This is an optimization exercise on Yosys and OpenROAD, whose aim is small area, not a production implementation. The RTL was checked by simulation tests, not by an equivalence proof against the original design. The series may have gaps, and a smaller design here may also do less where the tests do not look.

[flow/design.v]
module rfile #(
    parameter REG_W = -1,
    parameter REG_S = -1,
    parameter DATA_W = -1
)(
    input wire  clk,
    input wire [REG_W-1:0] a1,a2,a3,
    output wire [DATA_W-1:0] rd1,rd2,
    input wire [DATA_W-1:0] wd,
    input wire              we
);
    reg [DATA_W-1:0] rf [0:REG_S-1];
    wire [DATA_W-1:0] x1;
    assign x1 = rf[1];
    assign rd1 = (a1 == 0) ? {DATA_W{1'b0}} : rf[a1];
    assign rd2 = (a2 == 0) ? {DATA_W{1'b0}} : rf[a2];
    always @(posedge clk) begin
        if (we && (a3 != 0)) begin
            rf[a3] <= wd;
        end
    end
endmodule
module alu #(
    parameter DATA_W =32,
    parameter SHAMT_W = 5,
    parameter OP =3
)(
    input wire [DATA_W-1:0] a,
    input wire [DATA_W-1:0] b,
    input wire [OP-1:0]     s,
    input wire              ext,
    output reg [DATA_W-1:0] y
);
    wire [SHAMT_W-1:0] shamt = b[SHAMT_W-1:0];  
    always @(*) begin
        case (s)
        3'b000: y= ext ? (a-b) : (a+b);  
        3'b111: y= a & b;                
        3'b110: y= a | b;                
        3'b100: y= a ^ b;                
        3'b001: y= a << shamt;           
        3'b101:  begin
            if (ext)
                y = $signed(a) >>> shamt;  
            else
                y = a >> shamt;          
        end
        default: y=0;
     endcase
    end
endmodule
module rv32i #(
    parameter   MEMORY_S    =   2**8,
    parameter   OPCODE_W    =   7,
    parameter   SHAMT_W     =   5,
    parameter   OP          =   3,
    parameter   PC_W        =   8,
    parameter   REG_W       =   5,
    parameter   DATA_W      =   32,
    parameter   REG_S       =   32,
    parameter   FUNCT3      =   3,
    parameter   FUNCT7      =   7,
    parameter   IMM         =   32,
    parameter   BYTE        =   8,
    parameter   HALF        =   2*BYTE,
    parameter   WORD        =   4*BYTE,
    parameter   STORE_M     =   2
)(
    input wire                  clk,
    input wire                  n_rst,
    input wire  [DATA_W-1:0]    instruction,
    output wire [PC_W-1:0]      pc,
    input wire  [DATA_W-1:0]    d_in,
    output wire                 wr_en,
    output wire [STORE_M-1:0]   mode,
    output wire [PC_W-1:0]      wr_addr,
    output wire [PC_W-1:0]      rd_addr,
    output wire [DATA_W-1:0]    d_out
);
    reg [PC_W - 1:0]        pc_reg;     
    reg [DATA_W - 1:0]      inst;       
    wire                    r_we;       
    wire [PC_W-1:0]         pc_next;    
    assign pc    = pc_reg;
    always @(posedge clk or negedge n_rst) begin
        if (!n_rst) begin
            pc_reg <= 0;
        end else begin
            pc_reg <= pc_next;   
        end
    end
    always @(posedge clk or negedge n_rst) begin
        if (!n_rst) begin
            inst <= 0;
        end else begin
            inst <= instruction;
        end
    end
    wire    [REG_W-1:0]     rs1,rs2,rd;
    wire    [DATA_W-1:0]    rdata1,rdata2;
    wire                    aluop;
    wire    [OPCODE_W-1:0]  opcode;
    wire    [FUNCT3-1:0]    funct3;
    wire    [FUNCT7-1:0]    funct7;
    wire    [DATA_W-1:0]    imm_i, imm_s, imm_b, imm_j, imm_u;
    wire    [DATA_W-1:0]    imm_sel;
    reg     [REG_W-1:0]     rd_E;
    reg     [DATA_W-1:0]    rdata_E1,rdata_E2;
    reg                     aluop_E;
    reg     [OP-1:0]        funct3_E;
    reg     [IMM-1:0]       imm_E;
    reg     [OPCODE_W-1:0]  opcode_E;
    reg     [PC_W-1:0]      pc_E;
    assign funct7   = inst[31:25];
    assign rs2      = inst[24:20];
    assign rs1      = inst[19:15];
    assign funct3   = inst[14:12];
    assign rd       = inst[11:7];
    assign opcode   = inst[6:0];
    assign aluop    = inst[30];
    assign imm_i = {{20{inst[31]}}, inst[31:20]};
    assign imm_s = {{20{inst[31]}}, inst[31:25], inst[11:7]};
    assign imm_b = {{19{inst[31]}}, inst[31], inst[7], inst[30:25], inst[11:8], 1'b0};
    assign imm_j = {{11{inst[31]}}, inst[31], inst[19:12], inst[20], inst[30:21], 1'b0};
    assign imm_u = {inst[31:12], 12'b0};
    assign imm_sel = (opcode == 7'b0000011   || opcode == 7'b0010011   || opcode == 7'b1100111) ? imm_i :
                     (opcode == 7'b0100011)   ? imm_s :
                     (opcode == 7'b1100011)  ? imm_b :
                     (opcode == 7'b1101111)     ? imm_j :
                     (opcode == 7'b0110111 || opcode == 7'b0010111) ? imm_u :
                     imm_i;
    wire                    is_jal_D;        
    wire                    is_jalr_D;       
    wire    [PC_W-1:0]      jal_target_D;    
    wire    [PC_W-1:0]      jalr_target_D;   
    wire    [DATA_W-1:0]    jal_sum_D;       
    wire    [DATA_W-1:0]    jalr_sum_D;      
    assign is_jal_D       = (opcode == 7'b1101111);
    assign is_jalr_D      = (opcode == 7'b1100111);
    assign jal_sum_D      = pc_reg + imm_sel;
    assign jalr_sum_D     = rdata1 + imm_sel;
    assign jal_target_D   = jal_sum_D[PC_W-1:0];
    assign jalr_target_D  = jalr_sum_D[PC_W-1:0];
    rfile #(
        .REG_W(REG_W),
        .DATA_W(DATA_W),
        .REG_S(REG_S)
    )rfile(
        .clk(clk),
        .a1(rs1),        
        .a2(rs2),        
        .a3(rd_W),       
        .rd1(rdata1),    
        .rd2(rdata2),    
        .wd(wd),         
        .we(r_we)        
    );
    always @(posedge clk) begin
        rdata_E1    <= rdata1;
        rdata_E2    <= rdata2;
        rd_E        <= rd;
        funct3_E    <= funct3;
        aluop_E     <= aluop;
        opcode_E    <= opcode;
        imm_E       <= imm_sel;
        pc_E        <= pc_reg;
    end
    reg     [DATA_W-1:0]    alu_res_M;
    reg     [REG_W-1:0]     rd_M;
    reg     [FUNCT3-1:0]    funct3_M;
    reg     [DATA_W-1:0]    rdata_M1,rdata_M2;
    reg     [OPCODE_W-1:0]  opcode_M;
    reg     [PC_W-1:0]      pc_M;
    wire    [DATA_W-1:0]    alu_res;
    wire    [DATA_W-1:0]    in_a, in_b;
    wire    [FUNCT3-1:0]    s;
    wire                    branch_taken_E;
    wire    [PC_W-1:0]      pc_plus4;
    wire    [PC_W-1:0]      branch_target;
    wire    [PC_W-1:0]      jal_target;
    wire    [PC_W-1:0]      jalr_target;
    wire                    use_imm_E;
    reg     [PC_W-1:0]      pc_next_r;
    wire    [DATA_W-1:0]    branch_sum;
    wire    [DATA_W-1:0]    jal_sum;
    wire    [DATA_W-1:0]    jalr_sum;
    assign s        = (opcode_E == 7'b0110011 || opcode_E == 7'b0010011) ? funct3_E : 0;
    assign use_imm_E= (opcode_E == 7'b0000011)  || (opcode_E == 7'b0100011) ||
                      (opcode_E == 7'b0010011)   || (opcode_E == 7'b1101111)   ||
                      (opcode_E == 7'b1100111)  || (opcode_E == 7'b0110111)   ||
                      (opcode_E == 7'b0010111);
    assign in_a     = (opcode_E == 7'b0010111) ? pc_E : (opcode_E == 7'b0110111 ? {DATA_W{1'b0}} : rdata_E1);
    assign in_b     = use_imm_E ? imm_E : rdata_E2;
    assign branch_taken_E = (opcode_E == 7'b1100011) && (funct3_E == 3'b000) && (rdata_E1 == rdata_E2);
    assign pc_plus4       = pc_reg + 8'd4;       
    assign branch_sum     = pc_E + imm_E;        
    assign branch_target  = branch_sum[7:0];     
    always @(*) begin
        pc_next_r = pc_plus4;                    
        if (branch_taken_E)  pc_next_r = branch_target;   
        if (is_jal_D)        pc_next_r = jal_target_D;    
        if (is_jalr_D)       pc_next_r = jalr_target_D;   
    end
    assign pc_next = pc_next_r;
    alu #(
        .DATA_W(DATA_W),
        .SHAMT_W(SHAMT_W),
        .OP(OP)
    )alu(
        .a(in_a),
        .b(in_b),
        .s(s),  
        .ext(aluop_E),
        .y(alu_res)
    );
    always @(posedge clk)begin
        alu_res_M   <= alu_res;
        rd_M        <= rd_E;
        funct3_M    <= funct3_E;
        opcode_M    <= opcode_E;
        rdata_M1    <= rdata_E1;
        rdata_M2    <= rdata_E2;
        pc_M        <= pc_E;
    end
    wire    [DATA_W-1:0]    rd_data;
    reg     [OPCODE_W-1:0]  opcode_W;
    reg     [DATA_W-1:0]    rd_data_W;
    reg     [DATA_W-1:0]    alu_res_W;
    reg     [REG_W-1:0]     rd_W;
    reg     [PC_W-1:0]      pc_W;
    assign rd_addr  = alu_res_M;
    assign rd_data  = rd_data_sel(funct3_M,d_in);
    function [DATA_W-1:0] rd_data_sel(
        input [FUNCT3-1:0] funct,
        input [DATA_W-1:0] data
    );
        case(funct)
            3'b000 : rd_data_sel = (data[7]) ? {24'hFFFFFF,data[7:0]}:{24'h0,data[7:0]};
            3'b001 : rd_data_sel = (data[15]) ? {16'hFFFF,data[15:0]}:{16'h0,data[15:0]};
            3'b010 : rd_data_sel = data;
            3'b100 : rd_data_sel = {24'h0,data[7:0]};
            3'b101 : rd_data_sel = {16'h0,data[15:0]};
            default: rd_data_sel = 32'h0;
        endcase
    endfunction
    always @(posedge clk) begin
        opcode_W    <= opcode_M;
        rd_data_W   <= rd_data;
        rd_W        <= rd_M;
        alu_res_W   <= alu_res_M;
        pc_W        <= pc_M;
    end
    wire [DATA_W-1:0]   wd;
    wire [DATA_W-1:0]   jal_link;
    assign jal_link  = pc_W + 32'd4;   
    assign wd        = (opcode_W == 7'b0000011)                         ? rd_data_W :
                       (opcode_W == 7'b0110011   || opcode_W == 7'b0010011 ||
                        opcode_W == 7'b0010111 || opcode_W == 7'b0110111) ? alu_res_W :
                       (opcode_W == 7'b1101111  || opcode_W == 7'b1100111) ? jal_link :
                       rd_data_W;
    assign r_we     = (opcode_W == 7'b0000011)  || (opcode_W == 7'b0110011)   ||
                      (opcode_W == 7'b0010011)   || (opcode_W == 7'b1101111)  ||
                      (opcode_W == 7'b1100111)  || (opcode_W == 7'b0110111)  ||
                      (opcode_W == 7'b0010111);
    assign wr_en    = (opcode_M == 7'b0100011);
    assign mode     = funct3_M[1:0];
    assign wr_addr  = alu_res_M;
    assign d_out    = rdata_M2;
endmodule
[flow/run.sh]
#!/bin/bash
# synth_recipe.tcl (not shown) runs the flow's synth.tcl, then flattens the netlist and writes it again
# the make line also repeats each setting of config.mk as NAME=value (left out here)
make -C /OpenROAD-flow-scripts/flow DESIGN_CONFIG=/design/flow/config.mk WORK_HOME=/design/flow/orfs CLKGATE_MAP_FILE= SYNTH_SCRIPT=/design/flow/synth_recipe.tcl finish
[flow/config.mk]
export PLATFORM = sky130hd
export DESIGN_NAME = rv32i
export DESIGN_NICKNAME = rv32i
export VERILOG_FILES = /design/flow/design.v
export SDC_FILE = /design/flow/constraint.sdc
export NUM_CORES = 4
export LEC_CHECK = 0
export CAP_MARGIN = 20
export CORE_MARGIN = 2
export CORE_UTILIZATION = 40
export SLEW_MARGIN = 20
[flow/constraint.sdc]
create_clock -name core_clock -period 7.0 [get_ports {clk}]
set_input_delay 1.4000 -clock core_clock [delete_from_list [all_inputs] [get_ports {clk}]]
set_output_delay 1.4000 -clock core_clock [all_outputs]
set_load 0.01 [all_outputs]
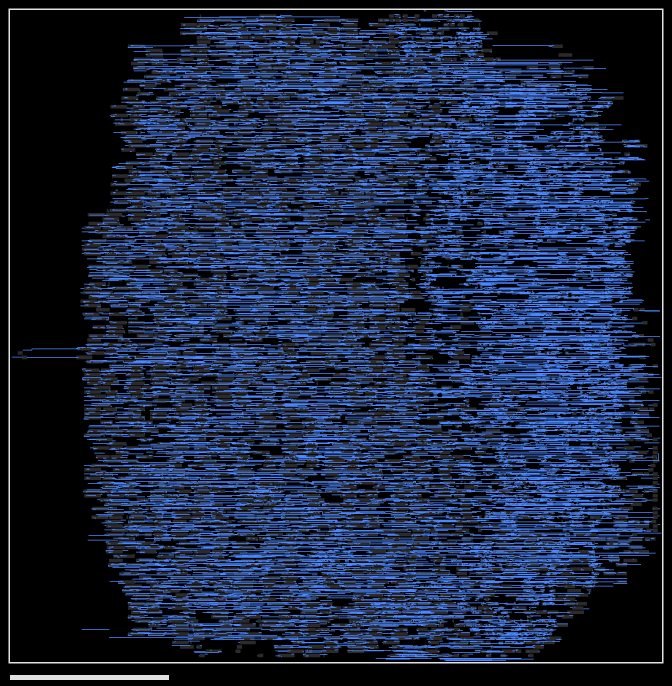
Fig. 1. Metal 1 (run 1).
Bar = 100 um.
The layer holds 38% of the routed length. The wires run mostly horizontal. The longest straight run is 96.6 um.
total vias in the final route: 42300
met1 track demand over resource in global routing: 36.3%
wirelength, routed: 238000 um

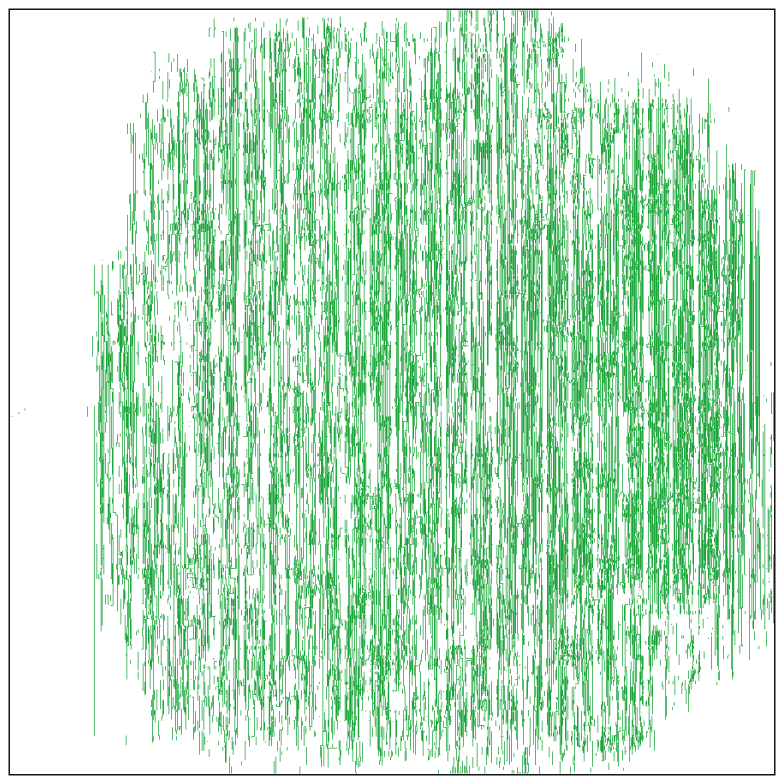
Fig. 2. Signal wires on met2 (run 1).
The wires run mostly vertical. The longest straight run is 177 um. The layer holds 48% of the routed length.
GR met2 Demand/Resource: 46.0%

==> parameters.txt, run 1 <==
Parameter                              Value

Clock tree
  Count of hold buffers inserted by post-cts repair    0
  Number of instances resized during post-cts repair    0
  Clk pin slew, worst setup/hold paths    0.06 ns
  Max H-tree Level    4
  Clock root buffer    sky130_fd_sc_hd__clkbuf_16
  CTS buffer count    144
  Sink count of the clock tree    1355
  TritonCTS clock tree    done
  Number of post-CTS setup repair buffers    0
  Maximum clock insertion buffer count    3
  Clk Latency, worst-skew pair    0.80 ns

Setup path
  Worst-case reg-to-reg path depth    17
  Cell repeated most along the worst path    sky130_fd_sc_hd__nand4_1
  Critical Path Fanout Max    8
  Cell type group with the largest total delay on the critical path    compound AO/OA/AOI/OAI gates
  Crit Path Category    register to register
  Start point of the critical path    opcode_E[2]
  Instance count on the critical path    17
  Cells along the critical path    and4bb_4, o2bb2ai_1, o21ai_0, nand4_1, a2111oi_4, a21oi_1, xnor2_1, ha_1, nand4_1, nor4_1, o21ai_0, or3b_1, nand4_1, o31ai_1, a41oi_1, xor2_1, o2111ai_1
  FF-to-FF setup slack    1.29 ns
  Req. time, crit path    7.68 ns
  Critical-path cell with the highest stage delay    sky130_fd_sc_hd__o31ai_1
  Critical path capture point    alu_res_M[29]
  Delay of the slowest cell on the worst path    0.54 ns
  Launching element type of the critical path    register
  Critical Path End Type    register
  Worst reg2reg path endpoint    alu_res_M[29]
  Data arrival time of the critical path    6.40 ns
  FF-to-FF Start    opcode_E[2]
  Total buffers and inverters traversed by the critical path    0

Finish
  Buffering overhead    3.15%
  Area of the multi-input gates    27100 um^2
  Number of sequential cells in the layout    1355
  Nets@finish    4525
  Multi-input comb cells    2480
  Finished Layout Cells    6645
  Flip-flop count of the largest register, all copies and words added    1024
  Biggest Area Class    registers
  Layout cell share with drive strength beyond 1    25.2%
  Area taken by flip-flops and latches    37600 um^2
  Largest register by flop count    rfile.rf
  Seq/total area    50.2%
  Number of signal-net buffers in the layout    256
  Fraction of area in multi-input gates    36.2%
  Clk_buf instances    200
  Core occupancy in the finished layout    45.6%
  Ant. Diodes    3
  Portion of the layout cell area used by clock cells    6.35%
  Post-route cell area    75000 um^2
  Number of fillers in the final layout    14300
  Layout overhead on the synthesized area    13.5%
  Nonclk inv count    98

Synth
  Ys async rst share    2.95%
  Number of cells produced by synthesis    4209
  Share of cell area taken by muxes after synthesis    24.3%
  Post-Synthesis Mean Instance Area    15.7 um^2
  Dominant register cell in the synthesized netlist    sky130_fd_sc_hd__edfxtp_1
  Cell types with the largest area share after synthesis    sky130_fd_sc_hd__edfxtp_1, sky130_fd_sc_hd__mux4_2, sky130_fd_sc_hd__dfxtp_1, sky130_fd_sc_hd__ha_1, sky130_fd_sc_hd__mux2i_1
  Dominant combinational cell family by area after synthesis    multiplexers
  Area fraction in and, or, nand and nor cells after synthesis    5.18%
  Post-synthesis sequential element count    1355
  Fraction of synthesized cell area taken by the top area cell type    46.5%
  Most common cell in the synthesized netlist    sky130_fd_sc_hd__edfxtp_1
  Complex-gate fraction of the synthesized area    6.96%
  Share of the yosys chip area belonging to registers    56.9%
  Warning count from the yosys run    3
  Adder-cell share of the synthesized area    2.39%
  Largest area contributor in the netlist    sky130_fd_sc_hd__edfxtp_1
  Top cells by instance count after synthesis    sky130_fd_sc_hd__edfxtp_1, sky130_fd_sc_hd__mux4_2, sky130_fd_sc_hd__dfxtp_1, sky130_fd_sc_hd__nor2_1, sky130_fd_sc_hd__a21oi_1
  Synth unique cells    102
  Xor/xnor share of the synthesized area    1.55%
  Number of enable flip-flop cells after synthesis    1024
  Cell area after synthesis    66100 um^2

Route
  Number of iterations in the first detailed-routing pass    6
  DRT met1 WL    90900 um
  Wirelength per Cell    35.9 um
  Met2 routed wirelength    115000 um
  Total length of routed met3 wires    17900 um
  Detail Route Antenna Nets    0
  Vias per cell    6.37
  First-iteration detailed-routing DRC count    5492
  Drt drc    0
  Top routing layer in use    met5

Place
  Number of cells in the design after placement    6378
  # port buffers    124
  Worst slack at placement    1.46 ns
  Detail Placement HPWL    159000 um
  Placed Area    70200 um^2
  Routability Congestion    1.04

Timing
  Final worst hold slack    0.315 ns
  Count of endpoints failing hold in the final timing report    0
  Largest clock skew in the final design    0.0384 ns
  Worst setup slack after layout    1.29 ns
  Minimum clock period after layout    5.71 ns
  Rel. slew slack    14.4%
  Final setup violation count    0
  Total count of max-transition violations in the final report    0
  Timing-limited maximum frequency    175 MHz
  Total negative slack    0 ns
  Final period utilization    81.6%
  Unrepaired setup endpoints after global routing    no
  Least-Margin Pin Slew    1.28 ns

Global route
  Overall overflow remaining after global route    0
  Antenna violations before repair    8
  Routing layer with the top usage in global route    met2
  All-layer global routing usage    28.2%
  Vias in the first global route    42000
  Pin count of the biggest net entering global routing    94
  Wire length of the first global-routing pass    332000 um

Hold path
  Hold depth    0
  Launch instance of the worst min-delay path    rd_E[4]
  Hold Crit Endpoint    rd_M[4]
  Class of the tightest hold or removal check    register to register

Floorplanning
  Area of the die    168000 um^2
  Effective utilization at floorplan    40.2%
  Taps Inserted    2189
  Floorplan core area    164000 um^2
  Die outline width    410 um
  Die height    410 um
  Row count    149
  Number of top-level design ports    125

Run status
  Outcome  timing/DRC/antenna clean

Job
  Reported max-cap violation count    0
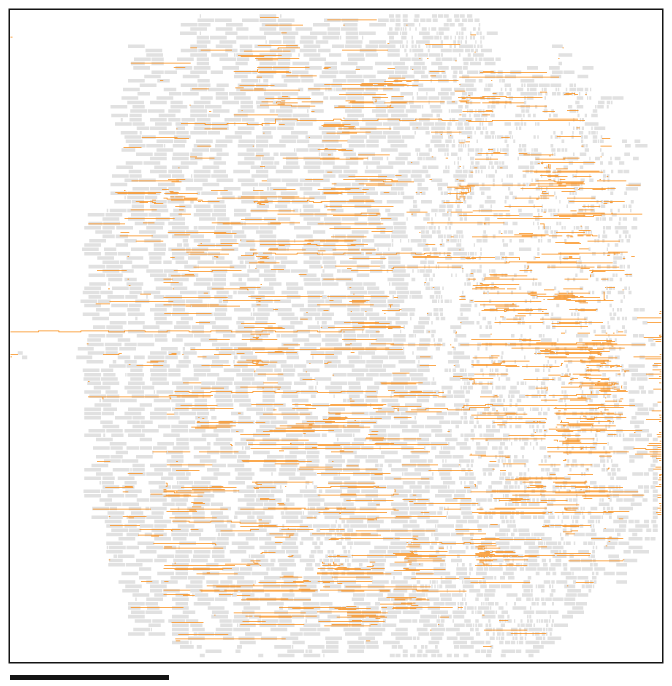
Fig. 3. Signal wires on met3 (run 1).
Bar = 100 um.
632 nets have wire on it. The layer carries 17900 um of wire. The layer holds 7.5% of the routed length. The longest straight run is 133 um.
met3 Use GR: 4.39%

[run 1: layout by cell type (no fill, tap or decap), types with 92 or more instances in the layout]
| master | netlist | final |
|---|---|---|
| sky130_fd_sc_hd__edfxtp_1 | 1024 | 1024 |
| sky130_fd_sc_hd__mux4_2 | 647 | 647 |
| sky130_fd_sc_hd__dfxtp_1 | 291 | 289 |
| sky130_fd_sc_hd__nor2_1 | 231 | 201 |
| sky130_fd_sc_hd__a21oi_1 | 200 | 200 |
| sky130_fd_sc_hd__nand2_1 | 185 | 184 |
| sky130_fd_sc_hd__clkbuf_16 | 0 | 147 |
| sky130_fd_sc_hd__mux2i_1 | 140 | 140 |
| sky130_fd_sc_hd__o21ai_0 | 128 | 128 |
| sky130_fd_sc_hd__clkdlybuf4s50_1 | 0 | 123 |
| sky130_fd_sc_hd__buf_4 | 23 | 122 |
| sky130_fd_sc_hd__ha_1 | 120 | 120 |
| sky130_fd_sc_hd__inv_1 | 92 | 92 |
[run 1: logic make-up after synthesis]
family / after synthesis
buffers and inverters: 405
and+or+nand+nor: 714
AOI/OAI and AO/OA: 696
other: 1
muxes: 797
xor gates and xnor gates: 117
adders and majority gates: 124
DFF: 1355
==> run 2: a larger rewrite; changed files in full <==
==> flow/design.v <==
module dec31 (
    input  wire [4:0]  a,
    output wire [31:1] y
);
    genvar i;
    generate
        for (i = 1; i < 32; i = i + 1) begin : g_d
            assign y[i] = (a == i);
        end
    endgenerate
endmodule
module wdec31 (
    input  wire [4:0]  a,
    output wire [31:1] we,
    output wire [31:1] nwe
);
    genvar i;
    generate
        for (i = 1; i < 32; i = i + 1) begin : g_d
            assign we[i]  = (a == i);
            assign nwe[i] = (a != i);
        end
    endgenerate
endmodule
module rnext (
    input  wire [31:0] q,
    input  wire [31:0] wd,
    input  wire        we,
    input  wire        nwe,
    output wire [31:0] y
);
    assign y = (q & {32{nwe}}) | (wd & {32{we}});
endmodule
module aoi222 (
    input  wire a1, a2, b1, b2, c1, c2,
    output wire y
);
    assign y = ~((a1 & a2) | (b1 & b2) | (c1 & c2));
endmodule
module rmux (
    input  wire [31:1]       s,
    input  wire [32*31-1:0]  q,
    output wire [31:0]       y
);
    genvar i, j;
    generate
        for (j = 0; j < 32; j = j + 1) begin : g_b
            wire [10:0] t;
            for (i = 0; i < 10; i = i + 1) begin : g_t
                aoi222 u (
                    .a1(s[3*i+1]), .a2(q[32*(3*i)+j]),
                    .b1(s[3*i+2]), .b2(q[32*(3*i+1)+j]),
                    .c1(s[3*i+3]), .c2(q[32*(3*i+2)+j]),
                    .y(t[i]));
            end
            assign t[10] = ~(s[31] & q[32*30+j]);
            assign y[j] = ~&t;
        end
    endgenerate
endmodule
module alu (
    input  wire [31:0] a,
    input  wire [31:0] b,
    input  wire [2:0]  s,
    input  wire        ext,
    output reg  [31:0] y,
    output wire        eq
);
    wire [31:0] x   = a ^ b;
    wire [31:0] sum = a + (b ^ {32{ext}}) + {31'b0, ext};
    assign eq = ~|x;
    wire        left = ~s[2];
    wire [31:0] ar;
    genvar i;
    generate
        for (i = 0; i < 32; i = i + 1) begin : g_rev
            assign ar[i] = a[31-i];
        end
    endgenerate
    wire [31:0] sin  = left ? ar : a;
    wire        fill = ext & a[31] & ~left;
    wire [31:0] sr   = $signed({fill, sin}) >>> b[4:0];
    wire [31:0] srr;
    generate
        for (i = 0; i < 32; i = i + 1) begin : g_rev2
            assign srr[i] = sr[31-i];
        end
    endgenerate
    always @(*) begin
        case (s)
        3'b000: y = sum;
        3'b111: y = a & b;
        3'b110: y = a | b;
        3'b100: y = x;
        3'b001: y = srr;
        3'b101: y = sr;
        default: y = 32'b0;
        endcase
    end
endmodule
module rv32i (
    input  wire        clk,
    input  wire        n_rst,
    input  wire [31:0] instruction,
    output wire [7:0]  pc,
    input  wire [31:0] d_in,
    output wire        wr_en,
    output wire [1:0]  mode,
    output wire [7:0]  wr_addr,
    output wire [7:0]  rd_addr,
    output wire [31:0] d_out
);
    reg  [7:0]  pc_reg;
    reg  [31:0] inst;
    wire [7:0]  pc_next;
    assign pc = pc_reg;
    always @(posedge clk or negedge n_rst)
        if (!n_rst) pc_reg <= 8'd0;
        else        pc_reg <= pc_next;
    always @(posedge clk or negedge n_rst)
        if (!n_rst) inst[0] <= 1'b0;
        else        inst[0] <= instruction[0];
    always @(posedge clk)
        inst[31:1] <= instruction[31:1];
    wire [6:0] op = inst[6:0];
    wire [2:0] f3 = inst[14:12];
    wire is_load  = (op == 7'b0000011);
    wire is_store = (op == 7'b0100011);
    wire is_br    = (op == 7'b1100011);
    wire is_imm   = (op == 7'b0010011);
    wire is_op    = (op == 7'b0110011);
    wire is_jal   = (op == 7'b1101111);
    wire is_jalr  = (op == 7'b1100111);
    wire is_lui   = (op == 7'b0110111);
    wire is_auipc = (op == 7'b0010111);
    wire writes   = is_load | is_op | is_imm | is_jal | is_jalr | is_lui | is_auipc;
    wire [31:0] r1, r2;
    wire [4:0]  rd_W;
    reg  [31:0] wd_W;
    wire [32*31-1:0] rq;
    wire [31:1]      s1, s2, we, nwe;
    genvar gi;
    generate
        for (gi = 1; gi < 32; gi = gi + 1) begin : g_rf
            reg  [31:0] r;
            wire [31:0] rn;
            rnext u_n (.q(r), .wd(wd_W), .we(we[gi]), .nwe(nwe[gi]), .y(rn));
            always @(posedge clk)
                r <= rn;
            assign rq[32*(gi-1) +: 32] = r;
        end
    endgenerate
    wdec31 u_wdec (.a(rd_W), .we(we), .nwe(nwe));
    dec31  u_dec1 (.a(inst[19:15]), .y(s1));
    dec31  u_dec2 (.a(inst[24:20]), .y(s2));
    rmux   u_rd1  (.s(s1), .q(rq), .y(r1));
    rmux   u_rd2  (.s(s2), .q(rq), .y(r2));
    wire [8:0] link = {1'b0, pc_reg} + 9'd4;
    wire [7:0] imm_p = {inst[27:25], inst[3] ? inst[24:21] : inst[11:8], 1'b0};
    wire [7:0] add_p = pc_reg + imm_p;
    wire       st_fmt = inst[5] & ~inst[6];
    wire       sub_a  = inst[30] & ~inst[6];
    wire [7:0] imm_a  = st_fmt ? {inst[27:25], inst[11:7]} : inst[27:20];
    wire [7:0] add_a  = r1[7:0] + (imm_a ^ {8{sub_a}}) + {7'b0, sub_a};
    wire        a_r1 = is_op | is_imm | is_br;
    wire        a_j  = is_jal | is_jalr;
    wire [31:0] in_a = a_r1     ? r1 :
                       is_auipc ? {24'b0, pc_reg} :
                       a_j      ? {23'b0, link} : 32'b0;
    wire        b_r2 = is_op | is_br | is_store;
    wire        b_u  = is_lui | is_auipc;
    wire [31:0] in_b = b_r2   ? r2 :
                       is_imm ? {{20{inst[31]}}, inst[31:20]} :
                       b_u    ? {inst[31:12], 12'b0} : 32'b0;
    reg [31:0] a_E, b_E;
    reg [7:0]  t_E;
    reg        alu_E, ext_E, beq_E;
    reg [4:0]  rd_E;
    reg [2:0]  f3_E;
    reg        ld_E, st_E;
    always @(posedge clk) begin
        a_E   <= in_a;
        b_E   <= in_b;
        t_E   <= inst[6] ? add_p : add_a;
        alu_E <= is_op | is_imm;
        ext_E <= inst[30] & (is_op | is_imm | b_u);
        beq_E <= is_br & (f3 == 3'b000);
        rd_E  <= writes ? inst[11:7] : 5'd0;
        f3_E  <= f3;
        ld_E  <= is_load;
        st_E  <= is_store;
    end
    wire [31:0] y;
    wire        eq;
    alu alu (.a(a_E), .b(b_E), .s(alu_E ? f3_E : 3'b000), .ext(ext_E), .y(y), .eq(eq));
    wire taken_E = beq_E & eq;
    assign pc_next = is_jalr ? add_a :
                     is_jal  ? add_p :
                     taken_E ? t_E   : link[7:0];
    reg [31:0] x_M;
    reg [7:0]  a_M;
    reg [4:0]  rd_M;
    reg [2:0]  f3_M;
    reg        ld_M, st_M;
    always @(posedge clk) begin
        x_M  <= y;
        a_M  <= t_E;
        rd_M <= rd_E;
        f3_M <= f3_E;
        ld_M <= ld_E;
        st_M <= st_E;
    end
    assign wr_en   = st_M;
    assign mode    = f3_M[1:0];
    assign wr_addr = a_M;
    assign rd_addr = a_M;
    assign d_out   = x_M;
    function [31:0] rd_data_sel(input [2:0] funct, input [31:0] data);
        case (funct)
            3'b000 : rd_data_sel = {{24{data[7]}}, data[7:0]};
            3'b001 : rd_data_sel = {{16{data[15]}}, data[15:0]};
            3'b010 : rd_data_sel = data;
            3'b100 : rd_data_sel = {24'h0, data[7:0]};
            3'b101 : rd_data_sel = {16'h0, data[15:0]};
            default: rd_data_sel = 32'h0;
        endcase
    endfunction
    reg [4:0] rd_Wr;
    assign rd_W = rd_Wr;
    always @(posedge clk) begin
        wd_W  <= ld_M ? rd_data_sel(f3_M, d_in) : x_M;
        rd_Wr <= rd_M;
    end
endmodule
==> flow/config.mk <==
export PLATFORM = sky130hd
export DESIGN_NAME = rv32i
export DESIGN_NICKNAME = rv32i
export VERILOG_FILES = /design/flow/design.v
export SDC_FILE = /design/flow/constraint.sdc
export NUM_CORES = 4
export LEC_CHECK = 0
export CAP_MARGIN = 20
export CORE_MARGIN = 2
export CORE_UTILIZATION = 40
export CTS_BUF_LIST = sky130_fd_sc_hd__clkbuf_16
export CTS_CLUSTER_DIAMETER = 100
export CTS_CLUSTER_SIZE = 20
export SLEW_MARGIN = 20
export SYNTH_HIERARCHICAL = 1
export SYNTH_MINIMUM_KEEP_SIZE = 0
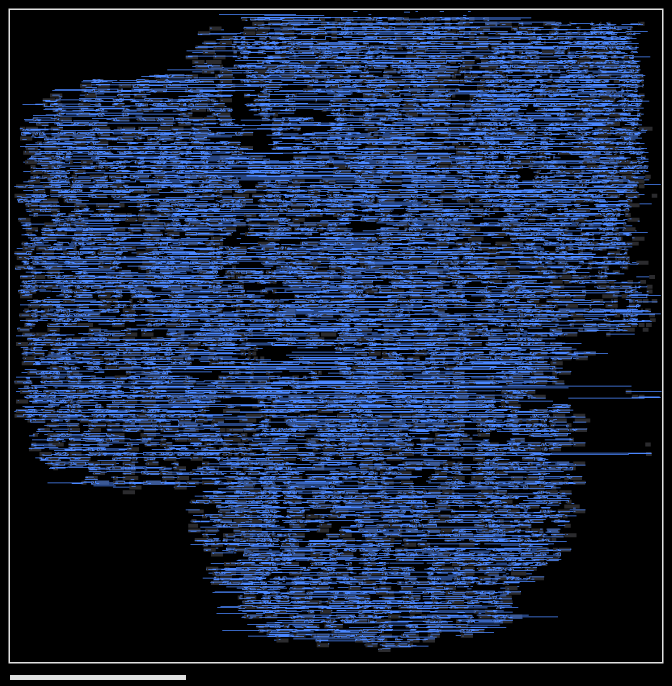
Fig. 4. Metal 1 (run 2).
Bar = 100 um.
The longest straight run is 135 um. 4853 nets have wire on it. The wires run mostly horizontal.
met1 track demand over resource in global routing: 43.6%
wirelength, routed: 236000 um
total vias in the final route: 49000

==> run 2 against run 1 <==
  * Cell count increased by 0.45%
  * Highest routed layer unchanged
  * Still clean
  * Register-to-register slack improved by 0.81 ns
  * Utilization decreased by 1.7 points
  * Worst setup slack improved by 0.81 ns
  * Routed wire length decreased by 1.1%
  * Critical path type unchanged
  * Flip-flop and latch count decreased by 151
  * First-iteration DRC count increased by 100%
  * Die area decreased by 18%
==> parameters.txt, run 2 <==
Parameter                              Value

Run status
  Outcome  timing/DRC/antenna clean

Hold path
  Class of the tightest hold or removal check    register to register
  Hold Crit Endpoint    rd_Wr[4]

Clock tree
  Clock root buffer    sky130_fd_sc_hd__clkbuf_16
  Number of instances resized during post-cts repair    0 (unchanged)
  Count of hold buffers inserted by post-cts repair    0 (unchanged)
  Max H-tree Level    3 (-1)
  Maximum clock insertion buffer count    3 (unchanged)

Setup path
  Total buffers and inverters traversed by the critical path    1 (+1)
  Critical path capture point    pc_reg[7]
  Crit Path Category    register to register
  Worst-case reg-to-reg path depth    12 (-5)
  Req. time, crit path    7.59 ns (-0.09 ns)
  Delay of the slowest cell on the worst path    0.74 ns (+0.20 ns)
  Cells along the critical path    nand2b_1, nor2_4, buf_16, a222oi_1, nand4_1, a2111o_1, ha_1, a21oi_1, o22ai_1, a211oi_2, nor2_1, a311o_1

Synth
  Cell area after synthesis    53800 um^2 (-19%)
  Number of cells produced by synthesis    4857 (+15%)
  Synth unique cells    88 (-14%)
  Cell types with the largest area share after synthesis    sky130_fd_sc_hd__dfxtp_1, sky130_fd_sc_hd__a22o_1, sky130_fd_sc_hd__a222oi_1, sky130_fd_sc_hd__buf_6, sky130_fd_sc_hd__ha_1
  Number of enable flip-flop cells after synthesis    0 (-100%)
  Dominant register cell in the synthesized netlist    sky130_fd_sc_hd__dfxtp_1
  Ys async rst share    0.748% (-2.2 points)
  Top cells by instance count after synthesis    sky130_fd_sc_hd__dfxtp_1, sky130_fd_sc_hd__a22o_1, sky130_fd_sc_hd__a222oi_1, sky130_fd_sc_hd__nand2_1, sky130_fd_sc_hd__nor2_1
  Warning count from the yosys run    8 (+5)
  Share of the yosys chip area belonging to registers    44.8% (-12 points)
  Largest area contributor in the netlist    sky130_fd_sc_hd__dfxtp_1

Place
  Routability Congestion    1.03 (-0.95%)
  Number of cells in the design after placement    6580 (+3.2%)
  Placed Area    56300 um^2 (-20%)

Route
  DRT met1 WL    92200 um (+1.5%)
  Detail Route Antenna Nets    0 (unchanged)
  Vias per cell    7.34 (+15%)
  Drt drc    0 (unchanged)
  Top routing layer in use    met5
  Number of iterations in the first detailed-routing pass    14 (+8)

Finish
  Leading cell type in the layout, fill and taps excluded    sky130_fd_sc_hd__dfxtp_1
  Nets@finish    5077 (+12%)
  Layout overhead on the synthesized area    8.75%
  Flip-flop count of the largest register, all copies and words added    992 (-3.1%)
  Finished Layout Cells    6675 (+0.45%)
  Largest register by flop count    g_rf.r
  Layout cell share with drive strength beyond 1    10.0% (-15 points)
  Ant. Diodes    0 (-3)
  Top library cells by usage in the layout, fill and taps aside    sky130_fd_sc_hd__dfxtp_1, sky130_fd_sc_hd__a22o_1, sky130_fd_sc_hd__a222oi_1, sky130_fd_sc_hd__nand2_1, sky130_fd_sc_hd__buf_4

Timing
  Timing-limited maximum frequency    204 MHz (+17%)
  Minimum clock period after layout    4.90 ns (-0.813 ns)
  Final worst hold slack    0.317 ns (+0.00290 ns)
  Total count of max-transition violations in the final report    0 (unchanged)
  Least-Margin Pin Slew    1.29 ns (+0.00852 ns)
  Final setup violation count    0 (unchanged)

Job
  Reported max-cap violation count    0 (unchanged)

Floorplanning
  Die outline width    371 um (-9.6%)
  Number of top-level design ports    125 (unchanged)
  Area of the die    138000 um^2 (-18%)

Global route
  Vias in the first global route    44500 (+6.0%)
  Wire length of the first global-routing pass    331000 um (-0.29%)
  Routing layer with the top usage in global route    met2
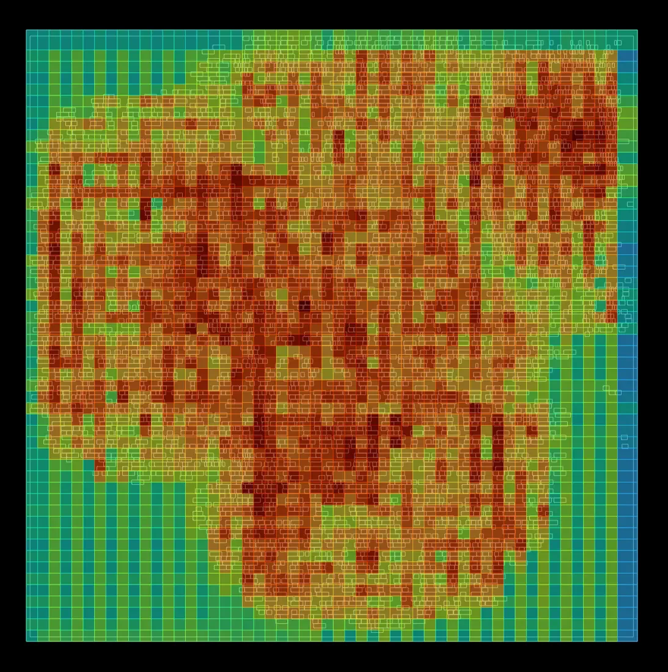
Fig. 5. Track usage over the die (run 2).
core occupancy in the finished layout: 43.9%
met3 Use GR: 10.1%
Wirelength per Cell: 35.3 um
GR met2 Demand/Resource: 47.3%

## run 2: cell types whose count changed in the layout (fill, tap and decap cells not counted), sizes merged, moves of 72 or more
cell	change
a21oi	-72
a222oi	+640
a22o	+985
clkbuf	-124
dfxtp	+904
edfxtp	-1024
mux2i	-98
mux4	-601
nand4	+118
## run 2: modules after synthesis (local to each module, per instance)
module  flops+latches  copies in the design  cells  cell area, um^2
rv32i            1204                     1   1640            26900
alu                 0                     1    950             6960
rmux                0                     2    131              915
wdec31              0                     1     95              453
rnext               0                    31     38              350
dec31               0                     2     46              218
aoi222              0                   640      1             10.0
## run 2: cells by family (layout without fill, tap and decap cells)
family / Yosys count / after routing / synth area share, %
mux: 104 / 104 / 3.09
fa+ha+maj: 118 / 118 / 2.78
buf+inv: 443 / 493 / 5.99
compound gates: 2166 / 2166 / 35.2
simple gates: 744 / 744 / 6.82
xor+xnor: 78 / 78 / 1.28
flops: 1204 / 1204 / 44.8
## run 2: final cells by class
cell class,count,area [um^2]
clock inverters,13,155
fillers,12700,74900
multi-input cells,3210,27100
repair buffers,274,2530
flip-flops and latches,1204,24200
inverters,130,488
clock buffers,76,1900
well taps,1768,2210
==> run 3: changes to the inputs <==
--- a/flow/design.v
+++ b/flow/design.v
@@ -58,45 +58,170 @@
         end
     endgenerate
 endmodule
+module c_xor2 (input wire a, b, output wire y);
+    assign y = a ^ b;
+endmodule
+module c_ha (input wire a, b, output wire s, c);
+    assign s = a ^ b;
+    assign c = a & b;
+endmodule
+module c_and2 (input wire a, b, output wire y);
+    assign y = a & b;
+endmodule
+module c_ao21 (input wire a1, a2, b1, output wire y);
+    assign y = (a1 & a2) | b1;
+endmodule
+module c_mx2i (input wire a0, a1, s, output wire y);
+    assign y = ~(s ? a1 : a0);
+endmodule
+module c_aoi22 (input wire a1, a2, b1, b2, output wire y);
+    assign y = ~((a1 & a2) | (b1 & b2));
+endmodule
+module c_nand2 (input wire a, b, output wire y);
+    assign y = ~(a & b);
+endmodule
 module alu (
     input  wire [31:0] a,
     input  wire [31:0] b,
     input  wire [2:0]  s,
     input  wire        ext,
-    output reg  [31:0] y,
+    output wire [31:0] y,
     output wire        eq
 );
-    wire [31:0] x   = a ^ b;
-    wire [31:0] sum = a + (b ^ {32{ext}}) + {31'b0, ext};
-    assign eq = ~|x;
+    genvar i;
+    wire [31:0] bx, p, g;
+    generate
+        for (i = 0; i < 32; i = i + 1) begin : g_pg
+            c_xor2 u_bx (.a(b[i]), .b(ext), .y(bx[i]));
+            c_ha   u_pg (.a(a[i]), .b(bx[i]), .s(p[i]), .c(g[i]));
+        end
+    endgenerate
+    assign eq = ~|p;
+    wire [31:0] G0, P0;
+    c_ao21 u_g00 (.a1(p[0]), .a2(ext), .b1(g[0]), .y(G0[0]));
+    assign P0[0] = 1'b0;
+    assign G0[31:1] = g[31:1];
+    assign P0[31:1] = p[31:1];
+    wire [31:0] G1, P1, G2, P2, G3, P3, G4, P4, H;
+    generate
+        for (i = 0; i < 32; i = i + 1) begin : g_l1
+            if (i % 2 == 1) begin : g_m
+                c_ao21 u_g (.a1(P0[i]), .a2(G0[i-1]), .b1(G0[i]), .y(G1[i]));
+                if (i > 1) begin : g_p
+                    c_and2 u_p (.a(P0[i]), .b(P0[i-1]), .y(P1[i]));
+                end else begin : g_z
+                    assign P1[i] = 1'b0;
+                end
+            end else begin : g_t
+                assign G1[i] = G0[i];
+                assign P1[i] = P0[i];
+            end
+        end
+        for (i = 0; i < 32; i = i + 1) begin : g_l2
+            if (i % 4 == 3) begin : g_m
+                c_ao21 u_g (.a1(P1[i]), .a2(G1[i-2]), .b1(G1[i]), .y(G2[i]));
+                if (i > 3) begin : g_p
+                    c_and2 u_p (.a(P1[i]), .b(P1[i-2]), .y(P2[i]));
+                end else begin : g_z
+                    assign P2[i] = 1'b0;
+                end
+            end else begin : g_t
+                assign G2[i] = G1[i];
+                assign P2[i] = P1[i];
+            end
+        end
+        for (i = 0; i < 32; i = i + 1) begin : g_l3
+            if (i % 8 == 7) begin : g_m
+                c_ao21 u_g (.a1(P2[i]), .a2(G2[i-4]), .b1(G2[i]), .y(G3[i]));
+                if (i > 7) begin : g_p
+                    c_and2 u_p (.a(P2[i]), .b(P2[i-4]), .y(P3[i]));
+                end else begin : g_z
+                    assign P3[i] = 1'b0;
+                end
+            end else begin : g_t
+                assign G3[i] = G2[i];
+                assign P3[i] = P2[i];
+            end
+        end
+        for (i = 0; i < 32; i = i + 1) begin : g_l4
+            if (i % 16 == 15) begin : g_m
+                c_ao21 u_g (.a1(P3[i]), .a2(G3[i-8]), .b1(G3[i]), .y(G4[i]));
+                assign P4[i] = 1'b0;
+            end else begin : g_t
+                assign G4[i] = G3[i];
+                assign P4[i] = P3[i];
+            end
+        end
+        for (i = 0; i < 31; i = i + 1) begin : g_h
+            if (i == 15 || i == 7 || i == 3 || i == 1 || i == 0) begin : g_d
+                assign H[i] = (i == 15) ? G4[i] : (i == 7) ? G3[i] : (i == 3) ? G2[i] :
+                              (i == 1) ? G1[i] : G0[i];
+            end else if (i == 23) begin : g_23
+                c_ao21 u_h (.a1(P3[i]), .a2(H[15]), .b1(G3[i]), .y(H[i]));
+            end else if (i % 8 == 3 || i % 8 == 7) begin : g_4
+                c_ao21 u_h (.a1(P2[i]), .a2(H[i-4]), .b1(G2[i]), .y(H[i]));
+            end else if (i % 2 == 1) begin : g_2
+                c_ao21 u_h (.a1(P1[i]), .a2(H[i-2]), .b1(G1[i]), .y(H[i]));
+            end else begin : g_1
+                c_ao21 u_h (.a1(P0[i]), .a2(H[i-1]), .b1(G0[i]), .y(H[i]));
+            end
+        end
+    endgenerate
+    wire [31:0] c = {H[30:0], ext};
+    wire [31:0] sum;
+    generate
+        for (i = 0; i < 32; i = i + 1) begin : g_sum
+            c_xor2 u_s (.a(p[i]), .b(c[i]), .y(sum[i]));
+        end
+    endgenerate
     wire        left = ~s[2];
-    wire [31:0] ar;
-    genvar i;
-    generate
-        for (i = 0; i < 32; i = i + 1) begin : g_rev
-            assign ar[i] = a[31-i];
-        end
-    endgenerate
-    wire [31:0] sin  = left ? ar : a;
-    wire        fill = ext & a[31] & ~left;
-    wire [31:0] sr   = $signed({fill, sin}) >>> b[4:0];
-    wire [31:0] srr;
-    generate
-        for (i = 0; i < 32; i = i + 1) begin : g_rev2
-            assign srr[i] = sr[31-i];
-        end
-    endgenerate
-    always @(*) begin
-        case (s)
-        3'b000: y = sum;
-        3'b111: y = a & b;
-        3'b110: y = a | b;
-        3'b100: y = x;
-        3'b001: y = srr;
-        3'b101: y = sr;
-        default: y = 32'b0;
-        endcase
-    end
+    wire        fill = ext & a[31];
+    wire [31:0] st0, st1, st2, st3, st4, st5;
+    generate
+        for (i = 0; i < 32; i = i + 1) begin : g_sh
+            c_mx2i u0 (.a0(a[i]), .a1(a[31-i]), .s(left), .y(st0[i]));    
+            if (i + 1 < 32) begin : g1a
+                c_mx2i u1 (.a0(st0[i]), .a1(st0[i+1]), .s(b[0]), .y(st1[i]));
+            end else begin : g1b
+                c_mx2i u1 (.a0(st0[i]), .a1(~fill), .s(b[0]), .y(st1[i]));
+            end
+            if (i + 2 < 32) begin : g2a
+                c_mx2i u2 (.a0(st1[i]), .a1(st1[i+2]), .s(b[1]), .y(st2[i]));  
+            end else begin : g2b
+                c_mx2i u2 (.a0(st1[i]), .a1(fill), .s(b[1]), .y(st2[i]));
+            end
+            if (i + 4 < 32) begin : g3a
+                c_mx2i u3 (.a0(st2[i]), .a1(st2[i+4]), .s(b[2]), .y(st3[i]));
+            end else begin : g3b
+                c_mx2i u3 (.a0(st2[i]), .a1(~fill), .s(b[2]), .y(st3[i]));
+            end
+            if (i + 8 < 32) begin : g4a
+                c_mx2i u4 (.a0(st3[i]), .a1(st3[i+8]), .s(b[3]), .y(st4[i]));  
+            end else begin : g4b
+                c_mx2i u4 (.a0(st3[i]), .a1(fill), .s(b[3]), .y(st4[i]));
+            end
+            if (i + 16 < 32) begin : g5a
+                c_mx2i u5 (.a0(st4[i]), .a1(st4[i+16]), .s(b[4]), .y(st5[i]));
+            end else begin : g5b
+                c_mx2i u5 (.a0(st4[i]), .a1(~fill), .s(b[4]), .y(st5[i]));
+            end
+        end
+    endgenerate
+    wire [31:0] sr = st5;
+    wire s_sum = (s == 3'b000);
+    wire s_sll = (s == 3'b001);
+    wire s_srl = (s == 3'b101);
+    wire s_p   = (s == 3'b100) | (s == 3'b110);
+    wire s_g   = (s == 3'b111) | (s == 3'b110);
+    generate
+        for (i = 0; i < 32; i = i + 1) begin : g_out
+            wire t0, t1, t2;
+            c_aoi22 u0 (.a1(s_sum), .a2(sum[i]), .b1(s_sll), .b2(sr[31-i]), .y(t0));
+            c_aoi22 u1 (.a1(s_srl), .a2(sr[i]),  .b1(s_p),   .b2(p[i]),     .y(t1));
+            c_nand2 u2 (.a(s_g), .b(g[i]), .y(t2));
+            assign y[i] = ~(t0 & t1 & t2);
+        end
+    endgenerate
 endmodule
 module rv32i (
     input  wire        clk,
@@ -183,7 +308,8 @@
         b_E   <= in_b;
         t_E   <= inst[6] ? add_p : add_a;
         alu_E <= is_op | is_imm;
-        ext_E <= inst[30] & (is_op | is_imm | b_u);
+        ext_E <= inst[30] & (((is_op | is_imm) & (f3 == 3'b000)) |
+                             ((is_op | is_imm) & (f3 == 3'b101)) | b_u);
         beq_E <= is_br & (f3 == 3'b000);
         rd_E  <= writes ? inst[11:7] : 5'd0;
         f3_E  <= f3;
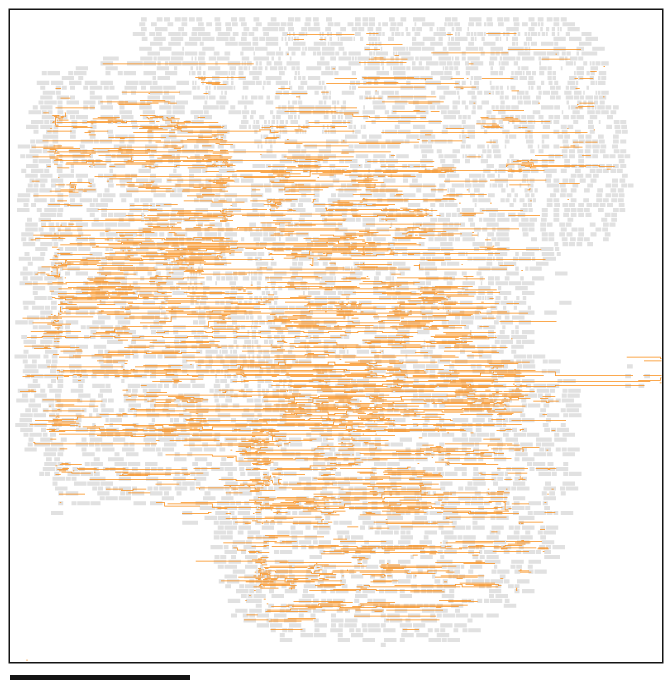
Fig. 6. Signal wires on met3 (run 3).
Bar = 100 um.
The longest straight run is 236 um. The layer carries 30.5 mm of wire.
total vias in the final route: 46500
wirelength, routed: 224000 um

==> run 3 against run 2 <==
  * Utilization increased by 0.24 points
  * Largest cell class unchanged
  * Via count shrank 5.0%
  * Flip-flop and latch count did not move
  * Routed wire length is 4.8% lower
  * Global-route usage decreased by 0.26 points
  * Critical path depth is 1 higher
  * Die area decreased by 4.3%
  * Non-clock buffer count increased by 1
==> parameters.txt, run 3 <==
Parameter                              Value

Finish
  Biggest Area Class    multi-input gates
  Finished Layout Cells    6190 (-7.3%)
  Nonclk inv count    42 (-68%)
  Buffering overhead    4.43% (+0.10 points)
  Area taken by flip-flops and latches    24200 um^2 (about the same)
  Top library cells by usage in the layout, fill and taps aside    sky130_fd_sc_hd__dfxtp_1, sky130_fd_sc_hd__a22o_1, sky130_fd_sc_hd__a222oi_1, sky130_fd_sc_hd__mux2i_1, sky130_fd_sc_hd__nand2_1
  Layout overhead on the synthesized area    9.32%
  Seq/total area    42.9% (+1.6 points)
  Leading cell type in the layout, fill and taps excluded    sky130_fd_sc_hd__dfxtp_1
  Number of signal-net buffers in the layout    275 (+0.36%)
  Flip-flop count of the largest register, all copies and words added    992 (unchanged)
  Fraction of area in multi-input gates    45.2% (-1.1 points)
  Multi-input comb cells    2917 (-9.1%)
  Post-route cell area    56300 um^2
  Number of sequential cells in the layout    1204 (unchanged)
  Core occupancy in the finished layout    44.1% (+0.24 points)
  Area of the multi-input gates    25400 um^2 (-6.2%)
  Ant. Diodes    2 (+2)
  Nets@finish    4626 (-8.9%)
  Portion of the layout cell area used by clock cells    3.53% (+0.022 points)
  Largest register by flop count    g_rf.r
  Clk_buf instances    75 (-1.3%)
  Layout cell share with drive strength beyond 1    11.1% (+1.0 points)
  Number of fillers in the final layout    11900 (-6.3%)

Clock tree
  Clk pin slew, worst setup/hold paths    0.09 ns
  TritonCTS clock tree    done
  Count of hold buffers inserted by post-cts repair    0 (unchanged)
  Number of post-CTS setup repair buffers    0
  Clock root buffer    sky130_fd_sc_hd__clkbuf_16
  Number of instances resized during post-cts repair    0 (unchanged)
  Maximum clock insertion buffer count    3 (unchanged)
  Sink count of the clock tree    1204
  Clk Latency, worst-skew pair    0.70 ns
  CTS buffer count    72
  Max H-tree Level    3 (unchanged)

Setup path
  Delay of the slowest cell on the worst path    0.73 ns (about the same)
  Critical path capture point    pc_reg[7]
  Launching element type of the critical path    register
  Crit Path Category    register to register
  Critical Path Fanout Max    17
  Req. time, crit path    7.59 ns (about the same)
  Instance count on the critical path    13
  FF-to-FF setup slack    1.94 ns
  Total buffers and inverters traversed by the critical path    1 (unchanged)
  Worst reg2reg path endpoint    pc_reg[7]
  FF-to-FF Start    inst[19]
  Cells along the critical path    nand2b_1, nor2_4, buf_4, a222oi_1, nand4_1, a2111o_1, ha_1, and2_1, and3_1, and2_1, a211oi_1, nand3_1, o211ai_1
  Data arrival time of the critical path    5.65 ns
  Cell type group with the largest total delay on the critical path    simple AND/OR/NAND/NOR gates
  Cell repeated most along the worst path    sky130_fd_sc_hd__and2_1
  Critical-path cell with the highest stage delay    sky130_fd_sc_hd__nand2b_1
  Worst-case reg-to-reg path depth    13 (+1)
  Critical Path End Type    register
  Start point of the critical path    inst[19]

Global route
  All-layer global routing usage    32.4%
  Overall overflow remaining after global route    0
  Met3 Use GR    9.74% (-0.39 points)
  Wire length of the first global-routing pass    315000 um (-4.8%)
  Antenna violations before repair    17
  Routing layer with the top usage in global route    met2
  Pin count of the biggest net entering global routing    35
  Vias in the first global route    42600 (-4.2%)
  Met1 track demand over resource in global routing    42.3% (-1.3 points)

Synth
  Number of cells produced by synthesis    4409 (-9.2%)
  Post-synthesis sequential element count    1204
  Top cells by instance count after synthesis    sky130_fd_sc_hd__dfxtp_1, sky130_fd_sc_hd__a22o_1, sky130_fd_sc_hd__a222oi_1, sky130_fd_sc_hd__mux2i_1, sky130_fd_sc_hd__buf_6
  Number of enable flip-flop cells after synthesis    0 (unchanged)
  Most common cell in the synthesized netlist    sky130_fd_sc_hd__dfxtp_1
  Cell area after synthesis    51500 um^2 (-4.3%)
  Fraction of synthesized cell area taken by the top area cell type    46.4%
  Warning count from the yosys run    7 (-1)
  Dominant register cell in the synthesized netlist    sky130_fd_sc_hd__dfxtp_1
  Synth unique cells    64 (-27%)
  Ys async rst share    0.748% (unchanged)
  Post-Synthesis Mean Instance Area    11.7 um^2
  Share of the yosys chip area belonging to registers    46.9% (+2.0 points)
  Largest area contributor in the netlist    sky130_fd_sc_hd__dfxtp_1
  Cell types with the largest area share after synthesis    sky130_fd_sc_hd__dfxtp_1, sky130_fd_sc_hd__a22o_1, sky130_fd_sc_hd__a222oi_1, sky130_fd_sc_hd__buf_6, sky130_fd_sc_hd__mux2i_1

Place
  # port buffers    124
  Worst slack at placement    2.29 ns
  Placed Area    54200 um^2 (-3.9%)
  Number of cells in the design after placement    6093 (-7.4%)
  Routability Congestion    0.961 (-6.9%)
  Detail Placement HPWL    140000 um

Timing
  Final period utilization    72.3%
  Unrepaired setup endpoints after global routing    no
  Count of endpoints failing hold in the final timing report    0
  Timing-limited maximum frequency    198 MHz (-3.2%)
  Total count of max-transition violations in the final report    0 (unchanged)
  Largest clock skew in the final design    0.0501 ns
  Minimum clock period after layout    5.06 ns (+0.161 ns)
  Final worst hold slack    0.326 ns (+0.00815 ns)
  Total negative slack    0 ns
  Final setup violation count    0 (unchanged)
  Worst setup slack after layout    1.94 ns
  Least-Margin Pin Slew    1.34 ns (+0.0480 ns)

Floorplanning
  Number of top-level design ports    125 (unchanged)
  Area of the die    132000 um^2 (-4.3%)
  Effective utilization at floorplan    40.4%
  Row count    131
  Taps Inserted    1662 (-6.0%)
  Die outline width    363 um (-2.2%)
  Floorplan core area    128000 um^2
  Die height    363 um

Hold path
  Hold depth    0
  Class of the tightest hold or removal check    register to register
  Launch instance of the worst min-delay path    rd_E[0]
  Hold Crit Endpoint    rd_M[0]

Route
  Wirelength per Cell    36.2 um (+2.7%)
  Met2 routed wirelength    93900 um
  Total length of routed met3 wires    30500 um
  Top routing layer in use    met5
  Number of iterations in the first detailed-routing pass    14 (unchanged)
  Vias per cell    7.52 (+2.4%)
  Detail Route Antenna Nets    0 (unchanged)
  First-iteration detailed-routing DRC count    10400
  DRT met1 WL    85900 um (-6.9%)
  Drt drc    0 (unchanged)

Job
  Reported max-cap violation count    0 (unchanged)

Run status
  Outcome  timing/DRC/antenna clean
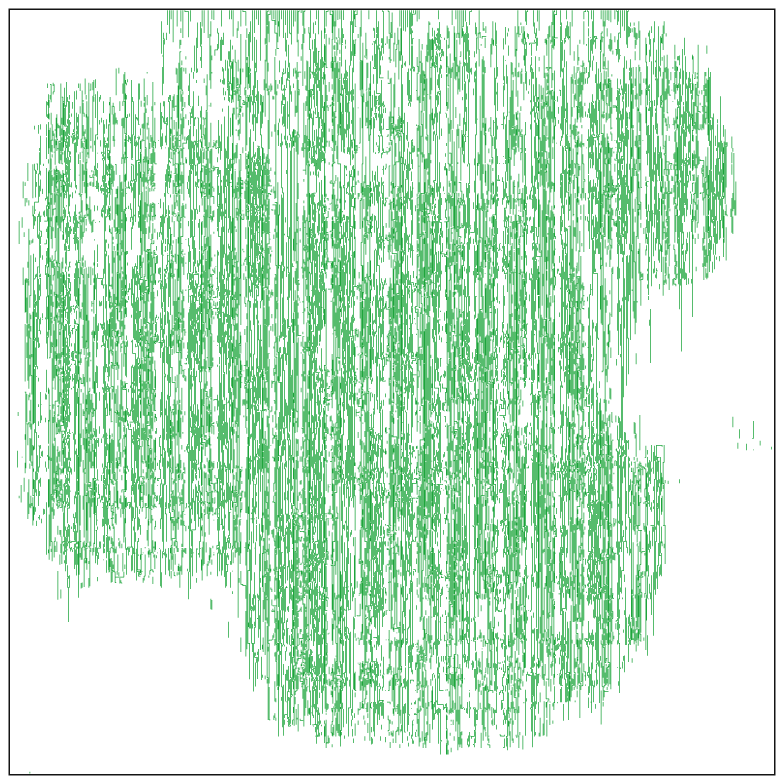
Fig. 7. Signal wires on met2 (run 3).
The layer carries 93.9 mm of wire. 4042 nets have wire on it. The layer holds 42% of the routed length.
GR met2 Demand/Resource: 48.1%

## run 3: cell count changes after synthesis, moves of 22 or more
cell and change:
sky130_fd_sc_hd__nand2_1 -56, sky130_fd_sc_hd__inv_1 -86, sky130_fd_sc_hd__o21ai_0 -84, sky130_fd_sc_hd__nor2_1 -84, sky130_fd_sc_hd__ha_1 -69, sky130_fd_sc_hd__clkbuf_1 -54
sky130_fd_sc_hd__xor2_1 +22, sky130_fd_sc_hd__mux4_2 -39, sky130_fd_sc_hd__a21o_1 +35, sky130_fd_sc_hd__a21oi_1 -84, sky130_fd_sc_hd__mux2i_1 +156, sky130_fd_sc_hd__a22oi_2 +64
## run 3: logic make-up after synthesis
logic type	Yosys count	share of synthesized area (%)
and+or+nand+nor	597	5.98
DFF	1204	46.9
xor gates and xnor gates	86	1.48
muxes	209	4.09
AOI/OAI and AO/OA	1977	35.3
adders and majority gates	48	1.19
buffers and inverters	288	5.04
==> run 4: changes to the inputs <==
--- a/flow/design.v
+++ b/flow/design.v
@@ -74,11 +74,8 @@
 module c_mx2i (input wire a0, a1, s, output wire y);
     assign y = ~(s ? a1 : a0);
 endmodule
-module c_aoi22 (input wire a1, a2, b1, b2, output wire y);
-    assign y = ~((a1 & a2) | (b1 & b2));
-endmodule
-module c_nand2 (input wire a, b, output wire y);
-    assign y = ~(a & b);
+module c_sel5 (input wire s0, v0, s1, v1, s2, v2, s3, v3, s4, v4, output wire y);
+    assign y = (s0 & v0) | (s1 & v1) | (s2 & v2) | (s3 & v3) | (s4 & v4);
 endmodule
 module alu (
     input  wire [31:0] a,
@@ -215,11 +212,9 @@
     wire s_g   = (s == 3'b111) | (s == 3'b110);
     generate
         for (i = 0; i < 32; i = i + 1) begin : g_out
-            wire t0, t1, t2;
-            c_aoi22 u0 (.a1(s_sum), .a2(sum[i]), .b1(s_sll), .b2(sr[31-i]), .y(t0));
-            c_aoi22 u1 (.a1(s_srl), .a2(sr[i]),  .b1(s_p),   .b2(p[i]),     .y(t1));
-            c_nand2 u2 (.a(s_g), .b(g[i]), .y(t2));
-            assign y[i] = ~(t0 & t1 & t2);
+            c_sel5 u (.s0(s_sum), .v0(sum[i]), .s1(s_sll), .v1(sr[31-i]),
+                      .s2(s_srl), .v2(sr[i]),  .s3(s_p),   .v3(p[i]),
+                      .s4(s_g),   .v4(g[i]),   .y(y[i]));
         end
     endgenerate
 endmodule
==> flow/flow/run.sh (new file) <==
#!/bin/bash
# The standard layout (standard.sh: standard synthesis, floorplan, place,
# CTS, route), with the port buffers made from the smallest buffer cell.
# ORFS writes each step's log under orfs/logs; make's own output goes to
# make_finish.log here.
set -euo pipefail
bash standard.sh "BUFFER_PORTS_ARGS=-buffer_cell sky130_fd_sc_hd__buf_1" finish > make_finish.log 2>&1
==> flow/standard.sh (new file) <==
#!/bin/bash
# synth_recipe.tcl (not shown) runs the flow's synth.tcl, then flattens the netlist and writes it again
# the make line also repeats each setting of config.mk as NAME=value (left out here)
make -C /OpenROAD-flow-scripts/flow DESIGN_CONFIG=/design/flow/config.mk WORK_HOME=/design/flow/orfs CLKGATE_MAP_FILE= SYNTH_SCRIPT=/design/flow/synth_recipe.tcl "${@:-finish}"
--- a/flow/config.mk
+++ b/flow/config.mk
@@ -7,10 +7,10 @@
 export LEC_CHECK = 0
 export CAP_MARGIN = 20
 export CORE_MARGIN = 2
-export CORE_UTILIZATION = 40
+export CORE_UTILIZATION = 60
 export CTS_BUF_LIST = sky130_fd_sc_hd__clkbuf_16
 export CTS_CLUSTER_DIAMETER = 100
-export CTS_CLUSTER_SIZE = 20
+export CTS_CLUSTER_SIZE = 22
 export SLEW_MARGIN = 20
 export SYNTH_HIERARCHICAL = 1
 export SYNTH_MINIMUM_KEEP_SIZE = 0
removed: flow/run.sh
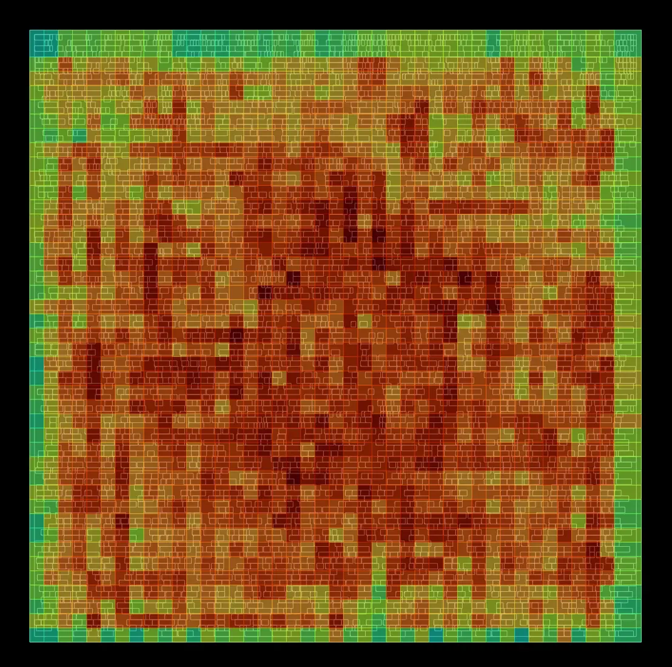
Fig. 8. Track usage over the die (run 4).
met3 Use GR: 20.5%
Wirelength per Cell: 38.8 um
routing layer with the top usage in global route: met2
GR met2 Demand/Resource: 64.2%
core occupancy in the finished layout: 63.7%

==> run 4 against run 3 <==
  * Critical path depth is 1 lower
  * Synthesized cell count decreased by 0.73%
  * Register-to-register slack gained 0.13 ns
  * Count of clock-buffer cells in the layout decreased by 14
  * First-iteration DRC count rose by 5.3%
  * Flip-flop and latch count stayed put
  * Critical endpoint is now pc_reg[6]
  * Largest cell class unchanged
==> parameters.txt, run 4 <==
Parameter                              Value

Floorplanning
  Die outline width    296 um (-18%)
  Taps Inserted    1144 (-31%)
  Die height    296 um (-18%)
  Area of the die    87600 um^2 (-34%)
  Floorplan core area    84700 um^2 (-34%)
  Effective utilization at floorplan    60.3% (+20 points)
  Row count    107 (-18%)
  Number of top-level design ports    125 (unchanged)

Finish
  Top library cells by usage in the layout, fill and taps aside    sky130_fd_sc_hd__dfxtp_1, sky130_fd_sc_hd__a22o_1, sky130_fd_sc_hd__a222oi_1, sky130_fd_sc_hd__mux2i_1, sky130_fd_sc_hd__nand2_1
  Area taken by flip-flops and latches    24200 um^2 (unchanged)
  Number of fillers in the final layout    6903 (-42%)
  Portion of the layout cell area used by clock cells    2.90% (-0.63 points)
  Fraction of area in multi-input gates    46.3% (+1.2 points)
  Nonclk inv count    42 (unchanged)
  Multi-input comb cells    2885 (-1.1%)
  Layout cell share with drive strength beyond 1    9.06% (-2.0 points)
  Layout overhead on the synthesized area    5.67%
  Biggest Area Class    multi-input gates
  Clk_buf instances    61 (-19%)
  Flip-flop count of the largest register, all copies and words added    992 (unchanged)
  Leading cell type in the layout, fill and taps excluded    sky130_fd_sc_hd__dfxtp_1
  Post-route cell area    54000 um^2 (-4.1%)
  Largest register by flop count    g_rf.r
  Area of the multi-input gates    25000 um^2 (-1.6%)
  Buffering overhead    2.99% (-1.4 points)
  Seq/total area    44.7% (+1.8 points)
  Nets@finish    4568 (-1.3%)

Setup path
  Cell repeated most along the worst path    sky130_fd_sc_hd__a221o_1
  Cell type group with the largest total delay on the critical path    compound AO/OA/AOI/OAI gates
  Total buffers and inverters traversed by the critical path    1 (unchanged)
  Critical Path Fanout Max    20 (+3)
  Critical Path End Type    register
  Launching element type of the critical path    register
  Critical-path cell with the highest stage delay    sky130_fd_sc_hd__nand2b_1
  Req. time, crit path    7.57 ns (-0.02 ns)
  Cells along the critical path    nand2b_1, nor2_4, buf_4, a222oi_1, nand4_1, a2111o_1, fa_1, a21o_1, a221o_1, a21oi_1, xnor2_1, a221o_1
  Crit Path Category    register to register
  Delay of the slowest cell on the worst path    0.74 ns (about the same)
  FF-to-FF Start    inst[18]
  Start point of the critical path    inst[18]

Timing
  Unrepaired setup endpoints after global routing    no
  Final worst hold slack    0.333 ns (+0.00754 ns)
  Least-Margin Pin Slew    1.27 ns (-0.0754 ns)
  Total negative slack    0 ns (unchanged)
  Final setup violation count    0 (unchanged)
  Count of endpoints failing hold in the final timing report    0 (unchanged)
  Timing-limited maximum frequency    203 MHz (+2.6%)
  Minimum clock period after layout    4.94 ns (-0.127 ns)
  Worst setup slack after layout    2.06 ns (+0.127 ns)
  Rel. slew slack    15.4%
  Final period utilization    70.5% (-1.8 points)
  Total count of max-transition violations in the final report    0 (unchanged)
  Largest clock skew in the final design    0.0405 ns (-0.00962 ns)

Synth
  Most common cell in the synthesized netlist    sky130_fd_sc_hd__dfxtp_1
  Xor/xnor share of the synthesized area    1.49% (+0.012 points)
  Dominant register cell in the synthesized netlist    sky130_fd_sc_hd__dfxtp_1
  Cell area after synthesis    51100 um^2 (-0.78%)
  Ys async rst share    0.748% (unchanged)
  Post-synthesis sequential element count    1204 (unchanged)
  Adder-cell share of the synthesized area    1.20% (+0.0094 points)
  Top cells by instance count after synthesis    sky130_fd_sc_hd__dfxtp_1, sky130_fd_sc_hd__a22o_1, sky130_fd_sc_hd__a222oi_1, sky130_fd_sc_hd__mux2i_1, sky130_fd_sc_hd__buf_6
  Complex-gate fraction of the synthesized area    35.2% (-0.19 points)
  Share of cell area taken by muxes after synthesis    4.12% (+0.032 points)
  Number of enable flip-flop cells after synthesis    0 (unchanged)
  Dominant combinational cell family by area after synthesis    compound AO/OA/AOI/OAI gates
  Largest area contributor in the netlist    sky130_fd_sc_hd__dfxtp_1
  Synth unique cells    63 (-1.6%)
  Share of the yosys chip area belonging to registers    47.2% (+0.37 points)
  Number of cells produced by synthesis    4377 (-0.73%)
  Warning count from the yosys run    7 (unchanged)
  Cell types with the largest area share after synthesis    sky130_fd_sc_hd__dfxtp_1, sky130_fd_sc_hd__a22o_1, sky130_fd_sc_hd__a222oi_1, sky130_fd_sc_hd__buf_6, sky130_fd_sc_hd__mux2i_1
  Area fraction in and, or, nand and nor cells after synthesis    5.72% (-0.27 points)
  Post-Synthesis Mean Instance Area    11.7 um^2 (about the same)

Route
  Total length of routed met3 wires    36400 um (+19%)
  Vias per cell    8.33 (+11%)
  First-iteration detailed-routing DRC count    10900 (+5.3%)
  Drt drc    0 (unchanged)
  DRT met1 WL    80200 um (-6.6%)
  Top routing layer in use    met5
  Met2 routed wirelength    84800 um (-9.7%)
  Detail Route Antenna Nets    0 (unchanged)
  Number of iterations in the first detailed-routing pass    12 (-2)

Job
  Reported max-cap violation count    0 (unchanged)

Hold path
  Launch instance of the worst min-delay path    rd_E[2]
  Class of the tightest hold or removal check    register to register

Clock tree
  Max H-tree Level    2 (-1)
  Number of post-CTS setup repair buffers    0 (unchanged)
  TritonCTS clock tree    done
  Clk pin slew, worst setup/hold paths    0.09 ns (about the same)
  CTS buffer count    60 (-17%)
  Number of instances resized during post-cts repair    0 (unchanged)
  Clk Latency, worst-skew pair    0.70 ns (about the same)
  Maximum clock insertion buffer count    3 (unchanged)
  Sink count of the clock tree    1204 (unchanged)
  Clock root buffer    sky130_fd_sc_hd__clkbuf_16
  Count of hold buffers inserted by post-cts repair    0 (unchanged)

Run status
  Outcome  timing/DRC/antenna clean

Global route
  Wire length of the first global-routing pass    304000 um (-3.5%)
  Met1 track demand over resource in global routing    62.8% (+20 points)
  Overall overflow remaining after global route    0 (unchanged)
  Antenna violations before repair    33 (+16)
  Pin count of the biggest net entering global routing    36 (+2.9%)
  Vias in the first global route    41200 (-3.4%)

Place
  Detail Placement HPWL    133000 um (-4.7%)
  Placed Area    52200 um^2 (-3.6%)
  # port buffers    124 (unchanged)
  Routability Congestion    1.04 (+8.3%)
  Number of cells in the design after placement    5528 (-9.3%)
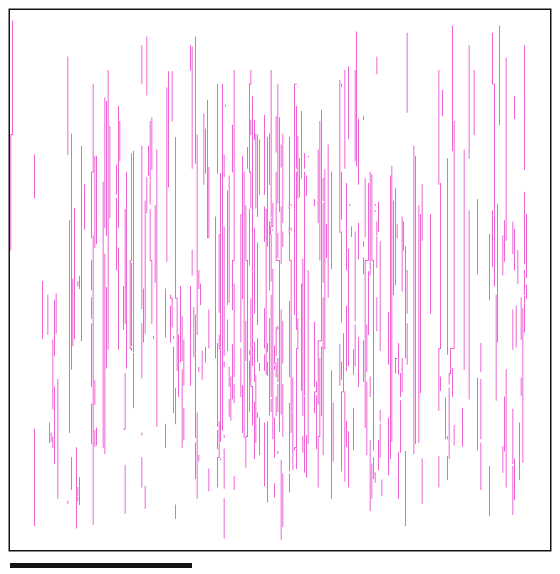
Fig. 9. M4 wires (run 4).
Bar = 100 um.
The wires run mostly vertical. The layer carries 16600 um of wire. The longest straight run is 190 um. The layer holds 7.6% of the routed length.
total vias in the final route: 46800
wirelength, routed: 218000 um

==> run 4: worst paths after layout <==
check                            end  slack, ns  cells after the start
max in group asynchronous    inst[0]       5.90                      1
min in group asynchronous  pc_reg[4]       0.69                      1
min reg2reg                  rd_M[2]       0.33                      0
min                          rd_M[2]       0.33                      0
max                        pc_reg[6]       2.06                     12
max reg2reg                pc_reg[6]       2.06                     12
==> run 4: per-module statistics from Yosys, one instance, submodules excluded, a selection <==
module	cells inside	cell area [um^2]	flops+latches	copies in the design
c_ao21	1	7.51	0	53
aoi222	1	10.0	0	640
wdec31	95	453	0	1
c_and2	1	6.26	0	22
rv32i	1631	26900	1204	1
c_xor2	1	8.76	0	64
c_ha	1	12.5	0	32
==> run 5: changes to the inputs <==
--- a/flow/config.mk
+++ b/flow/config.mk
@@ -7,10 +7,10 @@
 export LEC_CHECK = 0
 export CAP_MARGIN = 20
 export CORE_MARGIN = 2
-export CORE_UTILIZATION = 60
+export CORE_UTILIZATION = 70
 export CTS_BUF_LIST = sky130_fd_sc_hd__clkbuf_16
-export CTS_CLUSTER_DIAMETER = 100
-export CTS_CLUSTER_SIZE = 22
+export CTS_CLUSTER_DIAMETER = 120
+export CTS_CLUSTER_SIZE = 24
 export SLEW_MARGIN = 20
 export SYNTH_HIERARCHICAL = 1
 export SYNTH_MINIMUM_KEEP_SIZE = 0
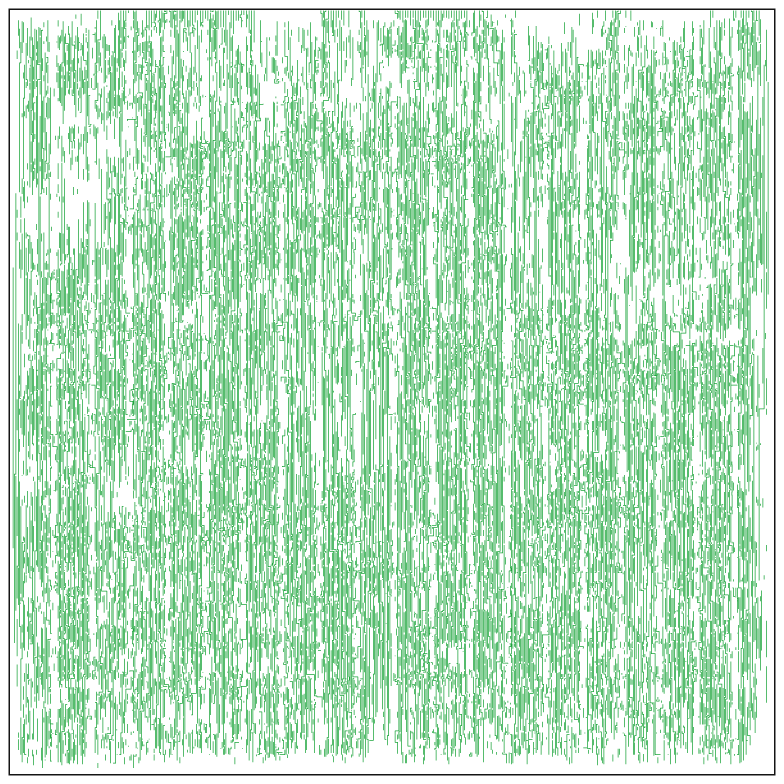
Fig. 10. Signal wires on met2 (run 5).
The layer carries 81.0 mm of wire. The wires run mostly vertical.
GR met2 Demand/Resource: 73.7%
total vias in the final route: 48200

==> run 5 against run 4 <==
  * Synthesized cell count is the same
  * Fmax is 0.77% higher
  * Non-clock buffer count down 17
  * First-iteration DRC count rose by 28%
  * Routed wire length fell by 1.8%
  * Flip-flop and latch count is the same
  * Utilization up 10 points
  * Critical path depth grew 1
  * Largest cell class unchanged
==> parameters.txt, run 5 <==
Parameter                              Value

Run status
  Outcome  timing/DRC/antenna clean

Setup path
  Start point of the critical path    inst[19]
  Critical Path Fanout Max    32 (+60%)
  Cell type group with the largest total delay on the critical path    compound AO/OA/AOI/OAI gates
  Req. time, crit path    7.61 ns (+0.04 ns)
  FF-to-FF setup slack    2.10 ns (+0.04 ns)
  Critical path capture point    pc_reg[6]
  Cells along the critical path    nand2b_1, nor2_4, a222oi_1, nand4_1, a2111o_1, inv_1, o22ai_2, fa_1, a21o_1, a221o_1, a21oi_1, xnor2_1, a221o_1
  Delay of the slowest cell on the worst path    0.74 ns (about the same)
  Critical-path cell with the highest stage delay    sky130_fd_sc_hd__nand2b_1
  Launching element type of the critical path    register
  Critical Path End Type    register
  Worst-case reg-to-reg path depth    13 (+1)
  Cell repeated most along the worst path    sky130_fd_sc_hd__a221o_1
  FF-to-FF Start    inst[19]
  Worst reg2reg path endpoint    pc_reg[6]
  Crit Path Category    register to register

Route
  Top routing layer in use    met5
  Total length of routed met3 wires    39800 um (+9.5%)
  Detail Route Antenna Nets    0 (unchanged)
  Drt drc    0 (unchanged)
  Number of iterations in the first detailed-routing pass    19 (+7)
  First-iteration detailed-routing DRC count    14000 (+28%)
  Vias per cell    8.90 (+6.8%)
  DRT met1 WL    72000 um (-10%)

Floorplanning
  Die height    274 um (-7.3%)
  Die outline width    274 um (-7.3%)
  Taps Inserted    959 (-16%)
  Effective utilization at floorplan    70.4% (+10 points)
  Row count    99 (-7.5%)
  Floorplan core area    72600 um^2 (-14%)
  Number of top-level design ports    125 (unchanged)
  Area of the die    75200 um^2 (-14%)

Timing
  Final period utilization    70.0% (-0.54 points)
  Rel. slew slack    9.40% (-6.0 points)
  Total count of max-transition violations in the final report    0 (unchanged)
  Minimum clock period after layout    4.90 ns (-0.0377 ns)
  Least-Margin Pin Slew    1.36 ns (+0.0905 ns)
  Count of endpoints failing hold in the final timing report    0 (unchanged)
  Timing-limited maximum frequency    204 MHz (+0.77%)
  Largest clock skew in the final design    0.0396 ns (-0.000935 ns)
  Total negative slack    0 ns (unchanged)

Global route
  Wire length of the first global-routing pass    301000 um (-0.90%)
  Met1 track demand over resource in global routing    67.9% (+5.1 points)
  Vias in the first global route    42700 (+3.7%)
  Pin count of the biggest net entering global routing    36 (unchanged)
  Antenna violations before repair    36 (+9.1%)
  Overall overflow remaining after global route    0 (unchanged)

Synth
  Complex-gate fraction of the synthesized area    35.2% (unchanged)
  Post-synthesis sequential element count    1204 (unchanged)
  Share of cell area taken by muxes after synthesis    4.12% (unchanged)
  Dominant combinational cell family by area after synthesis    compound AO/OA/AOI/OAI gates
  Warning count from the yosys run    7 (unchanged)
  Cell area after synthesis    51100 um^2 (unchanged)
  Share of the yosys chip area belonging to registers    47.2% (unchanged)
  Xor/xnor share of the synthesized area    1.49% (unchanged)
  Top cells by instance count after synthesis    sky130_fd_sc_hd__dfxtp_1, sky130_fd_sc_hd__a22o_1, sky130_fd_sc_hd__a222oi_1, sky130_fd_sc_hd__mux2i_1, sky130_fd_sc_hd__buf_6
  Largest area contributor in the netlist    sky130_fd_sc_hd__dfxtp_1
  Post-Synthesis Mean Instance Area    11.7 um^2 (unchanged)
  Number of enable flip-flop cells after synthesis    0 (unchanged)
  Synth unique cells    63 (unchanged)
  Cell types with the largest area share after synthesis    sky130_fd_sc_hd__dfxtp_1, sky130_fd_sc_hd__a22o_1, sky130_fd_sc_hd__a222oi_1, sky130_fd_sc_hd__buf_6, sky130_fd_sc_hd__mux2i_1
  Area fraction in and, or, nand and nor cells after synthesis    5.72% (unchanged)
  Ys async rst share    0.748% (unchanged)
  Number of cells produced by synthesis    4377 (unchanged)
  Adder-cell share of the synthesized area    1.20% (unchanged)
  Most common cell in the synthesized netlist    sky130_fd_sc_hd__dfxtp_1

Finish
  Buffering overhead    2.91% (-0.078 points)
  Area taken by flip-flops and latches    24200 um^2 (about the same)
  Biggest Area Class    multi-input gates
  Top library cells by usage in the layout, fill and taps aside    sky130_fd_sc_hd__dfxtp_1, sky130_fd_sc_hd__a22o_1, sky130_fd_sc_hd__a222oi_1, sky130_fd_sc_hd__mux2i_1, sky130_fd_sc_hd__nand2_1
  Seq/total area    45.0% (+0.30 points)
  Flip-flop count of the largest register, all copies and words added    992 (unchanged)
  Nets@finish    4547 (-0.46%)
  Nonclk inv count    42 (unchanged)
  Number of fillers in the final layout    5167 (-25%)
  Fraction of area in multi-input gates    46.6% (+0.28 points)
  Core occupancy in the finished layout    73.9% (+10 points)
  Portion of the layout cell area used by clock cells    2.80% (-0.10 points)

Clock tree
  Max H-tree Level    2 (unchanged)
  Clk pin slew, worst setup/hold paths    0.10 ns (about the same)
  Count of hold buffers inserted by post-cts repair    0 (unchanged)
  Clock root buffer    sky130_fd_sc_hd__clkbuf_16
  CTS buffer count    56 (-6.7%)
  TritonCTS clock tree    done
  Number of post-CTS setup repair buffers    0 (unchanged)
  Clk Latency, worst-skew pair    0.72 ns (+0.02 ns)
  Maximum clock insertion buffer count    3 (unchanged)

Hold path
  Hold depth    0 (unchanged)
  Hold Crit Endpoint    ld_M
  Class of the tightest hold or removal check    register to register

Place
  Detail Placement HPWL    129000 um (-3.6%)
  # port buffers    124 (unchanged)
  Placed Area    51800 um^2 (-0.67%)
  Routability Congestion    1.11 (+6.5%)

Job
  Reported max-cap violation count    0 (unchanged)
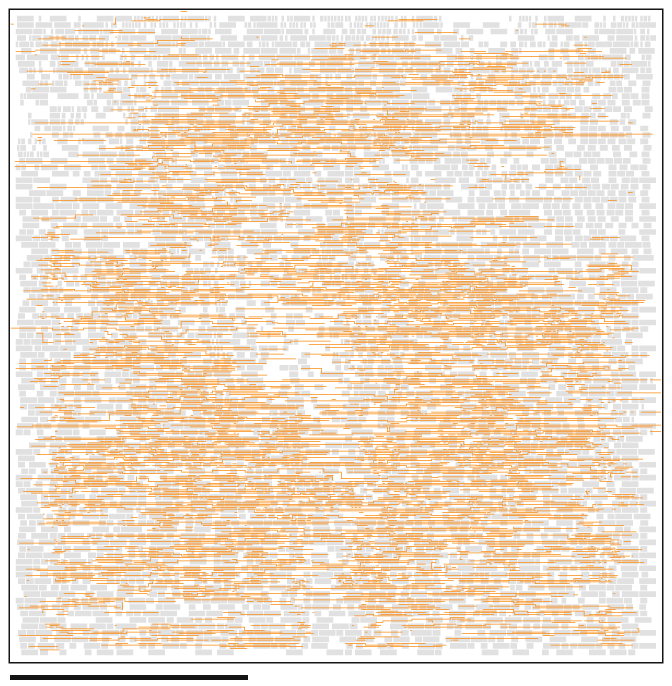
Fig. 11. Signal wires on met3 (run 5).
Bar = 100 um.
The layer holds 19% of the routed length. The layer carries 39.8 mm of wire. The wires run mostly horizontal.
met3 Use GR: 27.0%
wirelength, routed: 214000 um

run 5: cell counts after synthesis:
Identical to the previous run, type by type.
run 5: Yosys stat by module, one instance, submodules excluded:
module / cells / flip-flops and latches / times used
rnext: 38 / 0 / 31
rv32i: 1631 / 1204 / 1
dec31: 46 / 0 / 2
c_sel5: 3 / 0 / 32
rmux: 131 / 0 / 2
c_ao21: 1 / 0 / 53
c_ha: 1 / 0 / 32
c_mx2i: 1 / 0 / 192
alu: 20 / 0 / 1
c_xor2: 1 / 0 / 64
wdec31: 95 / 0 / 1
c_and2: 1 / 0 / 22
aoi222: 1 / 0 / 640
run 5: stage by stage:
| stage | hold WS (ns) | setup WS, ns | std cells |
|---|---|---|---|
| 2_1_floorplan | 0.310 | 2.83 | 4377 |
| 3_3_place_gp | 0.311 | 2.33 | 5322 |
| 6_report | 0.331 | 2.10 | 5422 |
| 4_1_cts | 0.333 | 2.31 | 5388 |
| 3_5_place_dp | 0.312 | 2.33 | 5324 |
| 5_1_grt | 0.333 | 2.08 | 5404 |
==> run 6: changes to the inputs <==
==> flow/flow/run.sh (replaced) <==
#!/bin/bash
# The standard layout (standard.sh: standard synthesis, floorplan, place,
# CTS, route), with the port buffers made from the smallest buffer cell and
# ORFS's power recovery (downsizing gates off the critical paths) enabled
# after global routing. ORFS writes each step's log under orfs/logs; make's
# own output goes to make_finish.log here.
set -euo pipefail
bash standard.sh "BUFFER_PORTS_ARGS=-buffer_cell sky130_fd_sc_hd__buf_1" RECOVER_POWER=100 finish > make_finish.log 2>&1
--- a/flow/config.mk
+++ b/flow/config.mk
@@ -7,10 +7,10 @@
 export LEC_CHECK = 0
 export CAP_MARGIN = 20
 export CORE_MARGIN = 2
-export CORE_UTILIZATION = 70
+export CORE_UTILIZATION = 60
 export CTS_BUF_LIST = sky130_fd_sc_hd__clkbuf_16
-export CTS_CLUSTER_DIAMETER = 120
-export CTS_CLUSTER_SIZE = 24
+export CTS_CLUSTER_DIAMETER = 100
+export CTS_CLUSTER_SIZE = 22
 export SLEW_MARGIN = 20
 export SYNTH_HIERARCHICAL = 1
 export SYNTH_MINIMUM_KEEP_SIZE = 0
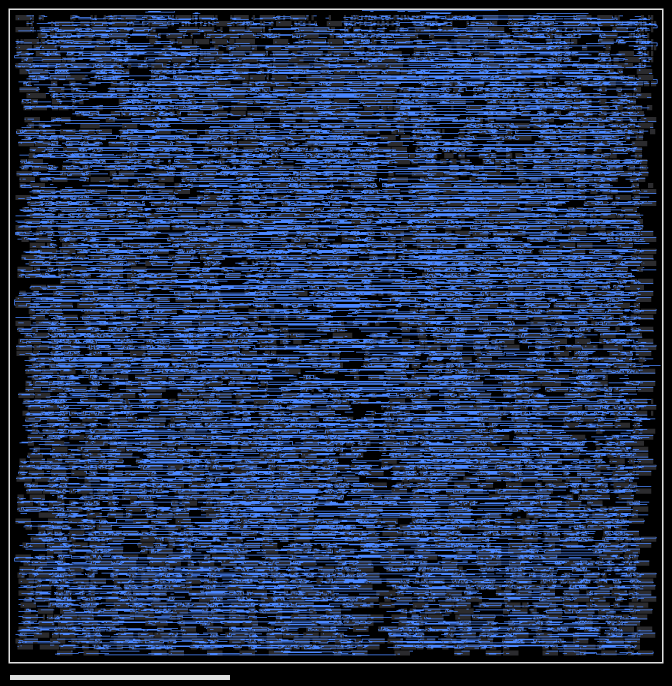
Fig. 12. Metal 1 (run 6).
Bar = 100 um.
The layer holds 37% of the routed length. The longest straight run is 140 um. The wires run mostly horizontal. The layer carries 80.3 mm of wire. 4431 nets have wire on it.
total vias in the final route: 46700
wirelength, routed: 218000 um
met1 track demand over resource in global routing: 62.8%

==> run 6 against run 5 <==
  * Worst setup slack got worse by 1.0 ns
  * Clock skew increased by 0.0043 ns
  * Die area is 16% higher
  * Worst hold slack improved by 0.0026 ns
  * Synthesized cell count unchanged
  * Utilization decreased by 11 points
  * Now fails the layout checks on max-capacitance violations, max-slew violations
  * Synthesized area stayed put
  * Fmax down 17%
==> parameters.txt, run 6 <==
Parameter                              Value

Timing
  Worst setup slack after layout    1.07 ns (-1.03 ns)
  Rel. slew slack    -142% (-150 points)
  Total count of max-transition violations in the final report    1019 (+1019)
  Final worst hold slack    0.334 ns (+0.00265 ns)
  Count of endpoints failing hold in the final timing report    0 (unchanged)
  Total negative slack    0 ns (unchanged)
  Least-Margin Pin Slew    3.62 ns (+2.26 ns)
  Largest clock skew in the final design    0.0439 ns (+0.00433 ns)
  Timing-limited maximum frequency    169 MHz (-17%)
  Minimum clock period after layout    5.93 ns (+1.03 ns)

Global route
  Antenna violations before repair    33 (-8.3%)
  Vias in the first global route    41200 (-3.5%)
  Wire length of the first global-routing pass    304000 um (+0.91%)
  Pin count of the biggest net entering global routing    36 (unchanged)
  Overall overflow remaining after global route    0 (unchanged)

Place
  Worst slack at placement    2.26 ns (-0.0746 ns)
  Number of cells in the design after placement    5528 (+3.8%)
  Routability Congestion    1.04 (-6.1%)
  # port buffers    124 (unchanged)
  Placed Area    52200 um^2 (+0.68%)

Floorplanning
  Floorplan core area    84700 um^2 (+17%)
  Row count    107 (+8.1%)
  Effective utilization at floorplan    60.3% (-10 points)

Synth
  Complex-gate fraction of the synthesized area    35.2% (unchanged)
  Area fraction in and, or, nand and nor cells after synthesis    5.72% (unchanged)
  Dominant combinational cell family by area after synthesis    compound AO/OA/AOI/OAI gates
  Warning count from the yosys run    7 (unchanged)
  Most common cell in the synthesized netlist    sky130_fd_sc_hd__dfxtp_1
  Adder-cell share of the synthesized area    1.20% (unchanged)
  Post-Synthesis Mean Instance Area    11.7 um^2 (unchanged)
  Top cells by instance count after synthesis    sky130_fd_sc_hd__dfxtp_1, sky130_fd_sc_hd__a22o_1, sky130_fd_sc_hd__a222oi_1, sky130_fd_sc_hd__mux2i_1, sky130_fd_sc_hd__buf_6
  Cell area after synthesis    51100 um^2 (unchanged)
  Ys async rst share    0.748% (unchanged)

Setup path
  Critical Path End Type    register
  Worst-case reg-to-reg path depth    6 (-7)
  Req. time, crit path    7.57 ns (-0.04 ns)
  Crit Path Category    register to register
  FF-to-FF setup slack    1.07 ns (-1.03 ns)
  Start point of the critical path    inst[20]
  Cells along the critical path    nand3b_1, nor2_1, a222oi_1, nand4_1, a2111o_1, a221o_1
  FF-to-FF Start    inst[20]

Clock tree
  Count of hold buffers inserted by post-cts repair    0 (unchanged)
  Clock root buffer    sky130_fd_sc_hd__clkbuf_16
  Max H-tree Level    2 (unchanged)
  Clk pin slew, worst setup/hold paths    0.09 ns (about the same)

Run status
  Violated layout checks      max-capacitance violations, max-slew violations
  Outcome    finished with violations

Job
  Reported max-cap violation count    33 (+33)

Finish
  Number of fillers in the final layout    6951 (+35%)
  Flip-flop count of the largest register, all copies and words added    992 (unchanged)
  Top library cells by usage in the layout, fill and taps aside    sky130_fd_sc_hd__dfxtp_1, sky130_fd_sc_hd__a22o_1, sky130_fd_sc_hd__a222oi_1, sky130_fd_sc_hd__mux2i_1, sky130_fd_sc_hd__nand2_1
  Nets@finish    4568 (+0.46%)
  Finished Layout Cells    5624 (+3.7%)

Route
  Drt drc    0 (unchanged)
  First-iteration detailed-routing DRC count    11000 (-22%)
  DRT met1 WL    80300 um (+11%)
  Detail Route Antenna Nets    0 (unchanged)

Hold path
  Hold depth    0 (unchanged)
  Class of the tightest hold or removal check    register to register
  Hold Crit Endpoint    rd_M[1]
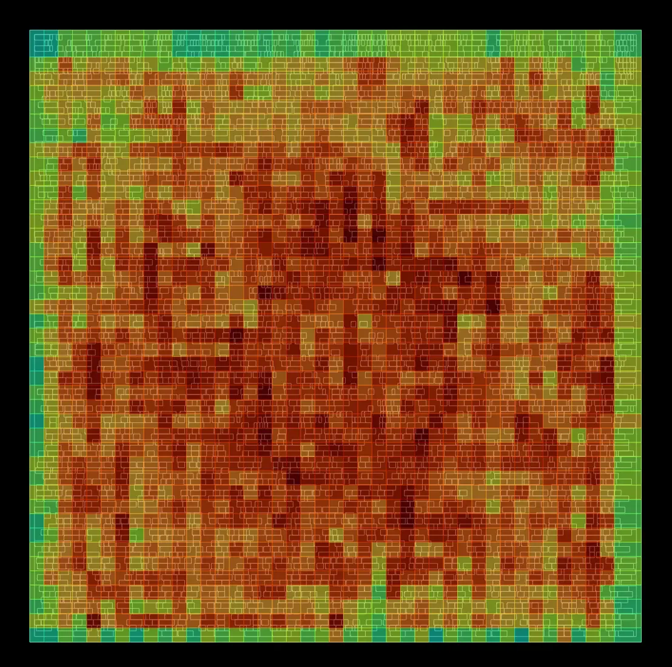
Fig. 13. Track usage over the die (run 6).
core occupancy in the finished layout: 63.3%
GR met2 Demand/Resource: 64.2%
all-layer global routing usage: 47.7%
Wirelength per Cell: 38.8 um

==> run 6: cell type report <==
cell class / instances / area (um^2) / area share [%]
Timing Repair Buffer: 261 / 1470 / 2.73
Sequential cell: 1204 / 24200 / 45.0
Inverter: 42 / 158 / 0.294
Antenna cell: 21 / 52.6 / 0.0979
Tap cell: 1144 / 1430 / 2.67
Clock inverter: 6 / 42.5 / 0.0793
Clock buffer: 61 / 1530 / 2.84
Multi-Input combinational cell: 2885 / 24800 / 46.3
==> run 6: worst max-delay path by stage <==
stage	endpoint	slack [ns]	cells past startpoint
floorplan	x_M[31]	2.83	14
global placement	pc_reg[6]	2.28	13
detailed placement	pc_reg[6]	2.26	13
CTS	pc_reg[6]	2.22	13
global route	pc_reg[7]	1.06	13
finish	b_E[24]	1.07	6
==> run 6: kinds of logic after synthesis <==
family	after synthesis
AO/OA/AOI/OAI	1977
flip-flops	1204
AND/OR/NAND/NOR	565
buffers and inverters	288
multiplexers	209
XOR/XNOR	86
adder cells (fa/ha/maj)	48
==> run 7: changes to the inputs <==
--- a/flow/design.v
+++ b/flow/design.v
@@ -292,29 +292,26 @@
     wire [31:0] in_b = b_r2   ? r2 :
                        is_imm ? {{20{inst[31]}}, inst[31:20]} :
                        b_u    ? {inst[31:12], 12'b0} : 32'b0;
-    reg [31:0] a_E, b_E;
+    wire [2:0]  s_alu = (is_op | is_imm) ? f3 : 3'b000;
+    wire        ext   = inst[30] & (((is_op | is_imm) & ((f3 == 3'b000) | (f3 == 3'b101))) | b_u);
+    wire [31:0] y;
+    wire        eq;
+    alu alu (.a(in_a), .b(in_b), .s(s_alu), .ext(ext), .y(y), .eq(eq));
+    reg [31:0] x_E;
     reg [7:0]  t_E;
-    reg        alu_E, ext_E, beq_E;
+    reg        taken_E;
     reg [4:0]  rd_E;
     reg [2:0]  f3_E;
     reg        ld_E, st_E;
     always @(posedge clk) begin
-        a_E   <= in_a;
-        b_E   <= in_b;
-        t_E   <= inst[6] ? add_p : add_a;
-        alu_E <= is_op | is_imm;
-        ext_E <= inst[30] & (((is_op | is_imm) & (f3 == 3'b000)) |
-                             ((is_op | is_imm) & (f3 == 3'b101)) | b_u);
-        beq_E <= is_br & (f3 == 3'b000);
-        rd_E  <= writes ? inst[11:7] : 5'd0;
-        f3_E  <= f3;
-        ld_E  <= is_load;
-        st_E  <= is_store;
+        x_E     <= y;
+        t_E     <= inst[6] ? add_p : add_a;
+        taken_E <= is_br & (f3 == 3'b000) & eq;
+        rd_E    <= writes ? inst[11:7] : 5'd0;
+        f3_E    <= f3;
+        ld_E    <= is_load;
+        st_E    <= is_store;
     end
-    wire [31:0] y;
-    wire        eq;
-    alu alu (.a(a_E), .b(b_E), .s(alu_E ? f3_E : 3'b000), .ext(ext_E), .y(y), .eq(eq));
-    wire taken_E = beq_E & eq;
     assign pc_next = is_jalr ? add_a :
                      is_jal  ? add_p :
                      taken_E ? t_E   : link[7:0];
@@ -324,7 +321,7 @@
     reg [2:0]  f3_M;
     reg        ld_M, st_M;
     always @(posedge clk) begin
-        x_M  <= y;
+        x_M  <= x_E;
         a_M  <= t_E;
         rd_M <= rd_E;
         f3_M <= f3_E;
==> flow/flow/run.sh (replaced) <==
#!/bin/bash
# The standard layout (standard.sh: standard synthesis, floorplan, place,
# CTS, route), with the port buffers made from the smallest buffer cell.
# ORFS writes each step's log under orfs/logs; make's own output goes to
# make_finish.log here.
set -euo pipefail
bash standard.sh "BUFFER_PORTS_ARGS=-buffer_cell sky130_fd_sc_hd__buf_1" finish > make_finish.log 2>&1
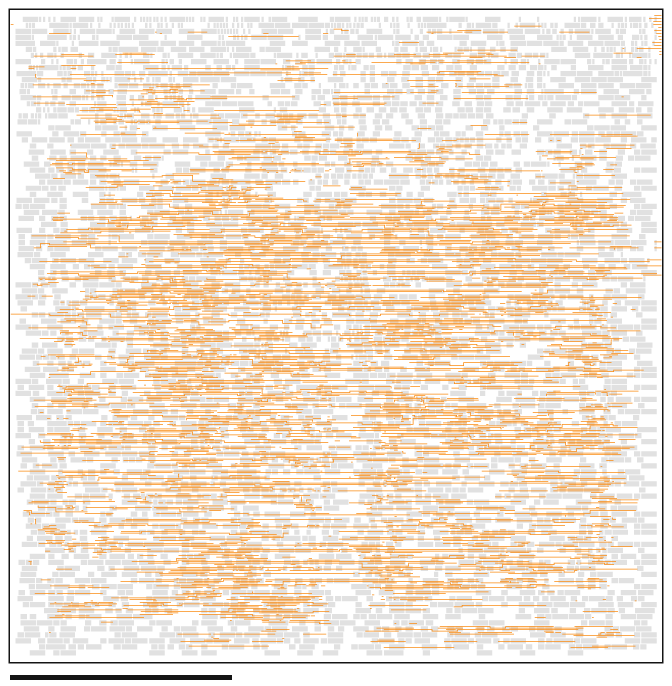
Fig. 14. Signal wires on met3 (run 7).
Bar = 100 um.
The layer holds 16% of the routed length. 948 nets have wire on it. The wires run mostly horizontal. The longest straight run is 168 um.
met3 Use GR: 17.3%
wirelength, routed: 217000 um

==> run 7 against run 6 <==
  * Worst setup slack worse by 0.74 ns
  * The run now finishes clean
  * Synthesized area is 1.4% lower
  * Cell count is 1.0% lower
  * Highest routed layer unchanged
  * First-iteration DRC count is 2.9% higher
==> parameters.txt, run 7 <==
Parameter                              Value

Run status
  Outcome  timing/DRC/antenna clean

Route
  Wirelength per Cell    39.0 um (+0.50%)
  Met2 routed wirelength    84500 um
  Top routing layer in use    met5
  Drt drc    0 (unchanged)
  First-iteration detailed-routing DRC count    11300 (+2.9%)
  DRT met1 WL    79500 um (-0.97%)
  Detail Route Antenna Nets    0 (unchanged)
  Total length of routed met3 wires    34400 um
  Vias per cell    8.47
  Number of iterations in the first detailed-routing pass    21

Synth
  Number of enable flip-flop cells after synthesis    0
  Largest area contributor in the netlist    sky130_fd_sc_hd__dfxtp_1
  Warning count from the yosys run    7 (unchanged)
  Area fraction in and, or, nand and nor cells after synthesis    5.84% (+0.12 points)
  Cell area after synthesis    50400 um^2 (-1.4%)
  Number of cells produced by synthesis    4351
  Xor/xnor share of the synthesized area    1.44%
  Ys async rst share    0.769% (+0.022 points)
  Fraction of synthesized cell area taken by the top area cell type    46.1%
  Post-synthesis sequential element count    1170
  Top cells by instance count after synthesis    sky130_fd_sc_hd__dfxtp_1, sky130_fd_sc_hd__a22o_1, sky130_fd_sc_hd__a222oi_1, sky130_fd_sc_hd__mux2i_1, sky130_fd_sc_hd__buf_6
  Synth unique cells    68
  Dominant register cell in the synthesized netlist    sky130_fd_sc_hd__dfxtp_1
  Complex-gate fraction of the synthesized area    35.8% (+0.63 points)
  Dominant combinational cell family by area after synthesis    compound AO/OA/AOI/OAI gates
  Most common cell in the synthesized netlist    sky130_fd_sc_hd__dfxtp_1
  Cell types with the largest area share after synthesis    sky130_fd_sc_hd__dfxtp_1, sky130_fd_sc_hd__a22o_1, sky130_fd_sc_hd__a222oi_1, sky130_fd_sc_hd__buf_6, sky130_fd_sc_hd__mux2i_1
  Adder-cell share of the synthesized area    1.22% (+0.017 points)
  Post-Synthesis Mean Instance Area    11.6 um^2 (-0.80%)
  Share of the yosys chip area belonging to registers    46.6%
  Share of cell area taken by muxes after synthesis    4.01%

Setup path
  Launching element type of the critical path    register
  Worst-case reg-to-reg path depth    18 (+12)
  Start point of the critical path    inst[19]
  Cells along the critical path    nand2b_1, nor2_4, a222oi_1, nand4_1, a2111o_1, a222oi_1, inv_1, ha_1, and2_1, a21o_1, a21o_1, a21o_1, a21o_1, a21o_1, a21o_1, xor2_1, a222oi_1, nand2_1
  Critical Path End Type    register
  Req. time, crit path    7.52 ns (-0.05 ns)
  Cell repeated most along the worst path    sky130_fd_sc_hd__a21o_1
  Worst reg2reg path endpoint    x_E[23]
  FF-to-FF setup slack    0.32 ns (-0.74 ns)
  Instance count on the critical path    18 (+12)
  Cell type group with the largest total delay on the critical path    compound AO/OA/AOI/OAI gates
  Critical Path Fanout Max    32
  Crit Path Category    register to register
  Total buffers and inverters traversed by the critical path    1
  Delay of the slowest cell on the worst path    0.69 ns
  Critical path capture point    x_E[23]
  Critical-path cell with the highest stage delay    sky130_fd_sc_hd__a222oi_1
  Data arrival time of the critical path    7.20 ns
  FF-to-FF Start    inst[19]

Clock tree
  TritonCTS clock tree    done
  Clk Latency, worst-skew pair    0.70 ns
  CTS buffer count    59
  Number of instances resized during post-cts repair    0
  Max H-tree Level    2 (unchanged)
  Count of hold buffers inserted by post-cts repair    0 (unchanged)
  Clk pin slew, worst setup/hold paths    0.09 ns (about the same)
  Maximum clock insertion buffer count    3
  Number of post-CTS setup repair buffers    0
  Sink count of the clock tree    1170
  Clock root buffer    sky130_fd_sc_hd__clkbuf_16

Timing
  Final setup violation count    0
  Unrepaired setup endpoints after global routing    no
  Count of endpoints failing hold in the final timing report    0 (unchanged)
  Minimum clock period after layout    6.68 ns (+0.744 ns)
  Final period utilization    95.4%
  Total count of max-transition violations in the final report    0 (-100%)
  Largest clock skew in the final design    0.0418 ns (-0.00206 ns)
  Rel. slew slack    18.0% (+160 points)
  Least-Margin Pin Slew    1.23 ns (-2.39 ns)
  Timing-limited maximum frequency    150 MHz (-11%)
  Total negative slack    0 ns (unchanged)

Finish
  Finished Layout Cells    5565 (-1.0%)
  Biggest Area Class    multi-input gates
  Layout overhead on the synthesized area    6.12%
  Number of signal-net buffers in the layout    304 (+16%)
  Leading cell type in the layout, fill and taps excluded    sky130_fd_sc_hd__dfxtp_1
  Area taken by flip-flops and latches    23500 um^2 (-2.8%)
  Area of the multi-input gates    25000 um^2 (+0.66%)
  Number of sequential cells in the layout    1170 (-2.8%)
  Flip-flop count of the largest register, all copies and words added    992 (unchanged)
  Fraction of area in multi-input gates    46.7% (+0.46 points)
  Nonclk inv count    44 (+4.8%)
  Largest register by flop count    g_rf.r
  Seq/total area    43.9% (-1.1 points)
  Nets@finish    4585 (+0.37%)
  Layout cell share with drive strength beyond 1    10.3%
  Portion of the layout cell area used by clock cells    2.88% (-0.046 points)
  Top library cells by usage in the layout, fill and taps aside    sky130_fd_sc_hd__dfxtp_1, sky130_fd_sc_hd__a22o_1, sky130_fd_sc_hd__a222oi_1, sky130_fd_sc_hd__mux2i_1, sky130_fd_sc_hd__nand2_1
  Ant. Diodes    8 (-62%)
  Number of fillers in the final layout    6760 (-2.7%)
  Multi-input comb cells    2892 (+0.24%)
  Clk_buf instances    59 (-3.3%)
  Buffering overhead    3.64% (+0.90 points)

Hold path
  Hold Crit Endpoint    x_M[22]
  Class of the tightest hold or removal check    register to register
  Hold depth    0 (unchanged)
  Launch instance of the worst min-delay path    x_E[22]

Global route
  Wire length of the first global-routing pass    306000 um (+0.62%)
  Pin count of the biggest net entering global routing    35 (-2.8%)
  Met1 track demand over resource in global routing    63.4% (+0.61 points)
  Antenna violations before repair    14 (-58%)
  Vias in the first global route    42200 (+2.4%)
  All-layer global routing usage    47.9% (+0.24 points)
  Overall overflow remaining after global route    0 (unchanged)
  Routing layer with the top usage in global route    met2

Floorplanning
  Die outline width    294 um
  Area of the die    86400 um^2
  Die height    294 um
  Taps Inserted    1080 (-5.6%)
  Effective utilization at floorplan    60.4% (+0.10 points)
  Floorplan core area    83400 um^2 (-1.6%)
  Row count    106 (-0.93%)
  Number of top-level design ports    125

Place
  Detail Placement HPWL    142000 um
  # port buffers    124 (unchanged)
  Number of cells in the design after placement    5484 (-0.80%)
  Routability Congestion    1.05 (+0.42%)

Job
  Reported max-cap violation count    0 (-100%)
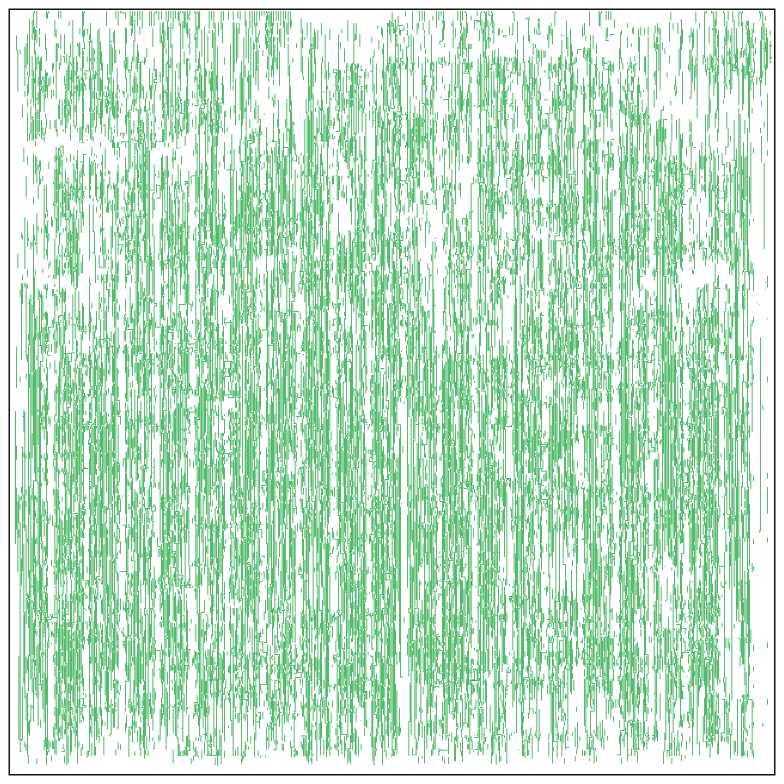
Fig. 15. Signal wires on met2 (run 7).
The layer holds 39% of the routed length. 4072 nets have wire on it. The wires run mostly vertical.
total vias in the final route: 47100
GR met2 Demand/Resource: 65.4%

[run 7: cell count changes in the layout (fill, tap and decap cells not counted), sizes merged, moves of 5 or more]
cell / delta
nor2b: -5
buf: +66
nand2: +9
o21ai: +9
diode: -13
clkbuf: -25
dfxtp: -34
a211oi: -5
mux2: -5
[run 7: through the flow]
| step | area [um^2] | setup WS, ns | hold WS (ns) | utilization (%) |
|---|---|---|---|---|
| after floorplan | 50400 | 0.554 | 0.310 | - |
| after global placement | 51700 | 0.851 | 0.310 | 62.0 |
| after detailed placement | 51800 | 0.826 | 0.312 | 62.1 |
| after CTS | 53300 | 0.766 | 0.332 | 63.9 |
| after global routing | 53500 | 0.358 | 0.335 | 64.1 |
| final | 53500 | 0.325 | 0.331 | 64.1 |
==> run 8: changes to the inputs <==
--- a/flow/config.mk
+++ b/flow/config.mk
@@ -7,10 +7,10 @@
 export LEC_CHECK = 0
 export CAP_MARGIN = 20
 export CORE_MARGIN = 2
-export CORE_UTILIZATION = 60
+export CORE_UTILIZATION = 70
 export CTS_BUF_LIST = sky130_fd_sc_hd__clkbuf_16
-export CTS_CLUSTER_DIAMETER = 100
-export CTS_CLUSTER_SIZE = 22
+export CTS_CLUSTER_DIAMETER = 120
+export CTS_CLUSTER_SIZE = 24
 export SLEW_MARGIN = 20
 export SYNTH_HIERARCHICAL = 1
 export SYNTH_MINIMUM_KEEP_SIZE = 0
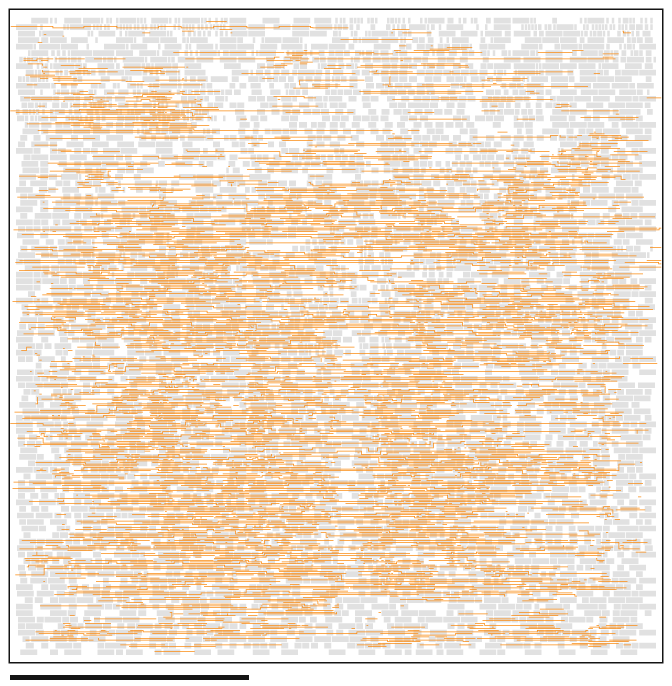
Fig. 16. Signal wires on met3 (run 8).
Bar = 100 um.
944 nets have wire on it. The layer carries 40.1 mm of wire.
wirelength, routed: 211000 um
total vias in the final route: 48200
met3 Use GR: 27.6%

==> run 8 against run 7 <==
  * Sequential share of layout area increased by 0.45 points
  * Via count increased by 2.2%
  * Routed wire length decreased by 2.6%
  * Worst setup slack got worse by 0.34 ns
  * Critical path type unchanged
  * Highest routed layer unchanged
  * Clock skew increased by 0.019 ns
  * Non-clock buffer count decreased by 26
  * Utilization increased by 10 points
  * Now fails the layout checks on negative setup slack
==> parameters.txt, run 8 <==
Parameter                              Value

Run status
  Outcome    finished with violations
  Violated layout checks      negative setup slack

Synth
  Synth unique cells    68 (unchanged)
  Cell area after synthesis    50400 um^2 (unchanged)
  Post-Synthesis Mean Instance Area    11.6 um^2 (unchanged)
  Most common cell in the synthesized netlist    sky130_fd_sc_hd__dfxtp_1
  Dominant register cell in the synthesized netlist    sky130_fd_sc_hd__dfxtp_1
  Number of enable flip-flop cells after synthesis    0 (unchanged)
  Fraction of synthesized cell area taken by the top area cell type    46.1% (unchanged)
  Largest area contributor in the netlist    sky130_fd_sc_hd__dfxtp_1
  Share of the yosys chip area belonging to registers    46.6% (unchanged)

Timing
  Final worst hold slack    0.331 ns (-0.000493 ns)
  Unrepaired setup endpoints after global routing    no
  Minimum clock period after layout    7.02 ns (+0.342 ns)
  Timing-limited maximum frequency    143 MHz (-4.9%)
  Largest clock skew in the final design    0.0604 ns (+0.0185 ns)
  Final period utilization    100% (+4.9 points)
  Worst setup slack after layout    -0.0173 ns (-0.342 ns)
  Count of endpoints failing hold in the final timing report    0 (unchanged)
  Total negative slack    -0.0173 ns (-0.0173 ns)
  Final setup violation count    1 (+1)
  Rel. slew slack    11.0% (-6.9 points)

Setup path
  Data arrival time of the critical path    7.58 ns (+0.38 ns)
  Delay of the slowest cell on the worst path    1.05 ns (+0.36 ns)
  Cells along the critical path    or3_1, nor2_4, buf_4, a222oi_1, nand4_1, a2111o_1, a221o_2, xor2_1, ha_1, and2_1, and2_1, and2_1, a21o_1, a21o_1, a21o_1, a21o_1, a21o_1, xor2_1, a222oi_1, nand2_1
  Launching element type of the critical path    register

Route
  Drt drc    0 (unchanged)
  DRT met1 WL    71200 um (-10%)
  Number of iterations in the first detailed-routing pass    17 (-19%)
  First-iteration detailed-routing DRC count    13100 (+16%)
  Top routing layer in use    met5

Global route
  Vias in the first global route    43600 (+3.3%)
  Routing layer with the top usage in global route    met2
  All-layer global routing usage    54.3% (+6.4 points)
  Met1 track demand over resource in global routing    68.0% (+4.6 points)

Finish
  Number of signal-net buffers in the layout    278 (-8.6%)
  Nets@finish    4554 (-0.68%)
  Layout cell share with drive strength beyond 1    9.77% (-0.53 points)
  Top library cells by usage in the layout, fill and taps aside    sky130_fd_sc_hd__dfxtp_1, sky130_fd_sc_hd__a22o_1, sky130_fd_sc_hd__a222oi_1, sky130_fd_sc_hd__mux2i_1, sky130_fd_sc_hd__nand2_1
  Finished Layout Cells    5407 (-2.8%)
  Fraction of area in multi-input gates    47.1% (+0.41 points)
  Post-route cell area    53000 um^2 (-1.0%)
  Clk_buf instances    55 (-6.8%)
  Biggest Area Class    multi-input gates

Clock tree
  TritonCTS clock tree    done
  Max H-tree Level    2 (unchanged)

Floorplanning
  Taps Inserted    950 (-12%)
  Die outline width    272 um (-7.3%)
  Die height    272 um (-7.3%)
  Row count    98 (-7.5%)

Place
  # port buffers    124 (unchanged)
  Detail Placement HPWL    131000 um (-7.4%)

Job
  Reported max-cap violation count    0 (unchanged)

Hold path
  Class of the tightest hold or removal check    register to register
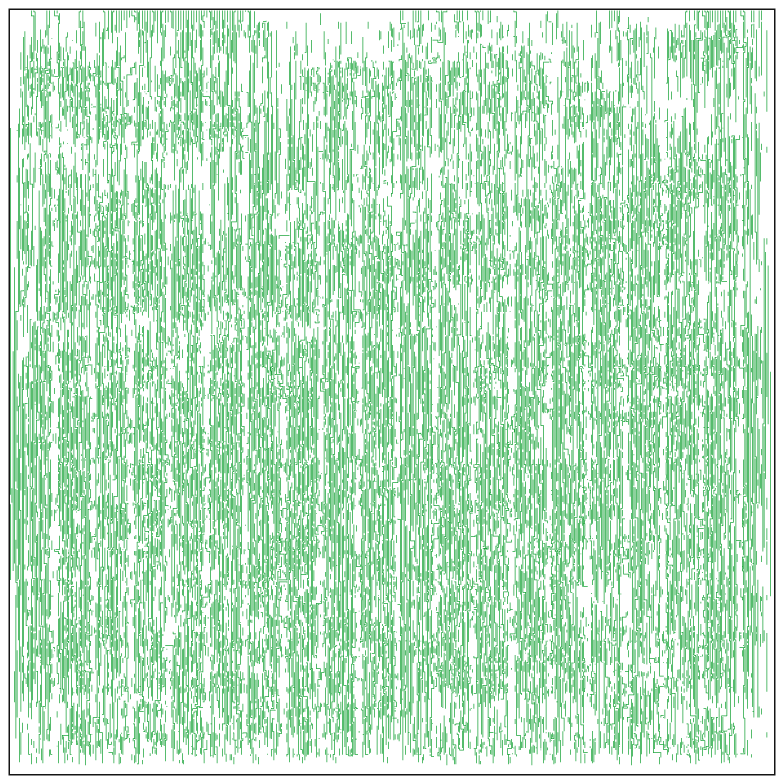
Fig. 17. Signal wires on met2 (run 8).
The wires run mostly vertical. The layer holds 38% of the routed length. The layer carries 80.1 mm of wire. The longest straight run is 131 um.
GR met2 Demand/Resource: 72.5%

## run 8: worst paths after layout
check / to / slack (ns) / depth (start not counted)
min reg2reg: rd_M[0] / 0.33 / 0
max: x_E[31] / -0.02 / 20
min: rd_M[0] / 0.33 / 0
min in group asynchronous: pc_reg[7] / 0.65 / 1
max reg2reg: x_E[31] / -0.02 / 20
max in group asynchronous: pc_reg[0] / 6.00 / 1
## run 8: critical path: cells and delay by family (launching register included)
family / cells / cell delay [ns]
adders and majority gates: 1 / 0.37
AOI/OAI and AO/OA: 9 / 2.90
and+or+nand+nor: 7 / 2.24
xor gates and xnor gates: 2 / 0.31
DFF: 1 / 0.78
buffers and inverters: 1 / 0.26
## run 8: logic make-up after synthesis
family / after synthesis / share of synthesized area [%]
multiplexers: 201 / 4.01
flip-flops: 1170 / 46.6
AND/OR/NAND/NOR: 576 / 5.84
adder cells (fa/ha/maj): 48 / 1.22
XOR/XNOR: 83 / 1.44
AO/OA/AOI/OAI: 1984 / 35.8
buffers and inverters: 289 / 5.15
## run 8: timing repair
action / CTS / global route
hold endpoints to repair: 0 / 0
gates resized for setup: 0 / 1
setup buffers: 0 / 0
endpoints found under the setup margin: 0 / 1

==> what the ideal ports hide <==
No port has a modelled driver above. Below, the same layouts with a new extraction and two added sets of constraints.
Step 1 (the two cells are an assumption about what drives the block):
set clk [get_ports {clk}]
set_driving_cell -lib_cell sky130_fd_sc_hd__clkbuf_16 $clk
set_driving_cell -lib_cell sky130_fd_sc_hd__buf_2 [delete_from_list [all_inputs] $clk]
Step 2 adds t to the input delays and takes it off the output delays; t is the mean of the earliest and latest rising clock arrival at the registers after step 1. Input paths then give back, and output paths get back, about the clock's delay inside the block.
Three values: no drivers, after step 1, after step 2; two values: the first two.
run	t, ns	setup slack, ns	hold slack, ns	slew at the worst register clock pin (ns)
run 1	0.865	1.286 / 1.286 / 1.286	0.315 / 0.315 / 0.315	0.07 / 0.07
run 2	0.772	2.099 / 2.099 / 2.099	0.317 / 0.317 / 0.317	0.10 / 0.10
run 3	0.756	1.937 / 1.937 / 1.937	0.326 / 0.326 / 0.326	0.10 / 0.10
run 4	0.750	2.064 / 2.064 / 2.064	0.333 / 0.333 / 0.333	0.10 / 0.10
run 5	0.773	2.102 / 2.102 / 2.102	0.331 / 0.331 / 0.331	0.10 / 0.10
run 6	0.750	1.068 / 1.068 / 1.068	0.334 / 0.334 / 0.334	0.10 / 0.10
run 7	0.750	0.325 / 0.325 / 0.325	0.331 / 0.331 / 0.331	0.10 / 0.10
run 8	0.771	-0.017 / -0.017 / -0.017	0.331 / 0.331 / 0.331	0.10 / 0.10
